This is an optimization exercise on Yosys and OpenROAD, whose aim is small area and a short achievable clock period, not a production implementation.
The RTL was checked by simulation tests, not by an equivalence proof against the original design.
Some runs may be left out. An edit can pass the tests and still lose a function that they never use.
The clock cells of runs 5 to 12 come from the design's own scripts or RTL, not from TritonCTS.
No driver is modelled on the clock port, so clock power and skew are understated where the tree is cut down; a real chip needs a root buffer or a tree.
Power is estimated from default activity; no workload was simulated.

==> flow/design.v <==
module pipelined_multiplier (
    input clk,
    input rst,
    input [10:0] n1,
    input [7:0] n2,
    output reg [18:0] product
);
    reg [10:0] a1;
    reg [7:0] b1;
    reg [48:0] r2;
    reg [28:0] r3;
    reg v1, v2, v3;
    wire pp1;
    wire pp2;
    wire pp3;
    wire pp4;
    wire pp5;
    wire pp6;
    wire pp7;
    wire pp8;
    wire pp9;
    wire pp10;
    wire pp11;
    wire pp12;
    wire pp13;
    wire pp14;
    wire pp15;
    wire pp16;
    wire pp17;
    wire pp18;
    wire pp19;
    wire pp20;
    wire pp21;
    wire pp22;
    wire pp23;
    wire pp24;
    wire pp25;
    wire pp26;
    wire pp27;
    wire pp28;
    wire pp29;
    wire pp30;
    wire pp31;
    wire pp32;
    wire pp33;
    wire pp34;
    wire pp35;
    wire pp36;
    wire pp37;
    wire pp38;
    wire pp39;
    wire pp40;
    wire pp41;
    wire pp42;
    wire pp43;
    wire pp44;
    wire pp45;
    wire pp46;
    wire pp47;
    wire pp48;
    wire pp49;
    wire pp50;
    wire pp51;
    wire pp52;
    wire pp53;
    wire pp54;
    wire pp55;
    wire pp56;
    wire pp57;
    wire pp58;
    wire pp59;
    wire pp60;
    wire pp61;
    wire pp62;
    wire pp63;
    wire pp64;
    wire pp65;
    wire pp66;
    wire pp67;
    wire pp68;
    wire pp69;
    wire pp70;
    wire pp71;
    wire pp72;
    wire pp73;
    wire pp74;
    wire pp75;
    wire pp76;
    wire pp77;
    wire pp78;
    wire pp79;
    wire pp80;
    wire pp81;
    wire pp82;
    wire pp83;
    wire pp84;
    wire pp85;
    wire pp86;
    wire pp87;
    wire pp88;
    wire s89;
    wire c90;
    wire s91;
    wire c92;
    wire s93;
    wire c94;
    wire s95;
    wire c96;
    wire s97;
    wire c98;
    wire s99;
    wire c100;
    wire s101;
    wire c102;
    wire s103;
    wire c104;
    wire s105;
    wire c106;
    wire s107;
    wire c108;
    wire s109;
    wire c110;
    wire s111;
    wire c112;
    wire s113;
    wire c114;
    wire s115;
    wire c116;
    wire s117;
    wire c118;
    wire s119;
    wire c120;
    wire s121;
    wire c122;
    wire s123;
    wire c124;
    wire s125;
    wire c126;
    wire s127;
    wire c128;
    wire s129;
    wire c130;
    wire s131;
    wire c132;
    wire s133;
    wire c134;
    wire s135;
    wire c136;
    wire s137;
    wire c138;
    wire s139;
    wire c140;
    wire s141;
    wire c142;
    wire s143;
    wire c144;
    wire s145;
    wire c146;
    wire s147;
    wire c148;
    wire s149;
    wire c150;
    wire s151;
    wire c152;
    wire s153;
    wire c154;
    wire s155;
    wire c156;
    wire s157;
    wire c158;
    wire s159;
    wire c160;
    wire s161;
    wire c162;
    wire s163;
    wire c164;
    wire s165;
    wire c166;
    wire s167;
    wire c168;
    wire s169;
    wire c170;
    wire s171;
    wire c172;
    wire s173;
    wire c174;
    wire s175;
    wire c176;
    wire s177;
    wire c178;
    wire s179;
    wire c180;
    wire s181;
    wire c182;
    wire s183;
    wire c184;
    wire s185;
    wire c186;
    wire s187;
    wire c188;
    wire s189;
    wire c190;
    wire s191;
    wire c192;
    wire s193;
    wire c194;
    wire s195;
    wire c196;
    wire s197;
    wire c198;
    wire s199;
    wire c200;
    wire s201;
    wire c202;
    wire s203;
    wire c204;
    wire s205;
    wire c206;
    wire s207;
    wire c208;
    assign pp1 = a1[0] & b1[0];
    assign pp2 = a1[0] & b1[1];
    assign pp3 = a1[0] & b1[2];
    assign pp4 = a1[0] & b1[3];
    assign pp5 = a1[0] & b1[4];
    assign pp6 = a1[0] & b1[5];
    assign pp7 = a1[0] & b1[6];
    assign pp8 = a1[0] & b1[7];
    assign pp9 = a1[1] & b1[0];
    assign pp10 = a1[1] & b1[1];
    assign pp11 = a1[1] & b1[2];
    assign pp12 = a1[1] & b1[3];
    assign pp13 = a1[1] & b1[4];
    assign pp14 = a1[1] & b1[5];
    assign pp15 = a1[1] & b1[6];
    assign pp16 = a1[1] & b1[7];
    assign pp17 = a1[2] & b1[0];
    assign pp18 = a1[2] & b1[1];
    assign pp19 = a1[2] & b1[2];
    assign pp20 = a1[2] & b1[3];
    assign pp21 = a1[2] & b1[4];
    assign pp22 = a1[2] & b1[5];
    assign pp23 = a1[2] & b1[6];
    assign pp24 = a1[2] & b1[7];
    assign pp25 = a1[3] & b1[0];
    assign pp26 = a1[3] & b1[1];
    assign pp27 = a1[3] & b1[2];
    assign pp28 = a1[3] & b1[3];
    assign pp29 = a1[3] & b1[4];
    assign pp30 = a1[3] & b1[5];
    assign pp31 = a1[3] & b1[6];
    assign pp32 = a1[3] & b1[7];
    assign pp33 = a1[4] & b1[0];
    assign pp34 = a1[4] & b1[1];
    assign pp35 = a1[4] & b1[2];
    assign pp36 = a1[4] & b1[3];
    assign pp37 = a1[4] & b1[4];
    assign pp38 = a1[4] & b1[5];
    assign pp39 = a1[4] & b1[6];
    assign pp40 = a1[4] & b1[7];
    assign pp41 = a1[5] & b1[0];
    assign pp42 = a1[5] & b1[1];
    assign pp43 = a1[5] & b1[2];
    assign pp44 = a1[5] & b1[3];
    assign pp45 = a1[5] & b1[4];
    assign pp46 = a1[5] & b1[5];
    assign pp47 = a1[5] & b1[6];
    assign pp48 = a1[5] & b1[7];
    assign pp49 = a1[6] & b1[0];
    assign pp50 = a1[6] & b1[1];
    assign pp51 = a1[6] & b1[2];
    assign pp52 = a1[6] & b1[3];
    assign pp53 = a1[6] & b1[4];
    assign pp54 = a1[6] & b1[5];
    assign pp55 = a1[6] & b1[6];
    assign pp56 = a1[6] & b1[7];
    assign pp57 = a1[7] & b1[0];
    assign pp58 = a1[7] & b1[1];
    assign pp59 = a1[7] & b1[2];
    assign pp60 = a1[7] & b1[3];
    assign pp61 = a1[7] & b1[4];
    assign pp62 = a1[7] & b1[5];
    assign pp63 = a1[7] & b1[6];
    assign pp64 = a1[7] & b1[7];
    assign pp65 = a1[8] & b1[0];
    assign pp66 = a1[8] & b1[1];
    assign pp67 = a1[8] & b1[2];
    assign pp68 = a1[8] & b1[3];
    assign pp69 = a1[8] & b1[4];
    assign pp70 = a1[8] & b1[5];
    assign pp71 = a1[8] & b1[6];
    assign pp72 = a1[8] & b1[7];
    assign pp73 = a1[9] & b1[0];
    assign pp74 = a1[9] & b1[1];
    assign pp75 = a1[9] & b1[2];
    assign pp76 = a1[9] & b1[3];
    assign pp77 = a1[9] & b1[4];
    assign pp78 = a1[9] & b1[5];
    assign pp79 = a1[9] & b1[6];
    assign pp80 = a1[9] & b1[7];
    assign pp81 = a1[10] & b1[0];
    assign pp82 = a1[10] & b1[1];
    assign pp83 = a1[10] & b1[2];
    assign pp84 = a1[10] & b1[3];
    assign pp85 = a1[10] & b1[4];
    assign pp86 = a1[10] & b1[5];
    assign pp87 = a1[10] & b1[6];
    assign pp88 = a1[10] & b1[7];
    assign s89 = pp10 ^ pp17 ^ pp3;
    assign c90 = (pp10 & pp17) | (pp10 & pp3) | (pp17 & pp3);
    assign s91 = pp11 ^ pp18 ^ pp25;
    assign c92 = (pp11 & pp18) | (pp11 & pp25) | (pp18 & pp25);
    assign s93 = pp4 ^ c90 ^ s91;
    assign c94 = (pp4 & c90) | (pp4 & s91) | (c90 & s91);
    assign s95 = pp12 ^ pp19 ^ pp26;
    assign c96 = (pp12 & pp19) | (pp12 & pp26) | (pp19 & pp26);
    assign s97 = pp33 ^ pp5 ^ c92;
    assign c98 = (pp33 & pp5) | (pp33 & c92) | (pp5 & c92);
    assign s99 = pp13 ^ pp20 ^ pp27;
    assign c100 = (pp13 & pp20) | (pp13 & pp27) | (pp20 & pp27);
    assign s101 = pp34 ^ pp41 ^ pp6;
    assign c102 = (pp34 & pp41) | (pp34 & pp6) | (pp41 & pp6);
    assign s103 = c96 ^ s101 ^ s99;
    assign c104 = (c96 & s101) | (c96 & s99) | (s101 & s99);
    assign s105 = pp14 ^ pp21 ^ pp28;
    assign c106 = (pp14 & pp21) | (pp14 & pp28) | (pp21 & pp28);
    assign s107 = pp35 ^ pp42 ^ pp49;
    assign c108 = (pp35 & pp42) | (pp35 & pp49) | (pp42 & pp49);
    assign s109 = pp7 ^ c100 ^ c102;
    assign c110 = (pp7 & c100) | (pp7 & c102) | (c100 & c102);
    assign s111 = pp15 ^ pp22 ^ pp29;
    assign c112 = (pp15 & pp22) | (pp15 & pp29) | (pp22 & pp29);
    assign s113 = pp36 ^ pp43 ^ pp50;
    assign c114 = (pp36 & pp43) | (pp36 & pp50) | (pp43 & pp50);
    assign s115 = pp57 ^ pp8 ^ c106;
    assign c116 = (pp57 & pp8) | (pp57 & c106) | (pp8 & c106);
    assign s117 = c108 ^ s111 ^ s113;
    assign c118 = (c108 & s111) | (c108 & s113) | (s111 & s113);
    assign s119 = pp16 ^ pp23 ^ pp30;
    assign c120 = (pp16 & pp23) | (pp16 & pp30) | (pp23 & pp30);
    assign s121 = pp37 ^ pp44 ^ pp51;
    assign c122 = (pp37 & pp44) | (pp37 & pp51) | (pp44 & pp51);
    assign s123 = pp58 ^ pp65 ^ c112;
    assign c124 = (pp58 & pp65) | (pp58 & c112) | (pp65 & c112);
    assign s125 = c114 ^ s119 ^ s121;
    assign c126 = (c114 & s119) | (c114 & s121) | (s119 & s121);
    assign s127 = pp24 ^ pp31 ^ pp38;
    assign c128 = (pp24 & pp31) | (pp24 & pp38) | (pp31 & pp38);
    assign s129 = pp45 ^ pp52 ^ pp59;
    assign c130 = (pp45 & pp52) | (pp45 & pp59) | (pp52 & pp59);
    assign s131 = pp66 ^ pp73 ^ c120;
    assign c132 = (pp66 & pp73) | (pp66 & c120) | (pp73 & c120);
    assign s133 = c122 ^ s127 ^ s129;
    assign c134 = (c122 & s127) | (c122 & s129) | (s127 & s129);
    assign s135 = pp32 ^ pp39 ^ pp46;
    assign c136 = (pp32 & pp39) | (pp32 & pp46) | (pp39 & pp46);
    assign s137 = pp53 ^ pp60 ^ pp67;
    assign c138 = (pp53 & pp60) | (pp53 & pp67) | (pp60 & pp67);
    assign s139 = pp74 ^ pp81 ^ c128;
    assign c140 = (pp74 & pp81) | (pp74 & c128) | (pp81 & c128);
    assign s141 = c130 ^ s135 ^ s137;
    assign c142 = (c130 & s135) | (c130 & s137) | (s135 & s137);
    assign s143 = pp40 ^ pp47 ^ pp54;
    assign c144 = (pp40 & pp47) | (pp40 & pp54) | (pp47 & pp54);
    assign s145 = pp61 ^ pp68 ^ pp75;
    assign c146 = (pp61 & pp68) | (pp61 & pp75) | (pp68 & pp75);
    assign s147 = pp82 ^ c136 ^ c138;
    assign c148 = (pp82 & c136) | (pp82 & c138) | (c136 & c138);
    assign s149 = pp48 ^ pp55 ^ pp62;
    assign c150 = (pp48 & pp55) | (pp48 & pp62) | (pp55 & pp62);
    assign s151 = pp69 ^ pp76 ^ pp83;
    assign c152 = (pp69 & pp76) | (pp69 & pp83) | (pp76 & pp83);
    assign s153 = c144 ^ c146 ^ s149;
    assign c154 = (c144 & c146) | (c144 & s149) | (c146 & s149);
    assign s155 = pp56 ^ pp63 ^ pp70;
    assign c156 = (pp56 & pp63) | (pp56 & pp70) | (pp63 & pp70);
    assign s157 = pp77 ^ pp84 ^ c150;
    assign c158 = (pp77 & pp84) | (pp77 & c150) | (pp84 & c150);
    assign s159 = pp64 ^ pp71 ^ pp78;
    assign c160 = (pp64 & pp71) | (pp64 & pp78) | (pp71 & pp78);
    assign s161 = pp85 ^ c156 ^ s159;
    assign c162 = (pp85 & c156) | (pp85 & s159) | (c156 & s159);
    assign s163 = pp72 ^ pp79 ^ pp86;
    assign c164 = (pp72 & pp79) | (pp72 & pp86) | (pp79 & pp86);
    assign s165 = pp80 ^ pp87 ^ c164;
    assign c166 = (pp80 & pp87) | (pp80 & c164) | (pp87 & c164);
    assign s167 = r2[5] ^ r2[6] ^ r2[7];
    assign c168 = (r2[5] & r2[6]) | (r2[5] & r2[7]) | (r2[6] & r2[7]);
    assign s169 = r2[8] ^ r2[9] ^ c168;
    assign c170 = (r2[8] & r2[9]) | (r2[8] & c168) | (r2[9] & c168);
    assign s171 = r2[10] ^ r2[11] ^ r2[12];
    assign c172 = (r2[10] & r2[11]) | (r2[10] & r2[12]) | (r2[11] & r2[12]);
    assign s173 = r2[13] ^ s171 ^ c170;
    assign c174 = (r2[13] & s171) | (r2[13] & c170) | (s171 & c170);
    assign s175 = r2[14] ^ r2[15] ^ r2[16];
    assign c176 = (r2[14] & r2[15]) | (r2[14] & r2[16]) | (r2[15] & r2[16]);
    assign s177 = r2[17] ^ r2[18] ^ r2[19];
    assign c178 = (r2[17] & r2[18]) | (r2[17] & r2[19]) | (r2[18] & r2[19]);
    assign s179 = r2[20] ^ c176 ^ s177;
    assign c180 = (r2[20] & c176) | (r2[20] & s177) | (c176 & s177);
    assign s181 = r2[21] ^ r2[22] ^ r2[23];
    assign c182 = (r2[21] & r2[22]) | (r2[21] & r2[23]) | (r2[22] & r2[23]);
    assign s183 = r2[24] ^ c178 ^ s181;
    assign c184 = (r2[24] & c178) | (r2[24] & s181) | (c178 & s181);
    assign s185 = r2[25] ^ r2[26] ^ r2[27];
    assign c186 = (r2[25] & r2[26]) | (r2[25] & r2[27]) | (r2[26] & r2[27]);
    assign s187 = r2[28] ^ c182 ^ s185;
    assign c188 = (r2[28] & c182) | (r2[28] & s185) | (c182 & s185);
    assign s189 = r2[29] ^ r2[30] ^ r2[31];
    assign c190 = (r2[29] & r2[30]) | (r2[29] & r2[31]) | (r2[30] & r2[31]);
    assign s191 = r2[32] ^ r2[33] ^ c186;
    assign c192 = (r2[32] & r2[33]) | (r2[32] & c186) | (r2[33] & c186);
    assign s193 = s189 ^ c188 ^ s191;
    assign c194 = (s189 & c188) | (s189 & s191) | (c188 & s191);
    assign s195 = r2[34] ^ r2[35] ^ r2[36];
    assign c196 = (r2[34] & r2[35]) | (r2[34] & r2[36]) | (r2[35] & r2[36]);
    assign s197 = c190 ^ s195 ^ c192;
    assign c198 = (c190 & s195) | (c190 & c192) | (s195 & c192);
    assign s199 = r2[37] ^ r2[38] ^ r2[39];
    assign c200 = (r2[37] & r2[38]) | (r2[37] & r2[39]) | (r2[38] & r2[39]);
    assign s201 = r2[40] ^ c196 ^ s199;
    assign c202 = (r2[40] & c196) | (r2[40] & s199) | (c196 & s199);
    assign s203 = r2[41] ^ r2[42] ^ c200;
    assign c204 = (r2[41] & r2[42]) | (r2[41] & c200) | (r2[42] & c200);
    assign s205 = r2[43] ^ r2[44] ^ r2[45];
    assign c206 = (r2[43] & r2[44]) | (r2[43] & r2[45]) | (r2[44] & r2[45]);
    assign s207 = r3[10] ^ r3[8] ^ r3[9];
    assign c208 = (r3[10] & r3[8]) | (r3[10] & r3[9]) | (r3[8] & r3[9]);
    wire [18:0] sum3 = {1'b0, r3[27], r3[25], r3[23], r3[21], r3[19], r3[17], r3[16], r3[14], r3[12], r3[11], s207, r3[7], r3[6], r3[5], r3[4], r3[3], r3[1], r3[0]} + {1'b0, r3[28], r3[26], r3[24], r3[22], r3[20], r3[18], 1'b0, r3[15], r3[13], c208, 1'b0, 1'b0, 1'b0, 1'b0, 1'b0, 1'b0, r3[2], 1'b0};
    always @(posedge clk) begin
        a1 <= n1;
        b1 <= n2;
        r2[0] <= pp1;
        r2[1] <= pp2;
        r2[2] <= pp9;
        r2[3] <= s89;
        r2[4] <= s93;
        r2[5] <= s95;
        r2[6] <= c94;
        r2[7] <= s97;
        r2[8] <= c98;
        r2[9] <= s103;
        r2[10] <= s105;
        r2[11] <= s107;
        r2[12] <= c104;
        r2[13] <= s109;
        r2[14] <= c110;
        r2[15] <= s115;
        r2[16] <= s117;
        r2[17] <= c116;
        r2[18] <= c118;
        r2[19] <= s123;
        r2[20] <= s125;
        r2[21] <= c124;
        r2[22] <= c126;
        r2[23] <= s131;
        r2[24] <= s133;
        r2[25] <= c132;
        r2[26] <= c134;
        r2[27] <= s139;
        r2[28] <= s141;
        r2[29] <= s143;
        r2[30] <= s145;
        r2[31] <= c140;
        r2[32] <= c142;
        r2[33] <= s147;
        r2[34] <= s151;
        r2[35] <= c148;
        r2[36] <= s153;
        r2[37] <= c152;
        r2[38] <= s155;
        r2[39] <= c154;
        r2[40] <= s157;
        r2[41] <= c158;
        r2[42] <= s161;
        r2[43] <= c160;
        r2[44] <= s163;
        r2[45] <= c162;
        r2[46] <= s165;
        r2[47] <= pp88;
        r2[48] <= c166;
        r3[0] <= r2[0];
        r3[1] <= r2[1];
        r3[2] <= r2[2];
        r3[3] <= r2[3];
        r3[4] <= r2[4];
        r3[5] <= s167;
        r3[6] <= s169;
        r3[7] <= s173;
        r3[8] <= c172;
        r3[9] <= s175;
        r3[10] <= c174;
        r3[11] <= s179;
        r3[12] <= c180;
        r3[13] <= s183;
        r3[14] <= c184;
        r3[15] <= s187;
        r3[16] <= s193;
        r3[17] <= c194;
        r3[18] <= s197;
        r3[19] <= c198;
        r3[20] <= s201;
        r3[21] <= c202;
        r3[22] <= s203;
        r3[23] <= c204;
        r3[24] <= s205;
        r3[25] <= r2[46];
        r3[26] <= c206;
        r3[27] <= r2[47];
        r3[28] <= r2[48];
    end
    always @(posedge clk or posedge rst) begin
        if (rst) begin
            v1 <= 1'b0;
            v2 <= 1'b0;
            v3 <= 1'b0;
        end else begin
            v1 <= 1'b1;
            v2 <= v1;
            v3 <= v2;
        end
    end
    always @(posedge clk or posedge rst) begin
        if (rst)
            product <= 19'b0;
        else
            product <= sum3 & {19{v3}};
    end
endmodule
==> flow/flow/run.sh <==
#!/bin/bash
# Own layout flow: the standard ORFS flow (standard.sh) with two changes:
#  - synthesis: the same script as synth_recipe.tcl, except that the second
#    part of Yosys's synth (fine:) runs with -noabc, so the bit-level adders
#    of the design reach extract_fa as written and map onto full-adder cells
#    without inverters between them (the final ABC mapping still runs);
#  - port buffers: buffer_ports uses sky130_fd_sc_hd__buf_2 instead of the
#    cell it picks by itself (clkdlybuf4s50_1).
# Each tool's output goes to its own log file in the work folder.
set -euo pipefail
work=$(pwd)
first='proc synth {args} { yosys synth -nofsm -noshare {*}$args }'
if [[ "$(head -1 synth_recipe.tcl)" == "$first" ]]; then
  {
    echo 'proc synth {args} { if {[lsearch $args "fine:"] >= 0} { yosys synth -nofsm -noshare -noabc {*}$args } else { yosys synth -nofsm -noshare {*}$args } }'
    tail -n +2 synth_recipe.tcl
  } > "$work/own_synth.tcl"
else
  cp synth_recipe.tcl "$work/own_synth.tcl"
fi
extra=()
if [[ -f flow/extra.mk ]]; then
  while IFS= read -r line; do
    [[ -n "$line" && "$line" != \#* ]] && extra+=("$line")
  done < flow/extra.mk
fi
bash standard.sh SYNTH_SCRIPT="$work/own_synth.tcl" \
  "BUFFER_PORTS_ARGS=-buffer_cell sky130_fd_sc_hd__buf_2" ${extra[@]+"${extra[@]}"} finish \
  > "$work/orfs_make.log" 2>&1
==> flow/standard.sh <==
#!/bin/bash
# synth_recipe.tcl (not shown) runs the flow's synth.tcl, then flattens the netlist and writes it again
# the make line also repeats each setting of config.mk as NAME=value (left out here)
make -C /OpenROAD-flow-scripts/flow DESIGN_CONFIG=/design/flow/config.mk WORK_HOME=/design/flow/orfs CLKGATE_MAP_FILE= SYNTH_SCRIPT=/design/flow/synth_recipe.tcl "${@:-finish}"
==> flow/config.mk <==
export PLATFORM = sky130hd
export DESIGN_NAME = pipelined_multiplier
export DESIGN_NICKNAME = pipelined_multiplier
export VERILOG_FILES = /design/flow/design.v
export SDC_FILE = /design/flow/constraint.sdc
export NUM_CORES = 4
export LEC_CHECK = 0
export CAP_MARGIN = 20
export CORE_MARGIN = 2
export CORE_UTILIZATION = 60
export CTS_BUF_LIST = sky130_fd_sc_hd__clkbuf_8
export CTS_CLUSTER_SIZE = 30
export SLEW_MARGIN = 20
==> flow/constraint.sdc <==
create_clock -name core_clock -period 4.5 [get_ports {clk}]
set_input_delay 0.9000 -clock core_clock [delete_from_list [all_inputs] [get_ports {clk}]]
set_output_delay 0.9000 -clock core_clock [all_outputs]
set_load 0.01 [all_outputs]
**Run 1: CTS result over the die**

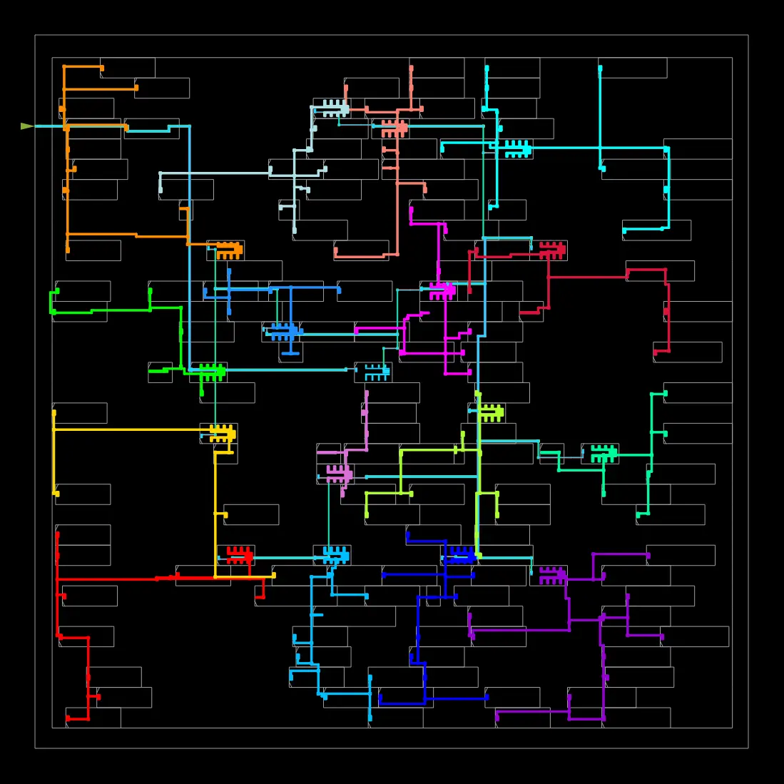
CTS Buf Count: 17
clock sink count: 119
clock root buffer: clkbuf_8
Seq Cell Count: 119

**Run 1: metal layers overlaid**

Two of the layers only.
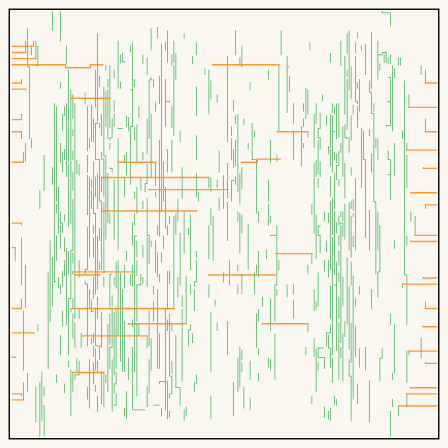
legend:
  metal 2:
    color: green
    wire_length: 3620 microns
  metal 3:
    color: orange
    wire_length: 367 microns

**Run 1: sequential cells colored by netlist name**

The bar under the picture is 20 microns long.
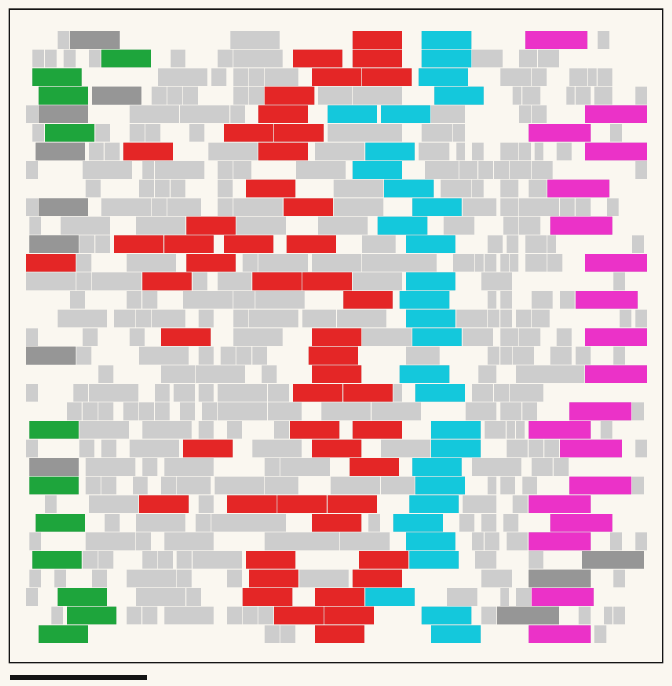
legend:
  `r3`:
    color: cyan
    flops: 29
  `r2`:
    color: red
    flops: 49
  `product`:
    color: magenta
    flops: 19
  `a1`:
    color: green
    flops: 11
not colored: 11
fin util: 70.4%
Reg area: 2490 sq um
Seq/total area: 43.3%

==> metrics.md, run 1 <==
| Metric | Value |
|---|---|
| Status | `no timing/DRC/antenna violations` |
| Post-route setup TNS | `0 ns` |
| Max layer used | `met4` |
| Grt ovf | `0` |
| Tap cells | `105` |
| Synthesis-stage register bit count | `about 120` |
| # clk buffers | `18` |
| Met3 usage | `6.64%` |
| Yosys warns | `1` |
| Worst Path Required | `4.81 ns` |
| Syn Nets | `471` |
| Dpl cell area | `5310 sq um` |
| Period utilisation layout | `45.9%` |
| # setup viols final | `0` |
| Clk pwr | `1.05 mW` |
| CP startpoint | `r3[8]` |
| Vias/cell | `between 4 and 5` |
| Iteration-0 DRC count of the detailed router | `84` |
| Vias in the first global route | `2854` |
| Worst-path clk slew | `0.07 ns` |
| Post-CTS Hold Buffers | `0` |
| WL per Instance | `14.4 microns` |
| Area occupied by multi-input gates | `2480 sq um` |
| Fraction of layout cells with a size suffix above 1 | `16.9%` |
| Fin nets | `about 520` |
| Bufs and invs on worst path | `0` |
| Number of non-clock inverters | `3` |
| Hold Path End | `r3[27]` |
| Gpl congestion | `0.835` |
| ClkCell Share | `7.68%` |
| Max-slew violation count | `0` |
| Unrepaired setup endpoints after global routing | `no` |
| Top Consumer | `registers` |
| Met2 Resource Use GR | `30.6%` |
| Flop2flop setup slack | `2.43 ns` |
| Commonest non-fill, non-tap cell in the layout | `and2_1` |
| Highest-count cells in the layout ignoring fill and taps | `and2_1, dfxtp_1, fa_1` |
| Relative slew slack | `48.8%` |
| Async SR Flop Fraction | `18.5%` |
| Most frequent cell after synthesis | `and2_1` |
| Peak VDD IR | `0.240 mV` |
## Run 2: what changed since run 1
--- a/flow/config.mk
+++ b/flow/config.mk
@@ -11,3 +11,4 @@
 export CTS_BUF_LIST = sky130_fd_sc_hd__clkbuf_8
 export CTS_CLUSTER_SIZE = 30
+export SETUP_SLACK_MARGIN = 2.8
 export SLEW_MARGIN = 20
**Run 2: sequential cells colored by netlist name**

The bar under the picture is 20 microns long.
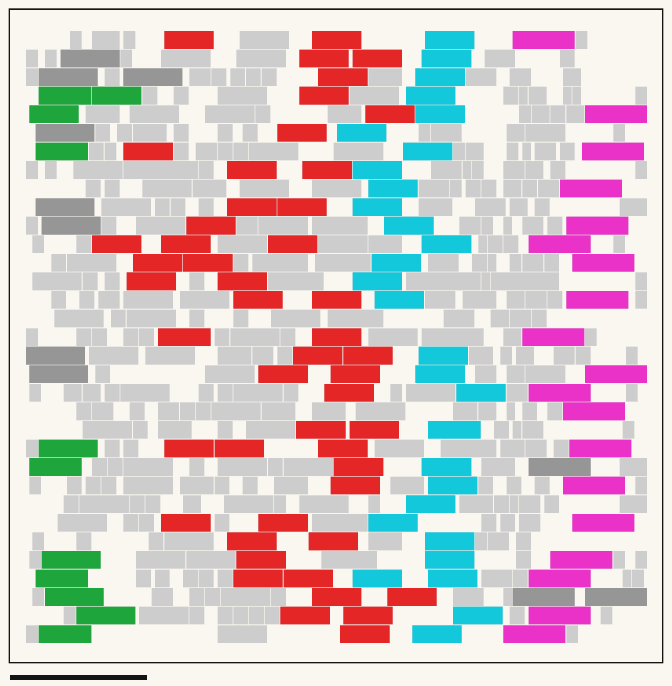
legend:
  `r3`:
    color: cyan
    flops: 29
  `a1`:
    color: green
    flops: 11
  `product`:
    color: magenta
    flops: 19
  `r2`:
    color: red
    flops: 49
Reg area: 2550 sq um
P_seq: 1.41 mW
Seq/total area: 43.2%
fin util: 72.1%

==> run 2 against run 1 <==
  * Final cell count up 1.1%
  * Flip-flop and latch count stayed put
  * Global-route usage is 0.48 points higher
  * Wire length up 2.8%
  * Count of clock-buffer cells in the layout unchanged
  * Die area stayed put
  * Highest routed layer unchanged
  * Combinational power is 11% higher
==> metrics.md, run 2 <==
| Metric | Value |
|---|---|
| Status | `no timing/DRC/antenna violations` |
| Clk pwr | `0.939 mW` |
| Seq Cell Count | `approximately 120` |
| Gpl congestion | `slightly above 0.8` |
| # setup viols final | `0` |
| Setup ws final | `2.59 ns` |
| Max-slew violation count | `0` |
| Final Power | `3.34 mW` |
| Most Crowded Layer GR | `met2` |
| Tap cells | `105` |
| Relative slew slack | `48.6%` |
| Worst-path clk slew | `0.08 ns` |
| CTS Buf Count | `17` |
| Fin nets | `524` |
| Clk Latency, worst-skew pair | `0.41 ns` |
| Most frequent cell after synthesis | `and2_1` |
| Synthesis-stage register bit count | `119` |
| Vias in the first global route | `2941` |
| DRT Pass-1 Iters | `4` |
| Area grow syn2layout | `17.3%` |
| Met2 Resource Use GR | `a little under a third` |
| Highest-count cells in the layout ignoring fill and taps | `and2_1, dfxtp_1, fa_1` |
| Dpl cell area | `between 5000 and 6000 sq um` |
| Top Consumer | `registers` |
| CP startpoint | `r3[10]` |
| Area occupied by multi-input gates | `2550 sq um` |
| Hold Path End | `r3[4]` |
| Leading area contributor after synthesis | `dfxtp_1` |
| Fraction of layout cells with a size suffix above 1 | `26.3%` |
| Iteration-0 DRC count of the detailed router | `91` |
| Yosys warns | `1` |
| Net Sw Power | `1.05 mW` |
| Worst setup SP type | `flip-flop` |
| Bufs and invs on worst path | `0` |
| Met1 wire length | `3800 microns` |
| Dpl hpwl | `approximately 5600 microns` |
| Pre-CTS setup slack | `roughly 2.6 ns` |
| Distinct cell type count after synthesis | `33` |
| Fraction of area in multi-input gates | `43.2%` |
| Global Route met1 Usage | `28.0%` |
| Predominant post-synthesis flop cell | `dfxtp_1` |
| ClkCell Share | `6.71%` |
| Unrepaired setup endpoints after global routing | `yes` |
| Post-synthesis simple-gate area fraction | `16.1%` |
| Worst reg2reg path startpoint | `r3[10]` |
| Commonest non-fill, non-tap cell in the layout | `and2_1` |
| Most instantiated cells after synthesis | `and2_1, dfxtp_1, fa_1` |
| Hold_sp | `r2[4]` |
| Non-filler cells in the finished layout | `550` |
| Post-CTS Hold Buffers | `0` |
| Synth Area in Compound Gates | `approximately 4.1%` |
| Grt ovf | `0` |
| Vias/cell | `between 4 and 5` |
| Syn Nets | `471` |
| Peak VDD IR | `0.271 mV` |
| # port buffers | `39` |
| Buffer share of cell area | `between 4 and 5%` |
| Flop2flop setup slack | `2.59 ns` |
| Async SR Flop Fraction | `between 10% and 20%` |
| Worst Path Required | `4.80 ns` |
| Number of non-clock inverters | `3` |
| WL per Instance | `14.7 microns` |
| Period utilisation layout | `about 42%` |
| Placed Cells | `512` |
| Internal power consumption | `2.29 mW` |
| Setup crit end kind | `flip-flop` |
| Post-synthesis xor/xnor area fraction | `2.44%` |
| Post-route DRC | `0` |
| # clk buffers | `18` |
| Max layer used | `met4` |
| Clock root buffer | `clkbuf_8` |
| Worst r2r path cells | `7` |
| Core Area | `~8200 sq um` |
| Top cells by area, synth | `dfxtp_1, fa_1, and2_1` |
| Largest net degree at the start of global routing | `23` |
| HP Class | `reg2reg` |
| Seq/Total Area, Yosys | `about half` |
| Post-route setup TNS | `0 ns` |
| # diodes | `0` |
| Clock sink count | `between 100 and 150` |
**Run 2: met3 routing**

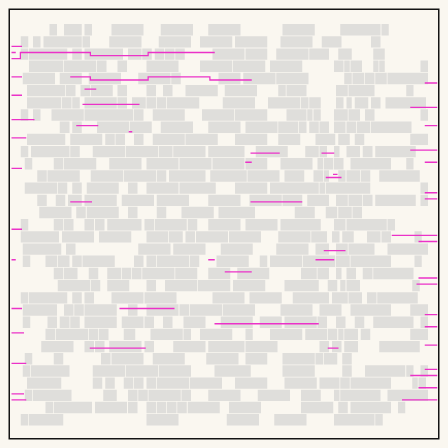
longest straight run: 23.0 microns
main direction: horizontal
share of all routed wire: 3.9%
nets with wire on the layer: 41
vias: 2742
met3 usage: 6.40%

==> run 3: a larger rewrite; changed files in full <==
==> flow/design.v <==
module pipelined_multiplier (
    input clk,
    input rst,
    input [10:0] n1,
    input [7:0] n2,
    output reg [18:0] product
);
    reg [10:0] a1;
    reg [7:0] b1;
    reg [48:0] r2;
    reg [32:0] r3;
    reg v1, v2, v3;
    wire pp1;
    wire pp2;
    wire pp3;
    wire pp4;
    wire pp5;
    wire pp6;
    wire pp7;
    wire pp8;
    wire pp9;
    wire pp10;
    wire pp11;
    wire pp12;
    wire pp13;
    wire pp14;
    wire pp15;
    wire pp16;
    wire pp17;
    wire pp18;
    wire pp19;
    wire pp20;
    wire pp21;
    wire pp22;
    wire pp23;
    wire pp24;
    wire pp25;
    wire pp26;
    wire pp27;
    wire pp28;
    wire pp29;
    wire pp30;
    wire pp31;
    wire pp32;
    wire pp33;
    wire pp34;
    wire pp35;
    wire pp36;
    wire pp37;
    wire pp38;
    wire pp39;
    wire pp40;
    wire pp41;
    wire pp42;
    wire pp43;
    wire pp44;
    wire pp45;
    wire pp46;
    wire pp47;
    wire pp48;
    wire pp49;
    wire pp50;
    wire pp51;
    wire pp52;
    wire pp53;
    wire pp54;
    wire pp55;
    wire pp56;
    wire pp57;
    wire pp58;
    wire pp59;
    wire pp60;
    wire pp61;
    wire pp62;
    wire pp63;
    wire pp64;
    wire pp65;
    wire pp66;
    wire pp67;
    wire pp68;
    wire pp69;
    wire pp70;
    wire pp71;
    wire pp72;
    wire pp73;
    wire pp74;
    wire pp75;
    wire pp76;
    wire pp77;
    wire pp78;
    wire pp79;
    wire pp80;
    wire pp81;
    wire pp82;
    wire pp83;
    wire pp84;
    wire pp85;
    wire pp86;
    wire pp87;
    wire pp88;
    wire s89;
    wire c90;
    wire s91;
    wire c92;
    wire s93;
    wire c94;
    wire s95;
    wire c96;
    wire s97;
    wire c98;
    wire s99;
    wire c100;
    wire s101;
    wire c102;
    wire s103;
    wire c104;
    wire s105;
    wire c106;
    wire s107;
    wire c108;
    wire s109;
    wire c110;
    wire s111;
    wire c112;
    wire s113;
    wire c114;
    wire s115;
    wire c116;
    wire s117;
    wire c118;
    wire s119;
    wire c120;
    wire s121;
    wire c122;
    wire s123;
    wire c124;
    wire s125;
    wire c126;
    wire s127;
    wire c128;
    wire s129;
    wire c130;
    wire s131;
    wire c132;
    wire s133;
    wire c134;
    wire s135;
    wire c136;
    wire s137;
    wire c138;
    wire s139;
    wire c140;
    wire s141;
    wire c142;
    wire s143;
    wire c144;
    wire s145;
    wire c146;
    wire s147;
    wire c148;
    wire s149;
    wire c150;
    wire s151;
    wire c152;
    wire s153;
    wire c154;
    wire s155;
    wire c156;
    wire s157;
    wire c158;
    wire s159;
    wire c160;
    wire s161;
    wire c162;
    wire s163;
    wire c164;
    wire s165;
    wire c166;
    wire s167;
    wire c168;
    wire s169;
    wire c170;
    wire s171;
    wire c172;
    wire s173;
    wire c174;
    wire s175;
    wire c176;
    wire s177;
    wire c178;
    wire s179;
    wire c180;
    wire s181;
    wire c182;
    wire s183;
    wire c184;
    wire s185;
    wire c186;
    wire s187;
    wire c188;
    wire s189;
    wire c190;
    wire s191;
    wire c192;
    wire s193;
    wire c194;
    wire s195;
    wire c196;
    wire s197;
    wire c198;
    wire s199;
    wire c200;
    wire s201;
    wire c202;
    wire s203;
    wire c204;
    wire s205;
    wire c206;
    wire s207;
    wire c208;
    wire g209;
    wire p210;
    wire g211;
    wire p212;
    wire g213;
    wire p214;
    wire g215;
    wire p216;
    wire g217;
    wire p218;
    wire g219;
    wire p220;
    wire g221;
    wire p222;
    wire g223;
    wire p224;
    wire g225;
    wire p226;
    wire g227;
    wire p228;
    wire g229;
    wire p230;
    wire g231;
    wire p232;
    wire g233;
    wire p234;
    wire g235;
    wire p236;
    wire g237;
    wire p238;
    wire G1_239;
    wire P1_240;
    wire P1_241;
    wire P1_242;
    wire G1_243;
    wire P1_244;
    wire G1_245;
    wire P1_246;
    wire G1_247;
    wire P1_248;
    wire G1_249;
    wire P1_250;
    wire G1_251;
    wire P1_252;
    wire G1_253;
    wire P1_254;
    wire G1_255;
    wire P1_256;
    wire G1_257;
    wire P1_258;
    wire G1_259;
    wire P1_260;
    wire G1_261;
    wire P1_262;
    wire G1_263;
    wire P1_264;
    wire G1_265;
    wire P1_266;
    wire G1_267;
    wire P1_268;
    wire G2_269;
    wire G2_270;
    wire P2_271;
    wire P2_272;
    wire G2_273;
    wire P2_274;
    wire G2_275;
    wire P2_276;
    wire G2_277;
    wire P2_278;
    wire G2_279;
    wire P2_280;
    wire G2_281;
    wire P2_282;
    wire G2_283;
    wire P2_284;
    wire G2_285;
    wire P2_286;
    wire G2_287;
    wire P2_288;
    wire G2_289;
    wire P2_290;
    wire G2_291;
    wire P2_292;
    wire G2_293;
    wire P2_294;
    wire G2_295;
    wire P2_296;
    wire G3_297;
    wire G3_298;
    wire G3_299;
    wire G3_300;
    wire P3_301;
    wire G3_302;
    wire P3_303;
    wire G3_304;
    wire P3_305;
    wire G3_306;
    wire P3_307;
    wire G3_308;
    wire P3_309;
    wire G3_310;
    wire P3_311;
    wire G3_312;
    wire P3_313;
    wire G3_314;
    wire P3_315;
    wire G3_316;
    wire P3_317;
    wire G3_318;
    wire P3_319;
    wire G4_320;
    wire G4_321;
    wire G4_322;
    wire G4_323;
    wire G4_324;
    wire G4_325;
    wire G4_326;
    wire G4_327;
    wire P4_328;
    wire G4_329;
    wire P4_330;
    wire G5_331;
    wire sum332;
    wire sum333;
    wire sum334;
    wire sum335;
    wire sum336;
    wire sum337;
    wire sum338;
    wire sum339;
    wire sum340;
    wire sum341;
    wire sum342;
    wire sum343;
    wire sum344;
    wire sum345;
    wire sum346;
    wire sum347;
    assign pp1 = a1[0] & b1[0];
    assign pp2 = a1[0] & b1[1];
    assign pp3 = a1[0] & b1[2];
    assign pp4 = a1[0] & b1[3];
    assign pp5 = a1[0] & b1[4];
    assign pp6 = a1[0] & b1[5];
    assign pp7 = a1[0] & b1[6];
    assign pp8 = a1[0] & b1[7];
    assign pp9 = a1[1] & b1[0];
    assign pp10 = a1[1] & b1[1];
    assign pp11 = a1[1] & b1[2];
    assign pp12 = a1[1] & b1[3];
    assign pp13 = a1[1] & b1[4];
    assign pp14 = a1[1] & b1[5];
    assign pp15 = a1[1] & b1[6];
    assign pp16 = a1[1] & b1[7];
    assign pp17 = a1[2] & b1[0];
    assign pp18 = a1[2] & b1[1];
    assign pp19 = a1[2] & b1[2];
    assign pp20 = a1[2] & b1[3];
    assign pp21 = a1[2] & b1[4];
    assign pp22 = a1[2] & b1[5];
    assign pp23 = a1[2] & b1[6];
    assign pp24 = a1[2] & b1[7];
    assign pp25 = a1[3] & b1[0];
    assign pp26 = a1[3] & b1[1];
    assign pp27 = a1[3] & b1[2];
    assign pp28 = a1[3] & b1[3];
    assign pp29 = a1[3] & b1[4];
    assign pp30 = a1[3] & b1[5];
    assign pp31 = a1[3] & b1[6];
    assign pp32 = a1[3] & b1[7];
    assign pp33 = a1[4] & b1[0];
    assign pp34 = a1[4] & b1[1];
    assign pp35 = a1[4] & b1[2];
    assign pp36 = a1[4] & b1[3];
    assign pp37 = a1[4] & b1[4];
    assign pp38 = a1[4] & b1[5];
    assign pp39 = a1[4] & b1[6];
    assign pp40 = a1[4] & b1[7];
    assign pp41 = a1[5] & b1[0];
    assign pp42 = a1[5] & b1[1];
    assign pp43 = a1[5] & b1[2];
    assign pp44 = a1[5] & b1[3];
    assign pp45 = a1[5] & b1[4];
    assign pp46 = a1[5] & b1[5];
    assign pp47 = a1[5] & b1[6];
    assign pp48 = a1[5] & b1[7];
    assign pp49 = a1[6] & b1[0];
    assign pp50 = a1[6] & b1[1];
    assign pp51 = a1[6] & b1[2];
    assign pp52 = a1[6] & b1[3];
    assign pp53 = a1[6] & b1[4];
    assign pp54 = a1[6] & b1[5];
    assign pp55 = a1[6] & b1[6];
    assign pp56 = a1[6] & b1[7];
    assign pp57 = a1[7] & b1[0];
    assign pp58 = a1[7] & b1[1];
    assign pp59 = a1[7] & b1[2];
    assign pp60 = a1[7] & b1[3];
    assign pp61 = a1[7] & b1[4];
    assign pp62 = a1[7] & b1[5];
    assign pp63 = a1[7] & b1[6];
    assign pp64 = a1[7] & b1[7];
    assign pp65 = a1[8] & b1[0];
    assign pp66 = a1[8] & b1[1];
    assign pp67 = a1[8] & b1[2];
    assign pp68 = a1[8] & b1[3];
    assign pp69 = a1[8] & b1[4];
    assign pp70 = a1[8] & b1[5];
    assign pp71 = a1[8] & b1[6];
    assign pp72 = a1[8] & b1[7];
    assign pp73 = a1[9] & b1[0];
    assign pp74 = a1[9] & b1[1];
    assign pp75 = a1[9] & b1[2];
    assign pp76 = a1[9] & b1[3];
    assign pp77 = a1[9] & b1[4];
    assign pp78 = a1[9] & b1[5];
    assign pp79 = a1[9] & b1[6];
    assign pp80 = a1[9] & b1[7];
    assign pp81 = a1[10] & b1[0];
    assign pp82 = a1[10] & b1[1];
    assign pp83 = a1[10] & b1[2];
    assign pp84 = a1[10] & b1[3];
    assign pp85 = a1[10] & b1[4];
    assign pp86 = a1[10] & b1[5];
    assign pp87 = a1[10] & b1[6];
    assign pp88 = a1[10] & b1[7];
    assign s89 = pp3 ^ pp10 ^ pp17;
    assign c90 = (pp3 & pp10) | (pp3 & pp17) | (pp10 & pp17);
    assign s91 = pp4 ^ pp11 ^ pp18;
    assign c92 = (pp4 & pp11) | (pp4 & pp18) | (pp11 & pp18);
    assign s93 = pp5 ^ pp12 ^ pp19;
    assign c94 = (pp5 & pp12) | (pp5 & pp19) | (pp12 & pp19);
    assign s95 = pp6 ^ pp13 ^ pp20;
    assign c96 = (pp6 & pp13) | (pp6 & pp20) | (pp13 & pp20);
    assign s97 = pp27 ^ pp34 ^ pp41;
    assign c98 = (pp27 & pp34) | (pp27 & pp41) | (pp34 & pp41);
    assign s99 = pp7 ^ pp14 ^ pp21;
    assign c100 = (pp7 & pp14) | (pp7 & pp21) | (pp14 & pp21);
    assign s101 = pp28 ^ pp35 ^ pp42;
    assign c102 = (pp28 & pp35) | (pp28 & pp42) | (pp35 & pp42);
    assign s103 = pp8 ^ pp15 ^ pp22;
    assign c104 = (pp8 & pp15) | (pp8 & pp22) | (pp15 & pp22);
    assign s105 = pp29 ^ pp36 ^ pp43;
    assign c106 = (pp29 & pp36) | (pp29 & pp43) | (pp36 & pp43);
    assign s107 = pp16 ^ pp23 ^ pp30;
    assign c108 = (pp16 & pp23) | (pp16 & pp30) | (pp23 & pp30);
    assign s109 = pp37 ^ pp44 ^ pp51;
    assign c110 = (pp37 & pp44) | (pp37 & pp51) | (pp44 & pp51);
    assign s111 = pp24 ^ pp31 ^ pp38;
    assign c112 = (pp24 & pp31) | (pp24 & pp38) | (pp31 & pp38);
    assign s113 = pp45 ^ pp52 ^ pp59;
    assign c114 = (pp45 & pp52) | (pp45 & pp59) | (pp52 & pp59);
    assign s115 = pp32 ^ pp39 ^ pp46;
    assign c116 = (pp32 & pp39) | (pp32 & pp46) | (pp39 & pp46);
    assign s117 = pp53 ^ pp60 ^ pp67;
    assign c118 = (pp53 & pp60) | (pp53 & pp67) | (pp60 & pp67);
    assign s119 = pp40 ^ pp47 ^ pp54;
    assign c120 = (pp40 & pp47) | (pp40 & pp54) | (pp47 & pp54);
    assign s121 = pp61 ^ pp68 ^ pp75;
    assign c122 = (pp61 & pp68) | (pp61 & pp75) | (pp68 & pp75);
    assign s123 = pp48 ^ pp55 ^ pp62;
    assign c124 = (pp48 & pp55) | (pp48 & pp62) | (pp55 & pp62);
    assign s125 = pp69 ^ pp76 ^ pp83;
    assign c126 = (pp69 & pp76) | (pp69 & pp83) | (pp76 & pp83);
    assign s127 = pp56 ^ pp63 ^ pp70;
    assign c128 = (pp56 & pp63) | (pp56 & pp70) | (pp63 & pp70);
    assign s129 = pp64 ^ pp71 ^ pp78;
    assign c130 = (pp64 & pp71) | (pp64 & pp78) | (pp71 & pp78);
    assign s131 = pp72 ^ pp79 ^ pp86;
    assign c132 = (pp72 & pp79) | (pp72 & pp86) | (pp79 & pp86);
    assign s133 = pp25 ^ c90 ^ s91;
    assign c134 = (pp25 & c90) | (pp25 & s91) | (c90 & s91);
    assign s135 = pp26 ^ pp33 ^ c92;
    assign c136 = (pp26 & pp33) | (pp26 & c92) | (pp33 & c92);
    assign s137 = c94 ^ s95 ^ s97;
    assign c138 = (c94 & s95) | (c94 & s97) | (s95 & s97);
    assign s139 = pp49 ^ c96 ^ c98;
    assign c140 = (pp49 & c96) | (pp49 & c98) | (c96 & c98);
    assign s141 = pp50 ^ pp57 ^ c100;
    assign c142 = (pp50 & pp57) | (pp50 & c100) | (pp57 & c100);
    assign s143 = c102 ^ s103 ^ s105;
    assign c144 = (c102 & s103) | (c102 & s105) | (s103 & s105);
    assign s145 = pp58 ^ pp65 ^ c104;
    assign c146 = (pp58 & pp65) | (pp58 & c104) | (pp65 & c104);
    assign s147 = c106 ^ s107 ^ s109;
    assign c148 = (c106 & s107) | (c106 & s109) | (s107 & s109);
    assign s149 = pp66 ^ pp73 ^ c108;
    assign c150 = (pp66 & pp73) | (pp66 & c108) | (pp73 & c108);
    assign s151 = c110 ^ s111 ^ s113;
    assign c152 = (c110 & s111) | (c110 & s113) | (s111 & s113);
    assign s153 = pp74 ^ pp81 ^ c112;
    assign c154 = (pp74 & pp81) | (pp74 & c112) | (pp81 & c112);
    assign s155 = c114 ^ s115 ^ s117;
    assign c156 = (c114 & s115) | (c114 & s117) | (s115 & s117);
    assign s157 = pp82 ^ c116 ^ c118;
    assign c158 = (pp82 & c116) | (pp82 & c118) | (c116 & c118);
    assign s159 = c120 ^ c122 ^ s123;
    assign c160 = (c120 & c122) | (c120 & s123) | (c122 & s123);
    assign s161 = pp77 ^ pp84 ^ c124;
    assign c162 = (pp77 & pp84) | (pp77 & c124) | (pp84 & c124);
    assign s163 = pp85 ^ c128 ^ s129;
    assign c164 = (pp85 & c128) | (pp85 & s129) | (c128 & s129);
    assign s165 = pp80 ^ pp87 ^ c132;
    assign c166 = (pp80 & pp87) | (pp80 & c132) | (pp87 & c132);
    assign s167 = r2[29] ^ r2[30];
    assign c168 = r2[29] & r2[30];
    assign s169 = r2[10] ^ r2[11];
    assign c170 = r2[10] & r2[11];
    assign s171 = r2[14] ^ r2[15];
    assign c172 = r2[14] & r2[15];
    assign s173 = r2[17] ^ r2[18] ^ r2[19];
    assign c174 = (r2[17] & r2[18]) | (r2[17] & r2[19]) | (r2[18] & r2[19]);
    assign s175 = r2[21] ^ r2[22] ^ r2[23];
    assign c176 = (r2[21] & r2[22]) | (r2[21] & r2[23]) | (r2[22] & r2[23]);
    assign s177 = r2[25] ^ r2[26] ^ r2[27];
    assign c178 = (r2[25] & r2[26]) | (r2[25] & r2[27]) | (r2[26] & r2[27]);
    assign s179 = r2[31] ^ r2[32] ^ r2[33];
    assign c180 = (r2[31] & r2[32]) | (r2[31] & r2[33]) | (r2[32] & r2[33]);
    assign s181 = r2[34] ^ r2[35] ^ r2[36];
    assign c182 = (r2[34] & r2[35]) | (r2[34] & r2[36]) | (r2[35] & r2[36]);
    assign s183 = r2[37] ^ r2[38] ^ r2[39];
    assign c184 = (r2[37] & r2[38]) | (r2[37] & r2[39]) | (r2[38] & r2[39]);
    assign s185 = r2[5] ^ r2[6];
    assign c186 = r2[5] & r2[6];
    assign s187 = r2[8] ^ r2[9];
    assign c188 = r2[8] & r2[9];
    assign s189 = r2[12] ^ r2[13] ^ s169;
    assign c190 = (r2[12] & r2[13]) | (r2[12] & s169) | (r2[13] & s169);
    assign s191 = r2[16] ^ c170 ^ s171;
    assign c192 = (r2[16] & c170) | (r2[16] & s171) | (c170 & s171);
    assign s193 = r2[20] ^ c172 ^ s173;
    assign c194 = (r2[20] & c172) | (r2[20] & s173) | (c172 & s173);
    assign s195 = r2[24] ^ c174 ^ s175;
    assign c196 = (r2[24] & c174) | (r2[24] & s175) | (c174 & s175);
    assign s197 = r2[28] ^ c176 ^ s177;
    assign c198 = (r2[28] & c176) | (r2[28] & s177) | (c176 & s177);
    assign s199 = s167 ^ c178 ^ s179;
    assign c200 = (s167 & c178) | (s167 & s179) | (c178 & s179);
    assign s201 = c168 ^ c180 ^ s181;
    assign c202 = (c168 & c180) | (c168 & s181) | (c180 & s181);
    assign s203 = r2[40] ^ c182 ^ s183;
    assign c204 = (r2[40] & c182) | (r2[40] & s183) | (c182 & s183);
    assign s205 = r2[41] ^ r2[42] ^ c184;
    assign c206 = (r2[41] & r2[42]) | (r2[41] & c184) | (r2[42] & c184);
    assign s207 = r2[43] ^ r2[44] ^ r2[45];
    assign c208 = (r2[43] & r2[44]) | (r2[43] & r2[45]) | (r2[44] & r2[45]);
    assign p210 = r2[1] ^ r2[2];
    assign g209 = r2[1] & r2[2];
    assign p212 = r2[7] ^ s185;
    assign g211 = r2[7] & s185;
    assign p214 = c186 ^ s187;
    assign g213 = c186 & s187;
    assign p216 = c188 ^ s189;
    assign g215 = c188 & s189;
    assign p218 = c190 ^ s191;
    assign g217 = c190 & s191;
    assign p220 = c192 ^ s193;
    assign g219 = c192 & s193;
    assign p222 = c194 ^ s195;
    assign g221 = c194 & s195;
    assign p224 = c196 ^ s197;
    assign g223 = c196 & s197;
    assign p226 = c198 ^ s199;
    assign g225 = c198 & s199;
    assign p228 = c200 ^ s201;
    assign g227 = c200 & s201;
    assign p230 = c202 ^ s203;
    assign g229 = c202 & s203;
    assign p232 = c204 ^ s205;
    assign g231 = c204 & s205;
    assign p234 = c206 ^ s207;
    assign g233 = c206 & s207;
    assign p236 = r2[46] ^ c208;
    assign g235 = r2[46] & c208;
    assign p238 = r2[47] ^ r2[48];
    assign g237 = r2[47] & r2[48];
    assign G1_239 = r3[3] & r3[2];
    assign P1_240 = r3[3] & r3[1];
    assign P1_241 = r3[4] & r3[3];
    assign P1_242 = r3[5] & r3[4];
    assign G1_243 = r3[8] | (r3[7] & r3[6]);
    assign P1_244 = r3[7] & r3[5];
    assign G1_245 = r3[10] | (r3[9] & r3[8]);
    assign P1_246 = r3[9] & r3[7];
    assign G1_247 = r3[12] | (r3[11] & r3[10]);
    assign P1_248 = r3[11] & r3[9];
    assign G1_249 = r3[14] | (r3[13] & r3[12]);
    assign P1_250 = r3[13] & r3[11];
    assign G1_251 = r3[16] | (r3[15] & r3[14]);
    assign P1_252 = r3[15] & r3[13];
    assign G1_253 = r3[18] | (r3[17] & r3[16]);
    assign P1_254 = r3[17] & r3[15];
    assign G1_255 = r3[20] | (r3[19] & r3[18]);
    assign P1_256 = r3[19] & r3[17];
    assign G1_257 = r3[22] | (r3[21] & r3[20]);
    assign P1_258 = r3[21] & r3[19];
    assign G1_259 = r3[24] | (r3[23] & r3[22]);
    assign P1_260 = r3[23] & r3[21];
    assign G1_261 = r3[26] | (r3[25] & r3[24]);
    assign P1_262 = r3[25] & r3[23];
    assign G1_263 = r3[28] | (r3[27] & r3[26]);
    assign P1_264 = r3[27] & r3[25];
    assign G1_265 = r3[30] | (r3[29] & r3[28]);
    assign P1_266 = r3[29] & r3[27];
    assign G1_267 = r3[32] | (r3[31] & r3[30]);
    assign P1_268 = r3[31] & r3[29];
    assign G2_269 = P1_241 & r3[2];
    assign G2_270 = r3[6] | (P1_242 & G1_239);
    assign P2_271 = P1_242 & P1_240;
    assign P2_272 = P1_244 & P1_241;
    assign G2_273 = G1_245 | (P1_246 & r3[6]);
    assign P2_274 = P1_246 & P1_242;
    assign G2_275 = G1_247 | (P1_248 & G1_243);
    assign P2_276 = P1_248 & P1_244;
    assign G2_277 = G1_249 | (P1_250 & G1_245);
    assign P2_278 = P1_250 & P1_246;
    assign G2_279 = G1_251 | (P1_252 & G1_247);
    assign P2_280 = P1_252 & P1_248;
    assign G2_281 = G1_253 | (P1_254 & G1_249);
    assign P2_282 = P1_254 & P1_250;
    assign G2_283 = G1_255 | (P1_256 & G1_251);
    assign P2_284 = P1_256 & P1_252;
    assign G2_285 = G1_257 | (P1_258 & G1_253);
    assign P2_286 = P1_258 & P1_254;
    assign G2_287 = G1_259 | (P1_260 & G1_255);
    assign P2_288 = P1_260 & P1_256;
    assign G2_289 = G1_261 | (P1_262 & G1_257);
    assign P2_290 = P1_262 & P1_258;
    assign G2_291 = G1_263 | (P1_264 & G1_259);
    assign P2_292 = P1_264 & P1_260;
    assign G2_293 = G1_265 | (P1_266 & G1_261);
    assign P2_294 = P1_266 & P1_262;
    assign G2_295 = G1_267 | (P1_268 & G1_263);
    assign P2_296 = P1_268 & P1_264;
    assign G3_297 = G1_243 | (P2_272 & r3[2]);
    assign G3_298 = G2_273 | (P2_274 & G1_239);
    assign G3_299 = G2_275 | (P2_276 & G2_269);
    assign G3_300 = G2_277 | (P2_278 & G2_270);
    assign P3_301 = P2_278 & P2_271;
    assign G3_302 = G2_279 | (P2_280 & G1_243);
    assign P3_303 = P2_280 & P2_272;
    assign G3_304 = G2_281 | (P2_282 & G2_273);
    assign P3_305 = P2_282 & P2_274;
    assign G3_306 = G2_283 | (P2_284 & G2_275);
    assign P3_307 = P2_284 & P2_276;
    assign G3_308 = G2_285 | (P2_286 & G2_277);
    assign P3_309 = P2_286 & P2_278;
    assign G3_310 = G2_287 | (P2_288 & G2_279);
    assign P3_311 = P2_288 & P2_280;
    assign G3_312 = G2_289 | (P2_290 & G2_281);
    assign P3_313 = P2_290 & P2_282;
    assign G3_314 = G2_291 | (P2_292 & G2_283);
    assign P3_315 = P2_292 & P2_284;
    assign G3_316 = G2_293 | (P2_294 & G2_285);
    assign P3_317 = P2_294 & P2_286;
    assign G3_318 = G2_295 | (P2_296 & G2_287);
    assign P3_319 = P2_296 & P2_288;
    assign G4_320 = G3_302 | (P3_303 & r3[2]);
    assign G4_321 = G3_304 | (P3_305 & G1_239);
    assign G4_322 = G3_306 | (P3_307 & G2_269);
    assign G4_323 = G3_308 | (P3_309 & G2_270);
    assign G4_324 = G3_310 | (P3_311 & G3_297);
    assign G4_325 = G3_312 | (P3_313 & G3_298);
    assign G4_326 = G3_314 | (P3_315 & G3_299);
    assign G4_327 = G3_316 | (P3_317 & G3_300);
    assign P4_328 = P3_317 & P3_301;
    assign G4_329 = G3_318 | (P3_319 & G3_302);
    assign P4_330 = P3_319 & P3_303;
    assign G5_331 = G4_329 | (P4_330 & r3[2]);
    assign sum332 = r3[3] ^ r3[2];
    assign sum333 = r3[4] ^ G1_239;
    assign sum334 = r3[5] ^ G2_269;
    assign sum335 = r3[7] ^ G2_270;
    assign sum336 = r3[9] ^ G3_297;
    assign sum337 = r3[11] ^ G3_298;
    assign sum338 = r3[13] ^ G3_299;
    assign sum339 = r3[15] ^ G3_300;
    assign sum340 = r3[17] ^ G4_320;
    assign sum341 = r3[19] ^ G4_321;
    assign sum342 = r3[21] ^ G4_322;
    assign sum343 = r3[23] ^ G4_323;
    assign sum344 = r3[25] ^ G4_324;
    assign sum345 = r3[27] ^ G4_325;
    assign sum346 = r3[29] ^ G4_326;
    assign sum347 = r3[31] ^ G4_327;
    wire [18:0] sum3 = {G5_331, sum347, sum346, sum345, sum344, sum343, sum342, sum341, sum340, sum339, sum338, sum337, sum336, sum335, sum334, sum333, sum332, r3[1], r3[0]};
    always @(posedge clk) begin
        a1 <= n1;
        b1 <= n2;
        r2[0] <= pp1;
        r2[1] <= pp2;
        r2[2] <= pp9;
        r2[3] <= s89;
        r2[4] <= s133;
        r2[5] <= s93;
        r2[6] <= c134;
        r2[7] <= s135;
        r2[8] <= c136;
        r2[9] <= s137;
        r2[10] <= s99;
        r2[11] <= s101;
        r2[12] <= c138;
        r2[13] <= s139;
        r2[14] <= c140;
        r2[15] <= s141;
        r2[16] <= s143;
        r2[17] <= c142;
        r2[18] <= c144;
        r2[19] <= s145;
        r2[20] <= s147;
        r2[21] <= c146;
        r2[22] <= c148;
        r2[23] <= s149;
        r2[24] <= s151;
        r2[25] <= c150;
        r2[26] <= c152;
        r2[27] <= s153;
        r2[28] <= s155;
        r2[29] <= s119;
        r2[30] <= s121;
        r2[31] <= c154;
        r2[32] <= c156;
        r2[33] <= s157;
        r2[34] <= s125;
        r2[35] <= c158;
        r2[36] <= s159;
        r2[37] <= c126;
        r2[38] <= s127;
        r2[39] <= c160;
        r2[40] <= s161;
        r2[41] <= c162;
        r2[42] <= s163;
        r2[43] <= c130;
        r2[44] <= s131;
        r2[45] <= c164;
        r2[46] <= s165;
        r2[47] <= pp88;
        r2[48] <= c166;
        r3[0] <= r2[0];
        r3[1] <= p210;
        r3[2] <= g209;
        r3[3] <= r2[3];
        r3[4] <= r2[4];
        r3[5] <= p212;
        r3[6] <= g211;
        r3[7] <= p214;
        r3[8] <= g213;
        r3[9] <= p216;
        r3[10] <= g215;
        r3[11] <= p218;
        r3[12] <= g217;
        r3[13] <= p220;
        r3[14] <= g219;
        r3[15] <= p222;
        r3[16] <= g221;
        r3[17] <= p224;
        r3[18] <= g223;
        r3[19] <= p226;
        r3[20] <= g225;
        r3[21] <= p228;
        r3[22] <= g227;
        r3[23] <= p230;
        r3[24] <= g229;
        r3[25] <= p232;
        r3[26] <= g231;
        r3[27] <= p234;
        r3[28] <= g233;
        r3[29] <= p236;
        r3[30] <= g235;
        r3[31] <= p238;
        r3[32] <= g237;
    end
    always @(posedge clk or posedge rst) begin
        if (rst) begin
            v1 <= 1'b0;
            v2 <= 1'b0;
            v3 <= 1'b0;
        end else begin
            v1 <= 1'b1;
            v2 <= v1;
            v3 <= v2;
        end
    end
    always @(posedge clk or posedge rst) begin
        if (rst)
            product <= 19'b0;
        else
            product <= sum3 & {19{v3}};
    end
endmodule
==> flow/config.mk <==
export PLATFORM = sky130hd
export DESIGN_NAME = pipelined_multiplier
export DESIGN_NICKNAME = pipelined_multiplier
export VERILOG_FILES = /design/flow/design.v
export SDC_FILE = /design/flow/constraint.sdc
export NUM_CORES = 4
export LEC_CHECK = 0
export CAP_MARGIN = 20
export CORE_MARGIN = 2
export CORE_UTILIZATION = 60
export CTS_BUF_LIST = sky130_fd_sc_hd__clkbuf_8
export SETUP_SLACK_MARGIN = 2.65
export SLEW_MARGIN = 20
**Run 3: met3 routing**

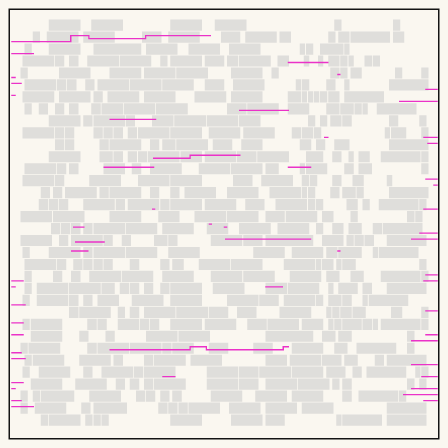
Post-Route WL: 8610 microns
met3 usage: 5.61%
vias: 2949

==> run 3 against run 2 <==
  * Still clean
  * First-iteration DRC count is 48% lower
  * Utilization is 2.9 points lower
  * Clock power grew 9%
  * Clock skew rose by 0.0030 ns
  * Synthesized cell count rose by 8.7%
  * Area after synthesis up 3.9%
==> metrics.md, run 3 <==
| Metric | Value |
|---|---|
| Post-route setup TNS | `0 ns` |
| CP startpoint | `product[0]` |
| Predominant post-synthesis flop cell | `dfxtp_1` |
| Worst setup SP type | `flip-flop` |
| Gpl congestion | `roughly 0.81` |
| Most frequent cell after synthesis | `dfxtp_1` |
| Vias in the first global route | `3146` |
| Max layer used | `met4` |
| Worst r2r path cells | `3` |
| Worst-path clk slew | `0.08 ns` |
| Commonest non-fill, non-tap cell in the layout | `dfxtp_1` |
| Status | `no timing/DRC/antenna violations` |
| Syn Nets | `509` |
| DRT Pass-1 Iters | `4` |
| Fraction of area in multi-input gates | `between 40% and 50%` |
| Max-slew violation count | `0` |
| Pre-CTS setup slack | `2.70 ns` |
| P_seq | `1.53 mW` |
| Post-route DRC | `0` |
| Clk pwr | `1.02 mW` |
| Hold Path End | `r3[3]` |
| Top Consumer | `registers` |
| Fin util | `approximately 70%` |
| Setup crit end kind | `output port` |
| Worst Path Required | `about 3.6 ns` |
| Clock root buffer | `clkbuf_8` |
| Worst reg2reg path startpoint | `b1[3]` |
| Relative slew slack | `48.8%` |
| WL per Instance | `14.9 microns` |
| Fraction of layout cells with a size suffix above 1 | `about 17%` |
| Most instantiated cells after synthesis | `dfxtp_1, and2_1, fa_1` |
| # diodes | `0` |
| Seq Cell Count | `123` |
| Met2 Resource Use GR | `33.2%` |
| ClkCell Share | `7.09%` |
| Placed Cells | `~550` |
| Yosys warns | `1` |
| Largest net degree at the start of global routing | `23` |
| Buffer share of cell area | `3.28%` |
| Internal power consumption | `around 2.2 mW` |
| Bufs and invs on worst path | `1` |
| Number of non-clock inverters | `6` |
| Met1 wire length | `4140 microns` |
| Clock sink count | `123` |
| Peak VDD IR | `0.251 mV` |
| Hold_sp | `r2[3]` |
| # clk buffers | `17` |
| Seq/Total Area, Yosys | `between 40% and 50%` |
| Setup ws final | `2.67 ns` |
| Unrepaired setup endpoints after global routing | `yes` |
**Run 3: wires at chosen ports, followed through buffers**

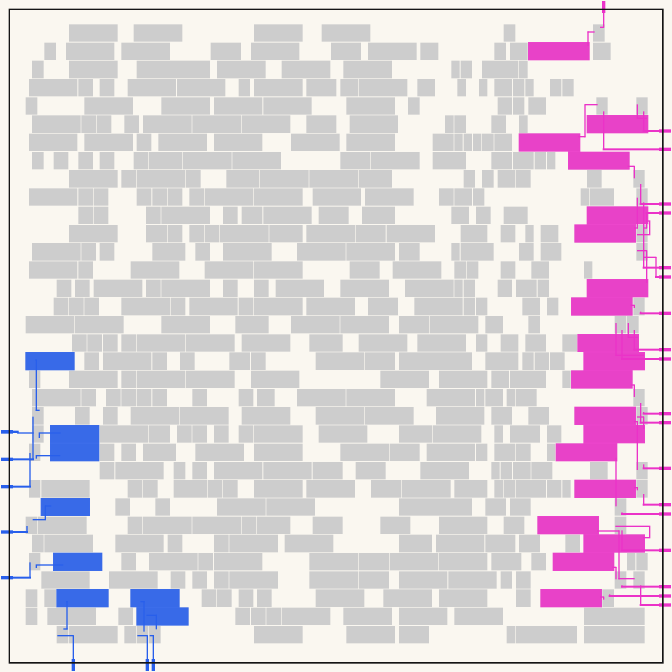
legend:
  `product`:
    color: magenta
    direction: output
    edge: 18 right, 1 top
    end_cells: 19
    buffers: 19
    wire: 209 microns
  `n2`:
    color: blue
    direction: input
    edge: 5 left, 3 bottom
    end_cells: 8
    buffers: 8
    wire: 80.1 microns

## Run 4: what changed since run 3
--- a/flow/config.mk
+++ b/flow/config.mk
@@ -10,4 +10,3 @@
 export CORE_UTILIZATION = 60
 export CTS_BUF_LIST = sky130_fd_sc_hd__clkbuf_8
-export SETUP_SLACK_MARGIN = 2.65
 export SLEW_MARGIN = 20
**Run 4: CTS result over the die**

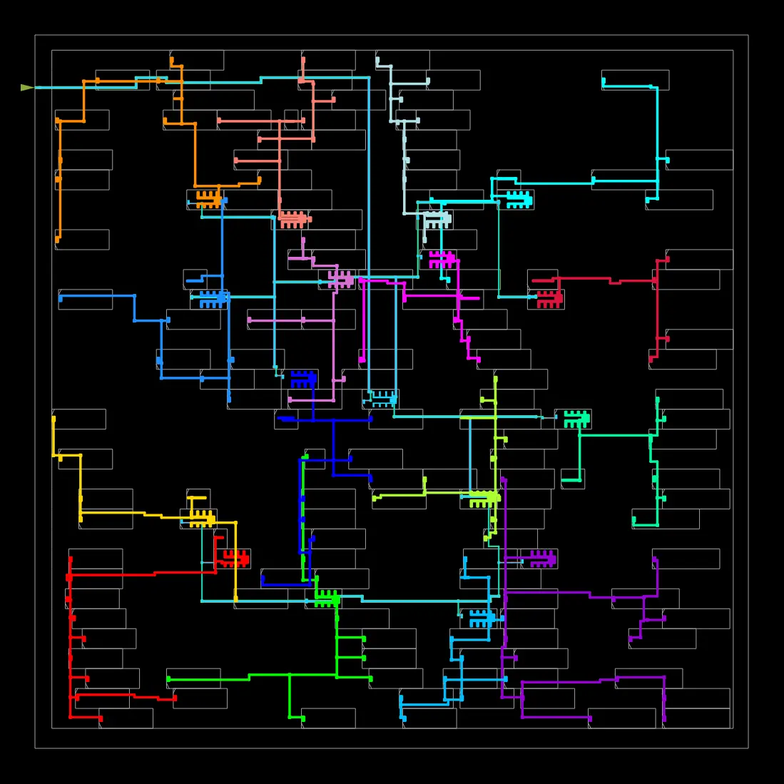
Seq Cell Count: 123
H-tree depth: 4

==> run 4 against run 3 <==
  * Sequential power is essentially flat
  * Maximum frequency shrank 2.8%
  * Register-to-register slack lost 0.10 ns
  * Sequential share of layout area grew 0.18 points
  * First-iteration DRC count grew 11%
  * Non-clock buffer count is the same
  * Clock power is essentially flat
  * Flip-flop and latch count is the same
  * Clock skew is essentially flat
  * Global-route usage is the same
  * Largest power group unchanged
==> metrics.md, run 4 <==
| Metric | Value |
|---|---|
| Post-route DRC | `0` |
| CTS Buf Count | `17` |
| Placed Cells | `547` |
| Leading area contributor after synthesis | `dfxtp_1` |
| Internal power consumption | `2.24 mW` |
| Clock sink count | `123` |
| Post-route setup TNS | `0 ns` |
| Worst-path clk slew | `0.08 ns` |
| Non-filler cells in the finished layout | `579` |
| Seq/total area | `43.5%` |
| Pre-CTS setup slack | `2.70 ns` |
| Worst Path Required | `4.83 ns` |
| Dpl cell area | `5500 sq um` |
| Final Power | `between 3 and 4 mW` |
| Bufs and invs on worst path | `0` |
| Area grow syn2layout | `13.4%` |
| # diodes | `0` |
| Most instantiated cells after synthesis | `dfxtp_1, and2_1, fa_1` |
| Hold Path End | `r3[3]` |
| Vias in the first global route | `around 3100` |
| Unrepaired setup endpoints after global routing | `no` |
| Iteration-0 DRC count of the detailed router | `between 50 and 60` |
| Status | `no timing/DRC/antenna violations` |
| Top cells by area, synth | `dfxtp_1, fa_1, and2_1` |
| Predominant post-synthesis flop cell | `dfxtp_1` |
| Fin nets | `555` |
| Buffer share of cell area | `3.30%` |
| Fin util | `about 69%` |
| Async SR Flop Fraction | `17.9%` |
| Clock root buffer | `clkbuf_8` |
| Reg area | `2570 sq um` |
| Setup crit end kind | `flip-flop` |
| Highest-count cells in the layout ignoring fill and taps | `dfxtp_1, and2_1, fa_1` |
| Fraction of area in multi-input gates | `43.4%` |
| DRT Pass-1 Iters | `4` |
| Flop2flop setup slack | `2.62 ns` |
| Relative slew slack | `48.8%` |
| # port buffers | `39` |
| Synth Area in Compound Gates | `5.44%` |
| Clk Latency, worst-skew pair | `between 0.4 and 0.5 ns` |
| Max-slew violation count | `0` |
| Core Area | `8590 sq um` |
| Setup ws final | `2.62 ns` |
| Most Crowded Layer GR | `met2` |
| Max layer used | `met4` |
| # setup viols final | `0` |
| ClkCell Share | `under 10%` |
| Net Sw Power | `1.02 mW` |
| Grt ovf | `0` |
| CP startpoint | `r3[2]` |
| Top Consumer | `registers` |
| Met1 wire length | `slightly above 4000 microns` |
| Peak VDD IR | `0.251 mV` |
| Largest net degree at the start of global routing | `23` |
| Worst setup SP type | `flip-flop` |
| Worst r2r path cells | `6` |
| Most frequent cell after synthesis | `dfxtp_1` |
| Worst reg2reg path startpoint | `r3[2]` |
| Fraction of layout cells with a size suffix above 1 | `15.7%` |
| Post-synthesis xor/xnor area fraction | `~1.3%` |
| Period utilisation layout | `a little over two fifths` |
| Gpl congestion | `roughly 0.8` |
| Distinct cell type count after synthesis | `43` |
| Hold_sp | `r2[3]` |
| Synthesis-stage register bit count | `123` |
| Seq/Total Area, Yosys | `between 40 and 50%` |
**Run 4: metal layers overlaid**

Two of the layers only.
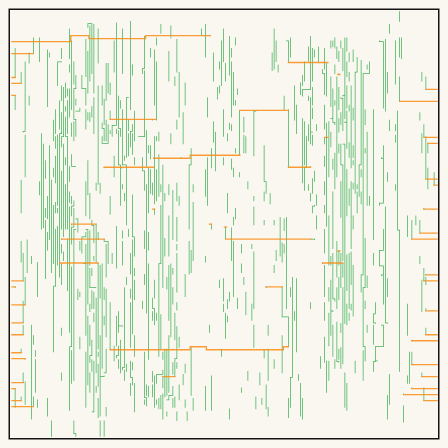
legend:
  metal 2:
    color: green
    wire_length: 3990 microns
  metal 3:
    color: orange
    wire_length: 322 microns
WL per Instance: 14.8 microns
Post-Route WL: 8590 microns
vias: 2945

## Run 5: what changed since run 4
--- a/flow/flow/run.sh
+++ b/flow/flow/run.sh
@@ -1,4 +1,4 @@
 #!/bin/bash
-# Own layout flow: the standard ORFS flow (standard.sh) with two changes:
+# Own layout flow: the standard ORFS flow (standard.sh) with three changes:
 #  - synthesis: the same script as synth_recipe.tcl, except that the second
 #    part of Yosys's synth (fine:) runs with -noabc, so the bit-level adders
@@ -6,5 +6,7 @@
 #    without inverters between them (the final ABC mapping still runs);
 #  - port buffers: buffer_ports uses sky130_fd_sc_hd__buf_2 instead of the
-#    cell it picks by itself (clkdlybuf4s50_1).
+#    cell it picks by itself (clkdlybuf4s50_1);
+#  - clock tree: flow/mycts.tcl (sourced before CTS) replaces
+#    clock_tree_synthesis with a two-level tree (root and 9 leaf buffers).
 # Each tool's output goes to its own log file in the work folder.
 set -euo pipefail
@@ -26,4 +28,4 @@
 fi
 bash standard.sh SYNTH_SCRIPT="$work/own_synth.tcl" \
-  "BUFFER_PORTS_ARGS=-buffer_cell sky130_fd_sc_hd__buf_2" ${extra[@]+"${extra[@]}"} finish \
+  "BUFFER_PORTS_ARGS=-buffer_cell sky130_fd_sc_hd__buf_2" "PRE_CTS_TCL=$work/flow/mycts.tcl" ${extra[@]+"${extra[@]}"} finish \
   > "$work/orfs_make.log" 2>&1
==> flow/flow/mycts.tcl (new file) <==
# Clock tree for a small design: the clock port drives one root buffer,
# which drives NLEAF leaf buffers, each driving one group of flip-flops
# (groups formed by position so each leaf is near its flip-flops).
# Replaces clock_tree_synthesis, whose H-tree makes 17 buffers here.
rename clock_tree_synthesis orig_clock_tree_synthesis
proc clock_tree_synthesis {args} {
  set leaf_cell sky130_fd_sc_hd__clkbuf_8
  set root_cell sky130_fd_sc_hd__clkbuf_16
  set nleaf 9
  if {[info exists ::env(OWN_CTS_LEAVES)]} { set nleaf $::env(OWN_CTS_LEAVES) }
  if {[info exists ::env(OWN_CTS_LEAF_CELL)]} { set leaf_cell $::env(OWN_CTS_LEAF_CELL) }
  if {[info exists ::env(OWN_CTS_ROOT_CELL)]} { set root_cell $::env(OWN_CTS_ROOT_CELL) }
  set block [ord::get_db_block]
  set clk_port [lindex [all_clocks] 0]
  set clk_net [[$block findBTerm clk] getNet]
  set sinks {}
  foreach pin [get_pins -of_objects [get_nets clk]] {
    if {[get_property $pin direction] ne "input"} { continue }
    set it [sta::sta_to_db_pin $pin]
    set bb [[$it getInst] getBBox]
    lappend sinks [list [expr {([$bb xMin] + [$bb xMax]) / 2}] [expr {([$bb yMin] + [$bb yMax]) / 2}] $pin]
  }
  set n [llength $sinks]
  puts "own cts: $n sinks, $nleaf leaf buffers"
  # split into nleaf groups: sort by y into rows of groups, then by x
  set ny [expr {int(sqrt($nleaf))}]
  if {$ny < 1} { set ny 1 }
  set nx [expr {($nleaf + $ny - 1) / $ny}]
  set groups {}
  set byy [lsort -integer -index 1 $sinks]
  set per_row [expr {($n + $ny - 1) / $ny}]
  for {set r 0} {$r < $ny} {incr r} {
    set row [lrange $byy [expr {$r * $per_row}] [expr {($r + 1) * $per_row - 1}]]
    set byx [lsort -integer -index 0 $row]
    set m [llength $byx]
    set per [expr {($m + $nx - 1) / $nx}]
    for {set c 0} {$c < $nx} {incr c} {
      set g [lrange $byx [expr {$c * $per}] [expr {($c + 1) * $per - 1}]]
      if {[llength $g]} { lappend groups $g }
    }
  }
  set dbu [$block getDbUnitsPerMicron]
  set leaves {}
  set k 0
  foreach g $groups {
    set sx 0; set sy 0; set pins {}
    foreach s $g { set sx [expr {$sx + [lindex $s 0]}]; set sy [expr {$sy + [lindex $s 1]}]; lappend pins [lindex $s 2] }
    set cx [expr {double($sx) / [llength $g] / $dbu}]
    set cy [expr {double($sy) / [llength $g] / $dbu}]
    set name "clkleaf_$k"
    set r [insert_buffer -buffer_cell $leaf_cell -net [get_nets clk] -load_pins $pins -location [list $cx $cy] -buffer_name $name -net_name "clknet_leaf_$k"]
    set name [get_full_name $r]
    lappend leaves $name
    incr k
  }
  # root buffer at the centre of the leaves
  set sx 0; set sy 0; set pins {}
  foreach l $leaves {
    set bb [[$block findInst $l] getBBox]
    set sx [expr {$sx + ([$bb xMin] + [$bb xMax]) / 2}]
    set sy [expr {$sy + ([$bb yMin] + [$bb yMax]) / 2}]
    lappend pins [get_pins $l/A]
  }
  set cx [expr {double($sx) / [llength $leaves] / $dbu}]
  set cy [expr {double($sy) / [llength $leaves] / $dbu}]
  insert_buffer -buffer_cell $root_cell -net [get_nets clk] -load_pins $pins -location [list $cx $cy] -buffer_name clkroot -net_name clknet_root
  foreach net [$block getNets] {
    set nm [$net getName]
    if {[string match clknet_* $nm] || $net eq $clk_net} { $net setSigType CLOCK }
  }
  set_propagated_clock [all_clocks]
}
--- a/flow/config.mk
+++ b/flow/config.mk
@@ -8,5 +8,5 @@
 export CAP_MARGIN = 20
 export CORE_MARGIN = 2
-export CORE_UTILIZATION = 60
-export CTS_BUF_LIST = sky130_fd_sc_hd__clkbuf_8
+export CORE_UTILIZATION = 75
+export SETUP_SLACK_MARGIN = 2.65
 export SLEW_MARGIN = 20
**Run 5: met3 routing**

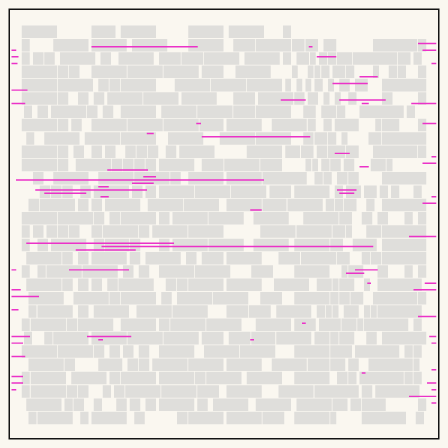
wire length on this layer: 390 microns
nets with wire on the layer: 56
share of all routed wire: 4.3%
main direction: horizontal
longest straight run: 55.2 microns

==> run 5 against run 4 <==
  * Still clean on timing, DRC and antenna
  * Combinational power is 4.5% higher
  * Flip-flop and latch count stayed put
  * Area after synthesis unchanged
  * Largest power group unchanged
==> metrics.md, run 5 <==
| Metric | Value |
|---|---|
| Seq/Total Area, Yosys | `49.3%` |
| Area grow syn2layout | `7.60%` |
| Async SR Flop Fraction | `17.9%` |
| Top Consumer | `registers` |
| Predominant post-synthesis flop cell | `dfxtp_1` |
| Synth Area in Compound Gates | `5.44%` |
| Tap cells | `80` |
| Fin util | `slightly above 80%` |
| Most instantiated cells after synthesis | `dfxtp_1, and2_1, fa_1` |
| Max-slew violation count | `0` |
| P_seq | `1.53 mW` |
| Worst Path Required | `4.71 ns` |
| Fraction of area in multi-input gates | `a little under half` |
| Worst reg2reg path startpoint | `b1[2]` |
| Synthesis-stage register bit count | `123` |
| Setup ws final | `2.71 ns` |
| Worst setup SP type | `flip-flop` |
| Post-Route WL | `9120 microns` |
| Post-synthesis simple-gate area fraction | `16.1%` |
| Dpl cell area | `~5500 sq um` |
| Hold Path End | `r3[4]` |
| Core Area | `6760 sq um` |
| Met3 usage | `3.03%` |
| Fraction of layout cells with a size suffix above 1 | `between 10% and 20%` |
| Reg area | `2570 sq um` |
| Status | `no timing/DRC/antenna violations` |
| DRT Pass-1 Iters | `4` |
| Final Power | `2.80 mW` |
| Clk Latency, worst-skew pair | `0.34 ns` |
| Met1 wire length | `3690 microns` |
| Net Sw Power | `0.891 mW` |
| Dpl hpwl | `7000 microns` |
| Seq/total area | `45.8%` |
| Peak VDD IR | `between 0.2 and 0.3 mV` |
| Clk pwr | `0.523 mW` |
| Number of non-clock inverters | `6` |
| Highest-count cells in the layout ignoring fill and taps | `dfxtp_1, and2_1, fa_1` |
| Grt ovf | `0` |
| Hold_sp | `r2[4]` |
| Worst-path clk slew | `approximately 0.090 ns` |
| Iteration-0 DRC count of the detailed router | `82` |
| Flop2flop setup slack | `2.71 ns` |
| Placed Cells | `519` |
| Post-synthesis xor/xnor area fraction | `1.34%` |
| Period utilisation layout | `39.7%` |
| Vias/cell | `5.64` |
| Gpl congestion | `0.812` |
| Worst r2r path cells | `3` |
| Post-route setup TNS | `0 ns` |
| # setup viols final | `0` |
| Most frequent cell after synthesis | `dfxtp_1` |
| Non-filler cells in the finished layout | `around 530` |
| Top cells by area, synth | `dfxtp_1, fa_1, and2_1` |
| Post-CTS Hold Buffers | `0` |
| Max layer used | `met4` |
| # diodes | `0` |
| HP Class | `reg2reg` |
| Setup crit end kind | `flip-flop` |
| Most Crowded Layer GR | `met2` |
| Yosys warns | `1` |
| Internal power consumption | `1.91 mW` |
| Critical path type | `reg2reg` |
| Syn Nets | `roughly 510` |
| Pre-CTS setup slack | `~2.7 ns` |
| Leading area contributor after synthesis | `dfxtp_1` |
| # port buffers | `39` |
**Run 5: metal layers overlaid**

Two of the layers only.
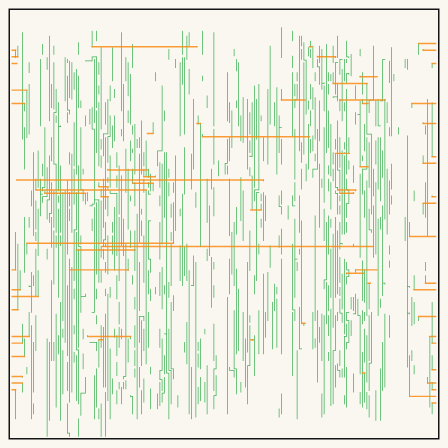
total track usage: 25.2%
WL per Instance: 17.2 microns

## Run 6: what changed since run 5
--- a/flow/config.mk
+++ b/flow/config.mk
@@ -8,5 +8,5 @@
 export CAP_MARGIN = 20
 export CORE_MARGIN = 2
-export CORE_UTILIZATION = 75
-export SETUP_SLACK_MARGIN = 2.65
+export CORE_UTILIZATION = 60
+export SETUP_SLACK_MARGIN = 2.75
 export SLEW_MARGIN = 20
**Run 6: wires at chosen ports, followed through buffers**

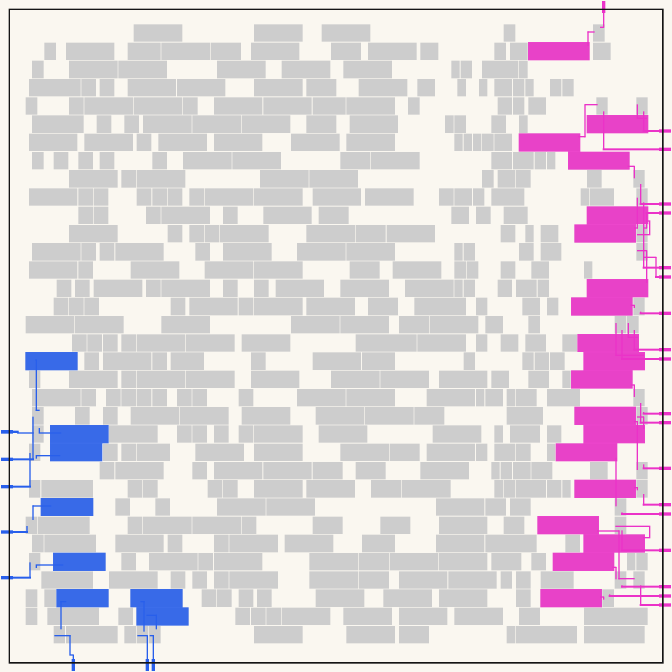
I/O pin cnt: 40
# port buffers: 39

==> run 6 against run 5 <==
  * Still clean on timing, DRC and antenna
  * Sequential power about the same
  * Maximum frequency up 3.4%
  * Critical path depth down 2
  * Clock skew about the same
  * First-iteration DRC count down 30%
  * Final cell count up 5.3%
  * Wire length down 8.5%
  * Area after synthesis unchanged
  * Largest cell class unchanged
==> metrics.md, run 6 <==
| Metric | Value |
|---|---|
| Most instantiated cells after synthesis | `dfxtp_1, and2_1, fa_1` |
| Grt ovf | `0` |
| Dpl cell area | `5500 sq um` |
| Vias in the first global route | `3043` |
| Met1 wire length | `3990 microns` |
| Seq/Total Area, Yosys | `49.3%` |
| Largest net degree at the start of global routing | `23` |
| Fin nets | `548` |
| Worst-path clk slew | `0.08 ns` |
| Post-route DRC | `0` |
| # setup viols final | `0` |
| Status | `no timing/DRC/antenna violations` |
| Most Crowded Layer GR | `met2` |
| Global Route met1 Usage | `25.7%` |
| Gpl congestion | `0.807` |
| Met2 Resource Use GR | `between 30% and 40%` |
| Relative slew slack | `48.8%` |
| Post-synthesis xor/xnor area fraction | `1.34%` |
| Net Sw Power | `0.874 mW` |
| Most frequent cell after synthesis | `dfxtp_1` |
| Peak VDD IR | `between 0.2 and 0.25 mV` |
| Unrepaired setup endpoints after global routing | `yes` |
| Top cells by area, synth | `dfxtp_1, fa_1, and2_1` |
| DRT Pass-1 Iters | `4` |
| Non-filler cells in the finished layout | `about 560` |
| Predominant post-synthesis flop cell | `dfxtp_1` |
| Resized Gates After CTS | `4` |
| Yosys warns | `1` |
| Top Consumer | `registers` |
| Flop2flop setup slack | `2.81 ns` |
| Post-synthesis simple-gate area fraction | `16.1%` |
| Setup ws final | `2.77 ns` |
| WL per Instance | `roughly 15 microns` |
| Area grow syn2layout | `9.32%` |
| Tap cells | `108` |
| CP startpoint | `product[18]` |
| Setup crit end kind | `output port` |
| Achievable Freq | `around 580 MHz` |
| Hold_sp | `r2[4]` |
| Synthesis-stage register bit count | `~120` |
| Core Area | `8590 sq um` |
| Vias | `roughly 2900` |
| Number of non-clock inverters | `6` |
| Async SR Flop Fraction | `17.9%` |
| Met3 usage | `1.65%` |
| Syn Nets | `slightly above 500` |
| Max layer used | `met4` |
| Fraction of layout cells with a size suffix above 1 | `16.7%` |
| Fraction of area in multi-input gates | `a little under half` |
| Internal power consumption | `1.91 mW` |
| Most flops, register | `r2` |
| Synth Area in Compound Gates | `5.44%` |
| Main combinational cell family by area after synthesis | `adder cells` |
| Post-route setup TNS | `0 ns` |
| P_seq | `~1.5 mW` |
| Pre-CTS setup slack | `2.70 ns` |
| Reg area | `2600 sq um` |
| HP Class | `reg2reg` |
| Max-slew violation count | `0` |
| Leading area contributor after synthesis | `dfxtp_1` |
| Seq Cell Count | `123` |
| Post-Route WL | `8350 microns` |
| Clk pwr | `0.529 mW` |
| Worst reg2reg path startpoint | `a1[6]` |
| Distinct cell type count after synthesis | `43` |
| # diodes | `0` |
| Area occupied by multi-input gates | `2600 sq um` |
| Post-CTS Hold Buffers | `0` |
| Worst setup SP type | `flip-flop` |
| Highest-count cells in the layout ignoring fill and taps | `and2_1, dfxtp_1, fa_1` |
| Fin util | `66.4%` |
| Final Power | `2.78 mW` |
| Worst Path Required | `3.60 ns` |
| Bufs and invs on worst path | `1` |
| Clk Latency, worst-skew pair | `0.33 ns` |
| Critical path type | `reg2out` |
| Hold Path End | `r3[4]` |
| Dpl hpwl | `6320 microns` |
| Sw Share | `between 30% and 40%` |
| Placed Cells | `547` |
| Tightest Pin Transition | `roughly 0.77 ns` |
| Iteration-0 DRC count of the detailed router | `57` |
| Vias/cell | `5.16` |
| Seq/total area | `45.5%` |
| Worst r2r path cells | `3` |
| Commonest non-fill, non-tap cell in the layout | `and2_1` |
| Total track usage | `a little under a fifth` |
| Period utilisation layout | `38.4%` |
**Run 6: cell outlines without signal wires**

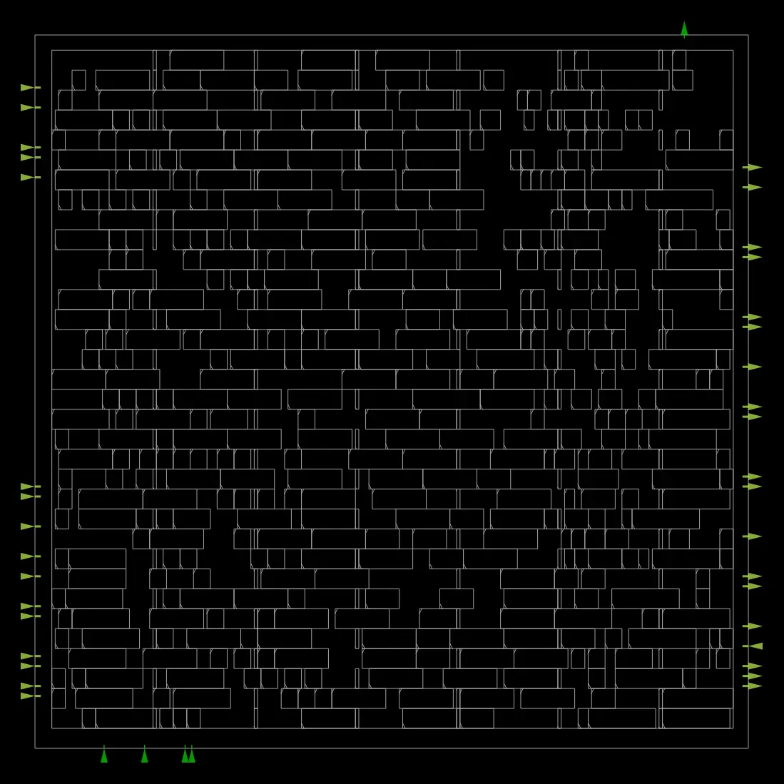
FP Rows: 34
Filler cells: 646

## Run 7: what changed since run 6
--- a/flow/config.mk
+++ b/flow/config.mk
@@ -9,4 +9,4 @@
 export CORE_MARGIN = 2
 export CORE_UTILIZATION = 60
-export SETUP_SLACK_MARGIN = 2.75
+export SETUP_SLACK_MARGIN = 2.55
 export SLEW_MARGIN = 20
**Run 7: wires at chosen ports, followed through buffers**

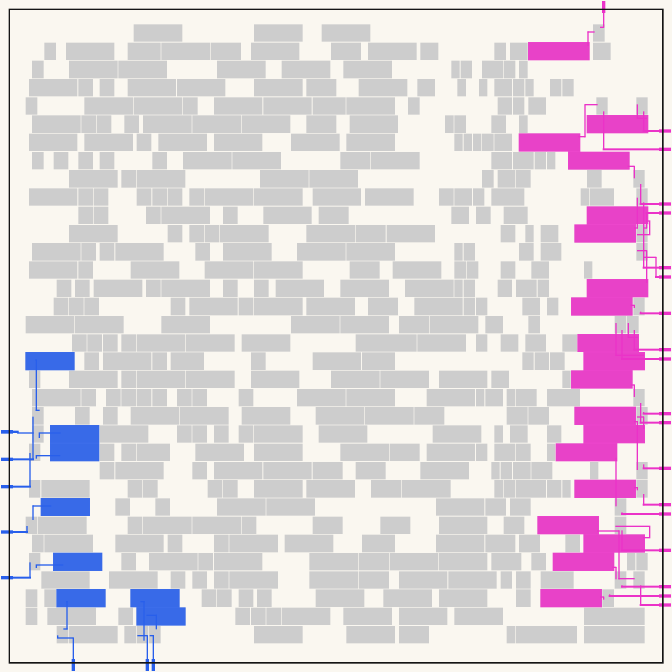

==> run 7 against run 6 <==
  * Critical path type is now reg2reg
  * Power is 0.57% lower
  * Final area shrank 0.96%
  * Sequential share of layout area is essentially flat
  * Register-to-register slack lost 0.09 ns
  * First-iteration DRC count shrank 1.8%
  * Utilization decreased by 0.64 points
  * Critical path depth grew 2
  * Final cell count unchanged
  * Sequential power about the same
  * Highest routed layer unchanged
==> metrics.md, run 7 <==
| Metric | Value |
|---|---|
| Worst r2r path cells | `3` |
| Peak VDD IR | `approximately 0.22 mV` |
| Met2 Resource Use GR | `31.5%` |
| Post-synthesis simple-gate area fraction | `16.1%` |
| Fin util | `about two thirds` |
| Tightest Pin Transition | `0.765 ns` |
| Setup ws final | `2.72 ns` |
| Filler cells | `645` |
| Distinct cell type count after synthesis | `43` |
| Most instantiated cells after synthesis | `dfxtp_1, and2_1, fa_1` |
| Achievable Freq | `563 MHz` |
| Total track usage | `18.3%` |
| Post-route DRC | `0` |
| Most Crowded Layer GR | `met2` |
| # diodes | `0` |
| Clk Latency, worst-skew pair | `0.33 ns` |
| Fin nets | `548` |
| Period utilisation layout | `39.4%` |
| Core Area | `8590 sq um` |
| Area occupied by multi-input gates | `between 2000 and 3000 sq um` |
| Post-CTS Hold Buffers | `0` |
| Top Consumer | `registers` |
| Flop2flop setup slack | `2.72 ns` |
| P_seq | `about 1.5 mW` |
| Iteration-0 DRC count of the detailed router | `56` |
| Fraction of area in multi-input gates | `45.6%` |
| Vias in the first global route | `a little over 3000` |
| Async SR Flop Fraction | `17.9%` |
| Internal power consumption | `1.90 mW` |
| Hold Path End | `r3[4]` |
| Resized Gates After CTS | `0` |
| Worst Path Required | `4.71 ns` |
| Commonest non-fill, non-tap cell in the layout | `dfxtp_1` |
| Seq/Total Area, Yosys | `49.3%` |
| Post-synthesis xor/xnor area fraction | `1.34%` |
| Largest net degree at the start of global routing | `23` |
| Status | `no timing/DRC/antenna violations` |
| Max layer used | `met4` |
| Fraction of layout cells with a size suffix above 1 | `11.8%` |
| Main combinational cell family by area after synthesis | `adder cells` |
**Run 7: met3 routing**

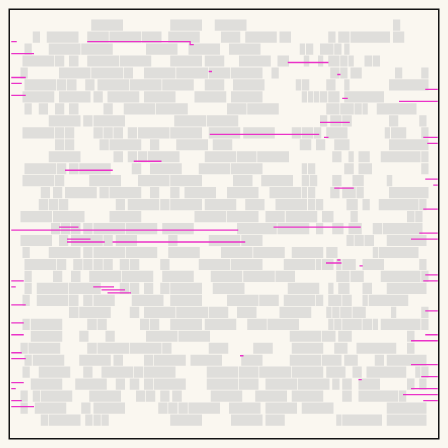
Post-Route WL: 8260 microns
met3 usage: 1.65%
vias: 2866

## Run 8: what changed since run 7
--- a/flow/config.mk
+++ b/flow/config.mk
@@ -9,4 +9,4 @@
 export CORE_MARGIN = 2
 export CORE_UTILIZATION = 60
-export SETUP_SLACK_MARGIN = 2.55
+export SETUP_SLACK_MARGIN = 2.85
 export SLEW_MARGIN = 20
**Run 8: wires at chosen ports, followed through buffers**

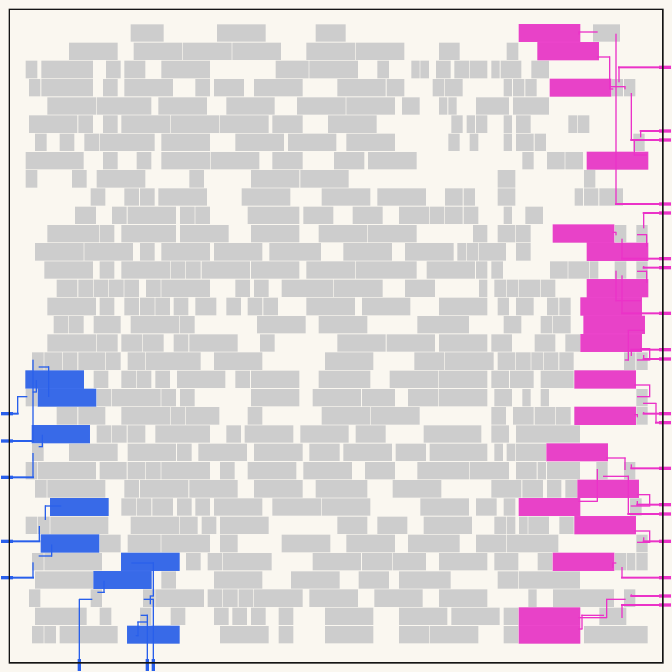
legend:
  `n2`:
    color: blue
    direction: input
    edge: 5 left, 3 bottom
    end_cells: 8
    buffers: 8
    wire: 100 microns
  `product`:
    color: magenta
    direction: output
    edge: right
    end_cells: 19
    buffers: 19
    wire: 236 microns

==> run 8 against run 7 <==
  * Clock skew is 0.0032 ns higher
  * First-iteration DRC count rose by 54%
  * Global-route usage is 0.41 points higher
  * Worst hold slack improved by 0.00098 ns
  * Utilization rose by 3.6 points
  * Via count grew 5.0%
  * Maximum frequency grew 2.2%
  * Sequential power about the same
  * Critical path type is now reg2out
  * Highest routed layer unchanged
==> metrics.md, run 8 <==
| Metric | Value |
|---|---|
| Status | `no timing/DRC/antenna violations` |
| Top cells by area, synth | `dfxtp_1, fa_1, and2_1` |
| Commonest non-fill, non-tap cell in the layout | `and2_1` |
| # diodes | `0` |
| Setup ws final | `2.76 ns` |
| Gpl congestion | `0.802` |
| # port buffers | `39` |
| # setup viols final | `0` |
| Grt ovf | `0` |
| Tightest Pin Transition | `0.763 ns` |
| Area occupied by multi-input gates | `2680 sq um` |
| Final Power | `2.86 mW` |
| Most Crowded Layer GR | `met2` |
| Most instantiated cells after synthesis | `dfxtp_1, and2_1, fa_1` |
| Worst setup SP type | `flip-flop` |
| Clk Latency, worst-skew pair | `between 0.3 and 0.4 ns` |
| Area grow syn2layout | `14.3%` |
| Achievable Freq | `576 MHz` |
| CP startpoint | `product[14]` |
| Largest net degree at the start of global routing | `23` |
| DRT Pass-1 Iters | `4` |
| HP Class | `reg2reg` |
| Fraction of layout cells with a size suffix above 1 | `26.3%` |
| Most frequent cell after synthesis | `dfxtp_1` |
| Seq/Total Area, Yosys | `49.3%` |
| FP Rows | `34` |
| Post-route setup TNS | `0 ns` |
| Fin util | `a little over two thirds` |
| Bufs and invs on worst path | `1` |
| Syn Nets | `509` |
| Main combinational cell family by area after synthesis | `adder cells` |
| Pre-CTS setup slack | `2.72 ns` |
| Resized Gates After CTS | `30` |
| Synth Area in Compound Gates | `5.44%` |
| Worst Path Required | `3.60 ns` |
| Post-synthesis xor/xnor area fraction | `1.34%` |
| Flop2flop setup slack | `2.80 ns` |
| Number of non-clock inverters | `6` |
| Post-route DRC | `0` |
| Filler cells | `649` |
| Vias in the first global route | `3062` |
| Clk pwr | `around 0.53 mW` |
| Dpl cell area | `5500 sq um` |
| Iteration-0 DRC count of the detailed router | `between 80 and 90` |
| Worst-path clk slew | `about 0.090 ns` |
| Post-CTS Hold Buffers | `0` |
| Vias | `3010` |
| Reg area | `2650 sq um` |
| Hold Path End | `r3[3]` |
| Top Consumer | `registers` |
| Placed Cells | `roughly 550` |
| Post-synthesis simple-gate area fraction | `between 10% and 20%` |
| Global Route met1 Usage | `26.5%` |
**Run 8: metal layers overlaid**

Two of the layers only.
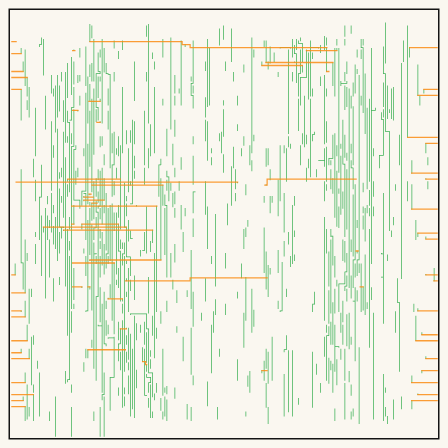
legend:
  metal 2:
    color: green
    wire_length: 4190 microns
  metal 3:
    color: orange
    wire_length: 468 microns
Post-Route WL: 8830 microns
total track usage: 18.7%

## Run 9: what changed since run 8
--- a/flow/config.mk
+++ b/flow/config.mk
@@ -9,4 +9,4 @@
 export CORE_MARGIN = 2
 export CORE_UTILIZATION = 60
-export SETUP_SLACK_MARGIN = 2.85
+export SETUP_SLACK_MARGIN = 2.65
 export SLEW_MARGIN = 20
**Run 9: metal layers overlaid**

Two of the layers only.
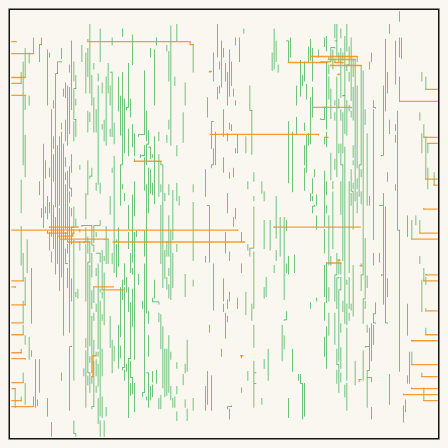
legend:
  metal 3:
    color: orange
    wire_length: 365 microns
  metal 2:
    color: green
    wire_length: 3740 microns

==> run 9 against run 8 <==
  * Critical endpoint is now r2[20]
  * Largest power group unchanged
  * Via count decreased by 4.5%
  * Still clean on timing, DRC and antenna
  * Area after synthesis is the same
  * Power shrank 3.1%
  * Critical path type is now reg2reg
  * Flip-flop and latch count did not move
  * Clock skew down 0.0033 ns
==> metrics.md, run 9 <==
| Metric | Value |
|---|---|
| Fin util | `65.9%` |
| Hold Path End | `r3[4]` |
| Unrepaired setup endpoints after global routing | `yes` |
| # diodes | `0` |
| Met2 Resource Use GR | `31.5%` |
| Total track usage | `18.3%` |
| Dpl hpwl | `6320 microns` |
| Tap cells | `about 110` |
| Seq/total area | `a little under half` |
| Most instantiated cells after synthesis | `dfxtp_1, and2_1, fa_1` |
| Final Power | `2.77 mW` |
| P_seq | `roughly 1.5 mW` |
| Hold_sp | `r2[4]` |
| Vias/cell | `5.16` |
| Critical path type | `reg2reg` |
| Status | `no timing/DRC/antenna violations` |
| Gpl congestion | `0.807` |
| Synth Area in Compound Gates | `5.44%` |
| Seq Cell Count | `123` |
| Area grow syn2layout | `8.46%` |
| # setup viols final | `0` |
| Yosys warns | `1` |
| Achievable Freq | `566 MHz` |
| Worst Path Required | `4.71 ns` |
| WL per Instance | `14.9 microns` |
| Post-synthesis simple-gate area fraction | `16.1%` |
| # port buffers | `39` |
| FP Rows | `34` |
| Fraction of layout cells with a size suffix above 1 | `12.7%` |
| HP Class | `reg2reg` |
| Dpl cell area | `~5500 sq um` |
| Flop2flop setup slack | `roughly 2.7 ns` |
| Global Route met1 Usage | `25.8%` |
| Core Area | `approximately 8600 sq um` |
| Syn Nets | `~510` |
| Most frequent cell after synthesis | `dfxtp_1` |
| Max-slew violation count | `0` |
| Top cells by area, synth | `dfxtp_1, fa_1, and2_1` |
| Most Crowded Layer GR | `met2` |
| Placed Cells | `547` |
| Top Consumer | `registers` |
| Peak VDD IR | `0.222 mV` |
| Filler cells | `646` |
| Met3 usage | `1.65%` |
| Vias | `roughly 2900` |
| I/O pin cnt | `40` |
| Worst reg2reg path startpoint | `b1[3]` |
| Distinct cell type count after synthesis | `43` |
| Largest net degree at the start of global routing | `23` |
| Synthesis-stage register bit count | `123` |
| Post-synthesis xor/xnor area fraction | `1.34%` |
| Vias in the first global route | `3035` |
| CP startpoint | `b1[3]` |
| Worst-path clk slew | `about 0.090 ns` |
| Seq/Total Area, Yosys | `49.3%` |
| Async SR Flop Fraction | `between 15 and 20%` |
| Bufs and invs on worst path | `0` |
**Run 9: wires at chosen ports, followed through buffers**

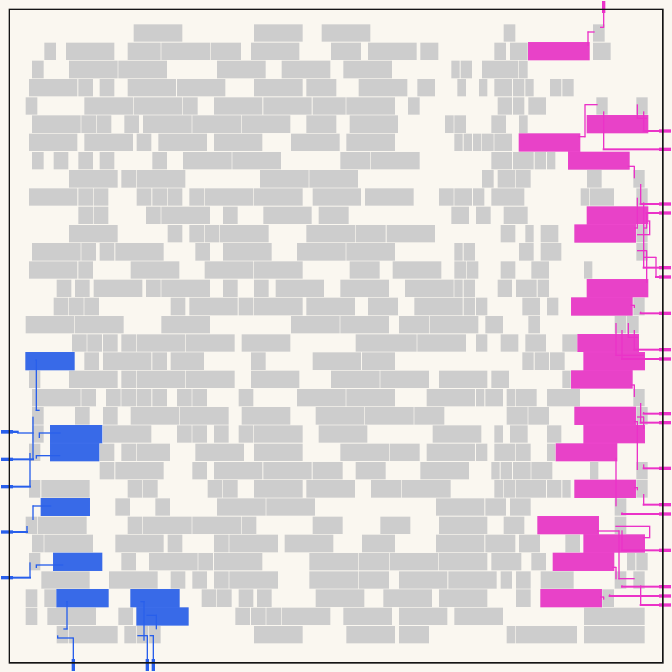
legend:
  `n2`:
    color: blue
    direction: input
    edge: 5 left, 3 bottom
    end_cells: 8
    buffers: 8
    wire: 81.4 microns
  `product`:
    color: magenta
    direction: output
    edge: 18 right, 1 top
    end_cells: 19
    buffers: 19
    wire: 209 microns

## Run 10: what changed since run 9
--- a/flow/flow/run.sh
+++ b/flow/flow/run.sh
@@ -8,5 +8,6 @@
 #    cell it picks by itself (clkdlybuf4s50_1);
 #  - clock tree: flow/mycts.tcl (sourced before CTS) replaces
-#    clock_tree_synthesis with a two-level tree (root and 9 leaf buffers).
+#    clock_tree_synthesis with a one-level tree (4 clkbuf_16 buffers fed by
+#    the clock port, each driving a quarter of the flip-flops).
 # Each tool's output goes to its own log file in the work folder.
 set -euo pipefail
--- a/flow/flow/mycts.tcl
+++ b/flow/flow/mycts.tcl
@@ -1,11 +1,7 @@
-# Clock tree for a small design: the clock port drives one root buffer,
-# which drives NLEAF leaf buffers, each driving one group of flip-flops
-# (groups formed by position so each leaf is near its flip-flops).
-# Replaces clock_tree_synthesis, whose H-tree makes 17 buffers here.
 rename clock_tree_synthesis orig_clock_tree_synthesis
 proc clock_tree_synthesis {args} {
-  set leaf_cell sky130_fd_sc_hd__clkbuf_8
-  set root_cell sky130_fd_sc_hd__clkbuf_16
-  set nleaf 9
+  set leaf_cell sky130_fd_sc_hd__clkbuf_16
+  set root_cell none
+  set nleaf 4
   if {[info exists ::env(OWN_CTS_LEAVES)]} { set nleaf $::env(OWN_CTS_LEAVES) }
   if {[info exists ::env(OWN_CTS_LEAF_CELL)]} { set leaf_cell $::env(OWN_CTS_LEAF_CELL) }
@@ -54,4 +50,12 @@
     incr k
   }
+  if {$root_cell eq "none"} {
+    foreach net [$block getNets] {
+      set nm [$net getName]
+      if {[string match clknet_* $nm] || $net eq $clk_net} { $net setSigType CLOCK }
+    }
+    set_propagated_clock [all_clocks]
+    return
+  }
   # root buffer at the centre of the leaves
   set sx 0; set sy 0; set pins {}
--- a/flow/config.mk
+++ b/flow/config.mk
@@ -9,4 +9,4 @@
 export CORE_MARGIN = 2
 export CORE_UTILIZATION = 60
-export SETUP_SLACK_MARGIN = 2.65
+export SETUP_SLACK_MARGIN = 2.85
 export SLEW_MARGIN = 20
**Run 10: wires at chosen ports, followed through buffers**

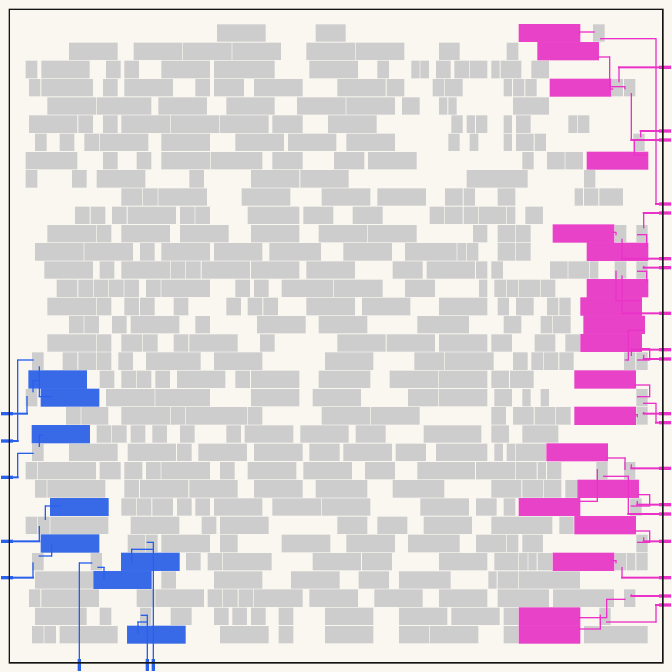

==> run 10 against run 9 <==
  * Maximum frequency up 4.1%
  * Wire length is 2.7% higher
  * Synthesized cell count is the same
  * Largest power group unchanged
  * Register-to-register slack improved by 0.07 ns
  * Worst hold slack improved by 0.0059 ns
  * First-iteration DRC count is 29% higher
  * Clock skew fell by 0.0034 ns
  * Sequential power is essentially flat
  * Die area unchanged
==> metrics.md, run 10 <==
| Metric | Value |
|---|---|
| Max-slew violation count | `0` |
| Dpl hpwl | `6560 microns` |
| Post-synthesis xor/xnor area fraction | `1.34%` |
| Synthesis-stage register bit count | `123` |
| WL per Instance | `15.2 microns` |
| Highest-count cells in the layout ignoring fill and taps | `and2_1, dfxtp_1, fa_1` |
| Filler cells | `approximately 660` |
| Achievable Freq | `589 MHz` |
| # setup viols final | `0` |
| Syn Nets | `between 500 and 600` |
| I/O pin cnt | `40` |
| Setup ws final | `2.80 ns` |
| Post-route setup TNS | `0 ns` |
| Vias/cell | `5.22` |
| Clk Latency, worst-skew pair | `0.17 ns` |
| Post-CTS Hold Buffers | `0` |
| Distinct cell type count after synthesis | `43` |
| Period utilisation layout | `37.7%` |
| Resized Gates After CTS | `34` |
| HP Class | `reg2reg` |
| Core Area | `8590 sq um` |
| Reg area | `about 2700 sq um` |
| Placed Cells | `547` |
| Yosys warns | `1` |
| Met1 wire length | `4000 microns` |
| Most Crowded Layer GR | `met2` |
| Dpl cell area | `between 5000 and 6000 sq um` |
| Seq/total area | `45.4%` |
| Number of non-clock inverters | `6` |
| Critical path type | `reg2reg` |
| Most flops, register | `r2` |
| Synth Area in Compound Gates | `5.44%` |
| Tightest Pin Transition | `0.763 ns` |
| # port buffers | `39` |
| Hold_sp | `r2[3]` |
| Top Consumer | `registers` |
| Clk pwr | `0.413 mW` |
| Non-filler cells in the finished layout | `roughly 560` |
| Worst-path clk slew | `roughly 0.11 ns` |
| Seq Cell Count | `~120` |
| Fin nets | `552` |
| Post-Route WL | `around 8500 microns` |
| Leading area contributor after synthesis | `dfxtp_1` |
| Seq/Total Area, Yosys | `49.3%` |
| Total track usage | `18.5%` |
| Largest net degree at the start of global routing | `32` |
| Pre-CTS setup slack | `2.72 ns` |
| # diodes | `0` |
| Flop2flop setup slack | `2.80 ns` |
| Area occupied by multi-input gates | `2650 sq um` |
| Global Route met1 Usage | `between 20% and 30%` |
| Commonest non-fill, non-tap cell in the layout | `and2_1` |
| Status | `no timing/DRC/antenna violations` |
| Internal power consumption | `roughly 1.9 mW` |
| FP Rows | `34` |
| Met2 Resource Use GR | `31.9%` |
| DRT Pass-1 Iters | `4` |
| Post-synthesis simple-gate area fraction | `between 10% and 20%` |
| Vias | `2926` |
| Worst setup SP type | `flip-flop` |
| Hold Path End | `r3[3]` |
| Worst reg2reg path startpoint | `b1[5]` |
| Relative slew slack | `slightly below 50%` |
| CP startpoint | `b1[5]` |
| Net Sw Power | `0.832 mW` |
**Run 10: metal layers overlaid**

Two of the layers only.
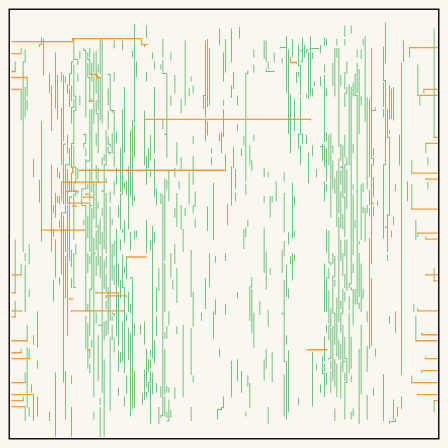
legend:
  metal 3:
    color: orange
    wire_length: 279 microns
  metal 2:
    color: green
    wire_length: 4070 microns

## Run 11: what changed since run 10
--- a/flow/config.mk
+++ b/flow/config.mk
@@ -9,4 +9,4 @@
 export CORE_MARGIN = 2
 export CORE_UTILIZATION = 60
-export SETUP_SLACK_MARGIN = 2.85
+export SETUP_SLACK_MARGIN = 2.75
 export SLEW_MARGIN = 20
**Run 11: met3 routing**

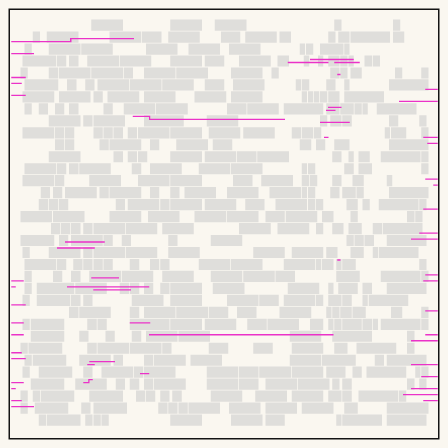
main direction: horizontal
nets with wire on the layer: 49
wire length on this layer: 320 microns
share of all routed wire: 3.9%
met3 usage: 1.37%
vias: 2834
Post-Route WL: 8240 microns

==> run 11 against run 10 <==
  * Critical path depth is 1 lower
  * First-iteration DRC count is 27% lower
  * Highest routed layer unchanged
  * Largest cell class is now multi-input gates
  * Global-route usage fell by 0.54 points
  * Still clean
  * Critical endpoint unchanged
==> metrics.md, run 11 <==
| Metric | Value |
|---|---|
| Max layer used | `met4` |
| Hold_sp | `r2[4]` |
| # setup viols final | `0` |
| Fin util | `65.8%` |
| Post-route setup TNS | `0 ns` |
| Distinct cell type count after synthesis | `43` |
| Vias in the first global route | `~3000` |
| Grt ovf | `0` |
| Fin nets | `542` |
| Post-route DRC | `0` |
| Net Sw Power | `0.812 mW` |
| Final Power | `2.66 mW` |
| Resized Gates After CTS | `6` |
| Total track usage | `18.0%` |
| Hold Path End | `r3[4]` |
| Most Crowded Layer GR | `met2` |
| Critical path type | `reg2reg` |
| Clk Latency, worst-skew pair | `0.17 ns` |
| Pre-CTS setup slack | `2.70 ns` |
| Worst-path clk slew | `between 0.1 and 0.15 ns` |
| # port buffers | `39` |
| Met1 wire length | `3960 microns` |
| Highest-count cells in the layout ignoring fill and taps | `and2_1, dfxtp_1, fa_1` |
| Dpl cell area | `5500 sq um` |
| Status | `no timing/DRC/antenna violations` |
| Post-CTS Hold Buffers | `0` |
| Largest net degree at the start of global routing | `32` |
| Leading area contributor after synthesis | `dfxtp_1` |
| Met2 Resource Use GR | `a little under a third` |
| Unrepaired setup endpoints after global routing | `yes` |
| DRT Pass-1 Iters | `4` |
| Top cells by area, synth | `dfxtp_1, fa_1, and2_1` |
| Top Consumer | `registers` |
| Period utilisation layout | `37.7%` |
| I/O pin cnt | `40` |
| Worst setup SP type | `flip-flop` |
| Global Route met1 Usage | `25.5%` |
| Async SR Flop Fraction | `roughly 18%` |
| Commonest non-fill, non-tap cell in the layout | `and2_1` |
| Most instantiated cells after synthesis | `dfxtp_1, and2_1, fa_1` |
| Main combinational cell family by area after synthesis | `adder cells` |
| Worst reg2reg path startpoint | `a1[6]` |
| Syn Nets | `509` |
| Most frequent cell after synthesis | `dfxtp_1` |
| Area grow syn2layout | `8.37%` |
| Number of non-clock inverters | `6` |
| Non-filler cells in the finished layout | `551` |
| Fraction of area in multi-input gates | `46.0%` |
| Core Area | `8590 sq um` |
| Worst r2r path cells | `3` |
**Run 11: cell outlines without signal wires**

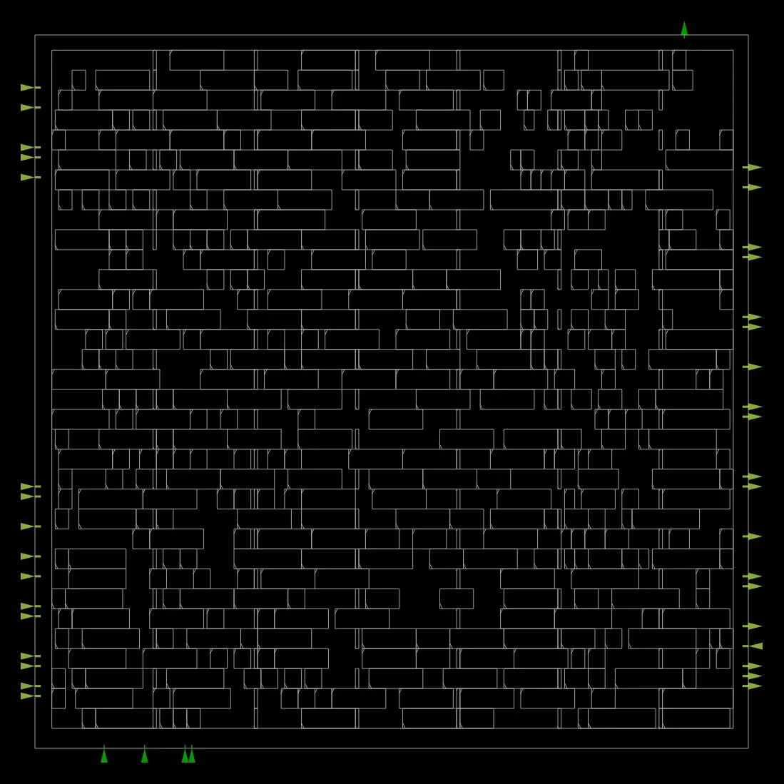
Seq/total area: 45.9%
Filler cells: 652

## Run 12: what changed since run 11
--- a/flow/flow/run.sh
+++ b/flow/flow/run.sh
@@ -5,5 +5,5 @@
 #    of the design reach extract_fa as written and map onto full-adder cells
 #    without inverters between them (the final ABC mapping still runs);
-#  - port buffers: buffer_ports uses sky130_fd_sc_hd__buf_2 instead of the
+#  - port buffers: buffer_ports uses sky130_fd_sc_hd__buf_1 instead of the
 #    cell it picks by itself (clkdlybuf4s50_1);
 #  - clock tree: flow/mycts.tcl (sourced before CTS) replaces
@@ -29,4 +29,4 @@
 fi
 bash standard.sh SYNTH_SCRIPT="$work/own_synth.tcl" \
-  "BUFFER_PORTS_ARGS=-buffer_cell sky130_fd_sc_hd__buf_2" "PRE_CTS_TCL=$work/flow/mycts.tcl" ${extra[@]+"${extra[@]}"} finish \
+  "BUFFER_PORTS_ARGS=-buffer_cell sky130_fd_sc_hd__buf_1" "PRE_CTS_TCL=$work/flow/mycts.tcl" ${extra[@]+"${extra[@]}"} finish \
   > "$work/orfs_make.log" 2>&1
**Run 12: cell outlines without signal wires**

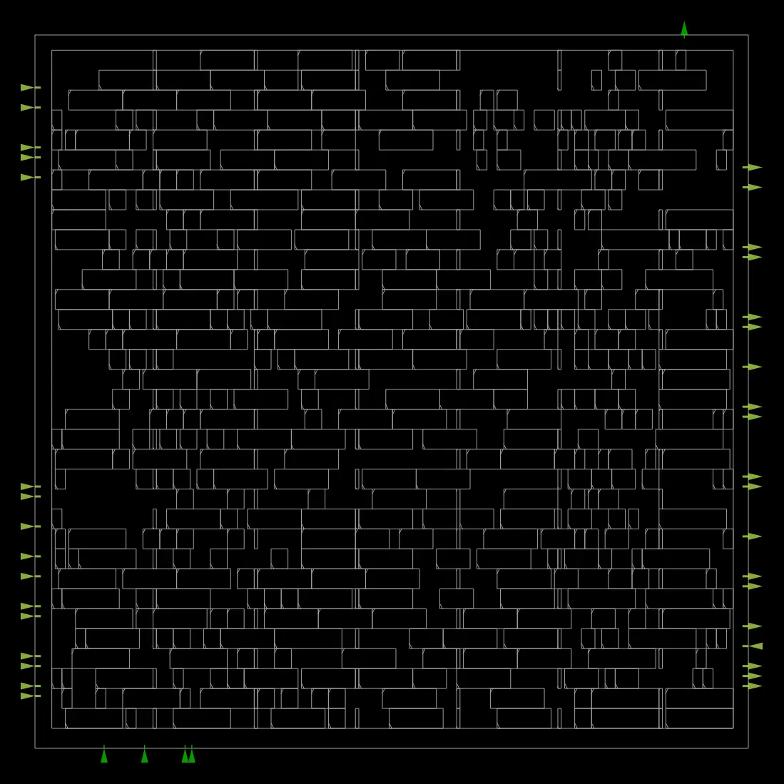
Seq/total area: 46.4%
Core Area: 8590 sq um
Filler cells: 683
non-filler cells in the finished layout: 551
fin util: 64.9%

==> run 12 against run 11 <==
  * Still clean
  * Die area did not move
  * Worst hold slack improved by 0.0040 ns
  * Maximum frequency fell by 2.1%
  * Sequential share of layout area rose by 0.53 points
  * Wire length fell by 2.1%
  * Setup slack got worse by 0.036 ns
  * Combinational power fell by 4.4%
  * Flip-flop and latch count did not move
  * Synthesized cell count did not move
  * Largest power group unchanged
  * Highest routed layer unchanged
==> metrics.md, run 12 <==
| Metric | Value |
|---|---|
| Status | `no timing/DRC/antenna violations` |
| Yosys warns | `1` |
| Post-synthesis xor/xnor area fraction | `between 1 and 1.5%` |
| Largest net degree at the start of global routing | `32` |
| Fraction of area in multi-input gates | `46.3%` |
| Distinct cell type count after synthesis | `43` |
| Most frequent cell after synthesis | `dfxtp_1` |
| Die X | `about 97 microns` |
| Flop2flop setup slack | `between 2 and 3 ns` |
| Max layer used | `met4` |
| Unrepaired setup endpoints after global routing | `yes` |
| Clk Latency, worst-skew pair | `0.17 ns` |
| Worst Path Required | `between 4 and 5 ns` |
| Total track usage | `18.1%` |
| Area grow syn2layout | `6.88%` |
| Iteration-0 DRC count of the detailed router | `60` |
| # setup viols final | `0` |
| Grt ovf | `0` |
| WL per Instance | `14.6 microns` |
| Internal power consumption | `~1.8 mW` |
| Top Consumer | `registers` |
| Dpl hpwl | `6350 microns` |
| Vias/cell | `between 5 and 6` |
| Bufs and invs on worst path | `0` |
| Achievable Freq | `578 MHz` |
| Syn Nets | `509` |
| HP Class | `reg2reg` |
| Max-slew violation count | `0` |
| Final Power | `2.64 mW` |
| Vias | `2842` |
| Fraction of layout cells with a size suffix above 1 | `between 5 and 6%` |
| Vias in the first global route | `2975` |
| I/O pin cnt | `40` |
| Placed Cells | `roughly 550` |
| Met1 wire length | `3910 microns` |
| Commonest non-fill, non-tap cell in the layout | `and2_1` |
| Net Sw Power | `0.808 mW` |
| Worst r2r path cells | `6` |
| CP startpoint | `r3[2]` |
| Relative slew slack | `between 40 and 50%` |
| P_seq | `1.53 mW` |
| Global Route met1 Usage | `26.3%` |
| Synthesis-stage register bit count | `between 100 and 150` |
| FP Rows | `34` |
| Leading area contributor after synthesis | `dfxtp_1` |
| Fin nets | `542` |
| Hold Path End | `r3[3]` |
| Top cells by area, synth | `dfxtp_1, fa_1, and2_1` |
| DRT Pass-1 Iters | `4` |
| Tightest Pin Transition | `~0.76 ns` |
| Worst-path clk slew | `approximately 0.10 ns` |
| # diodes | `0` |
| Setup ws final | `2.77 ns` |
| Highest-count cells in the layout ignoring fill and taps | `and2_1, dfxtp_1, fa_1` |
| Initial Util | `60.7%` |
| Synth Area in Compound Gates | `5.44%` |
| Pre-CTS setup slack | `between 2 and 3 ns` |
| Predominant post-synthesis flop cell | `dfxtp_1` |
| Hold_sp | `r2[3]` |
| Critical path fanouts, max | `3` |
| Worst setup SP type | `flip-flop` |
| Tap cells | `108` |
| Reg area | `2590 sq um` |
| Resized Gates After CTS | `3` |
| Seq Cell Count | `123` |
| Seq/Total Area, Yosys | `49.3%` |
| Critical path type | `reg2reg` |
| Met2 Resource Use GR | `a little under a third` |
| Post-Route WL | `8060 microns` |
| Worst reg2reg path startpoint | `r3[2]` |
| Number of non-clock inverters | `6` |
| Met3 usage | `approximately 1.7%` |
| Period utilisation layout | `38.5%` |
| Main combinational cell family by area after synthesis | `adder cells` |
| Post-CTS Hold Buffers | `0` |
| Most flops, register | `r2` |
| Dpl cell area | `5450 sq um` |
| Post-synthesis simple-gate area fraction | `16.1%` |
| Post-route setup TNS | `0 ns` |
| Most instantiated cells after synthesis | `dfxtp_1, and2_1, fa_1` |
| Area occupied by multi-input gates | `roughly 2600 sq um` |
| CP arrival | `1.81 ns` |
| Most Crowded Layer GR | `met2` |
| Sw Share | `30.6%` |
**Run 12: sequential cells colored by netlist name**

The bar under the picture is 20 microns long.
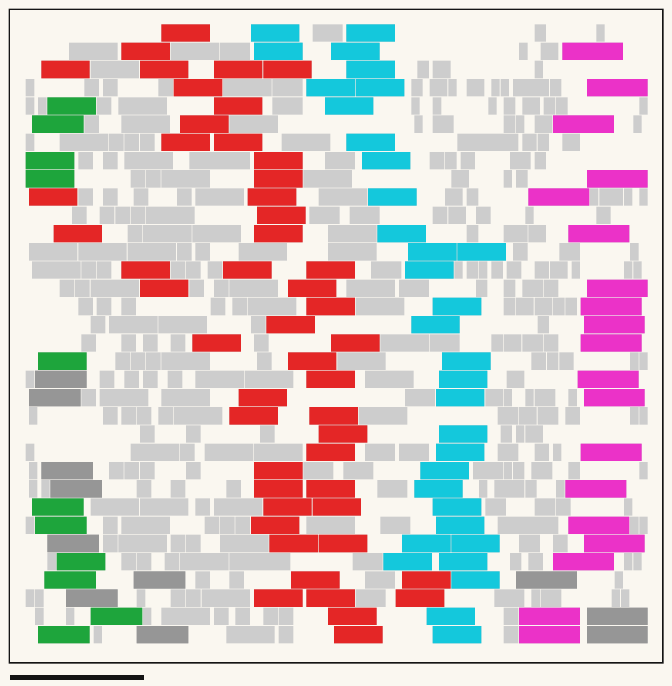
legend:
  `r3`:
    color: cyan
    flops: 33
  `product`:
    color: magenta
    flops: 19
  `a1`:
    color: green
    flops: 11
  `r2`:
    color: red
    flops: 49


==> notes/layouts.md <==
Pictures saved along the way, in no particular order.

Wires at chosen ports, followed through buffers.
(a)
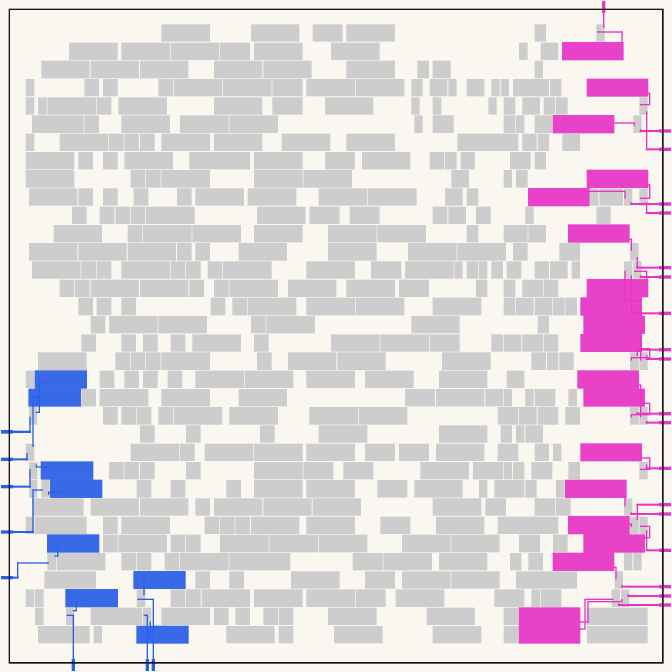
(b)
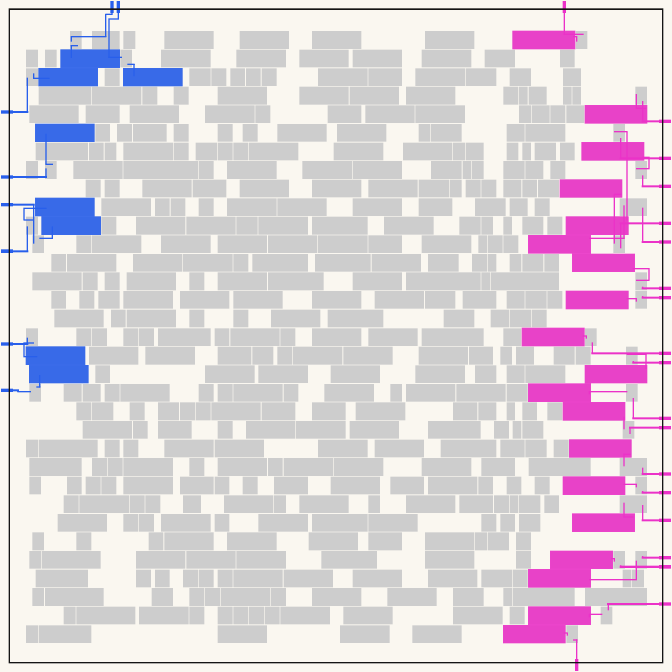
(c)
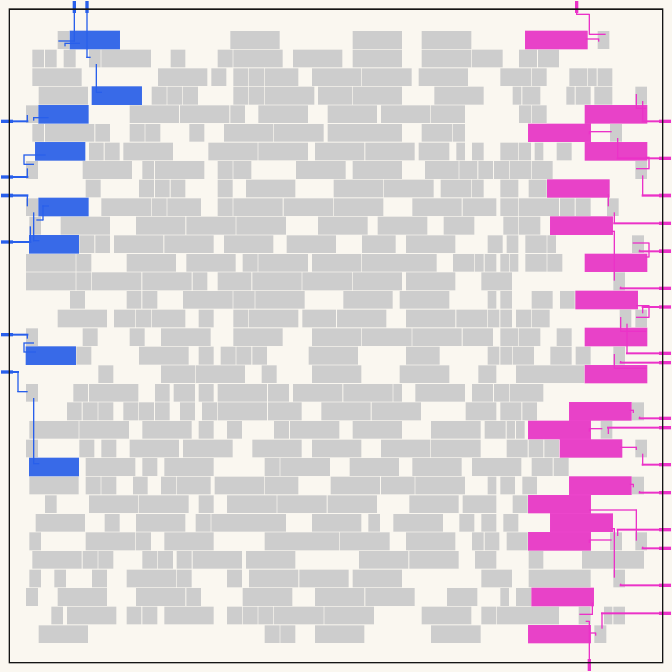
- (a) = run 12
- (b) = run 2
- (c) = run 1

Key to (c):
legend:
  `product`:
    color: magenta
    direction: output
    edge: 17 right, 1 top, 1 bottom
    end_cells: 19
    buffers: 19
    wire: 193 microns
  `n2`:
    color: blue
    direction: input
    edge: 6 left, 2 top
    end_cells: 8
    buffers: 8
    wire: 74.8 microns


==> gallery <==
Cell outlines without signal wires.
Plate I
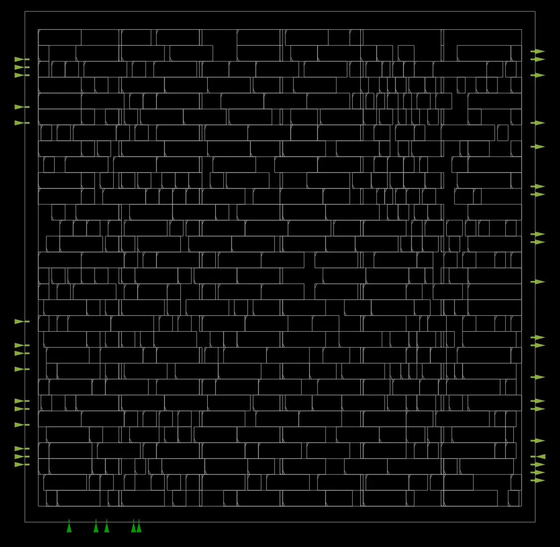
Plate II
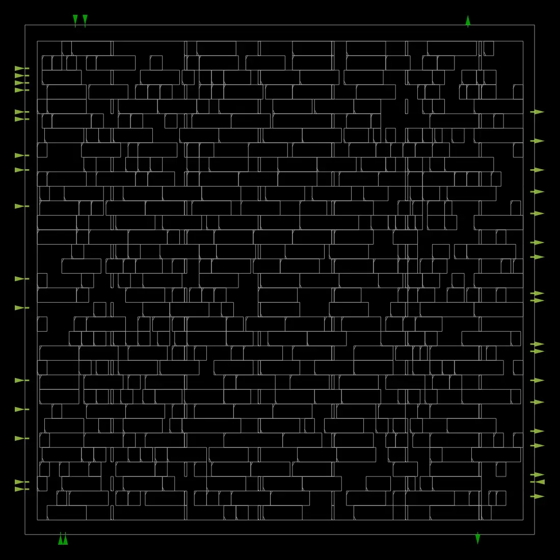
run 5: Plate I
run 1: Plate II
Of these, highest utilization: Plate I

re-timing with driven ports:
The results above use ideal ports. As a check the final layouts listed here were re-extracted and re-timed, cells and wires unchanged.
Step 1: set_driving_cell puts a clkbuf_16 on clk and a buf_2 on each other input, an assumption about the parent block.
Step 2 also shifts input and output timing later by t, the mid clock arrival at the registers, as if the neighbouring blocks saw the same clock.
a / b / c = no drivers / after step 1 / after step 2; a / b = the first two.
run	t (ns)	setup WS [ns]	worst hold slack (ns)	worst setup path at the end
run 1	0.444	2.434 / 2.434 / 2.434	0.322 / 0.322 / 0.322	register to register
run 2	0.442	2.592 / 2.592 / 2.592	0.324 / 0.324 / 0.324	register to register
run 3	0.448	2.673 / 2.641 / 2.723	0.316 / 0.316 / 0.316	register to register
run 4	0.448	2.620 / 2.620 / 2.620	0.316 / 0.316 / 0.316	register to register
run 5	0.365	2.711 / 2.711 / 2.711	0.333 / 0.333 / 0.333	register to register
run 6	0.364	2.771 / 2.734 / 2.806	0.331 / 0.331 / 0.331	register to register
run 7	0.364	2.725 / 2.725 / 2.725	0.331 / 0.331 / 0.331	register to register
run 8	0.370	2.763 / 2.726 / 2.801	0.332 / 0.332 / 0.332	register to register
run 9	0.364	2.732 / 2.732 / 2.732	0.331 / 0.331 / 0.331	register to register
run 10	0.244	2.802 / 2.802 / 2.802	0.337 / 0.337 / 0.337	register to register
run 11	0.243	2.805 / 2.805 / 2.805	0.334 / 0.334 / 0.334	register to register
run 12	0.244	2.769 / 2.769 / 2.769	0.338 / 0.338 / 0.338	register to register
After both steps every run listed still meets setup and hold.
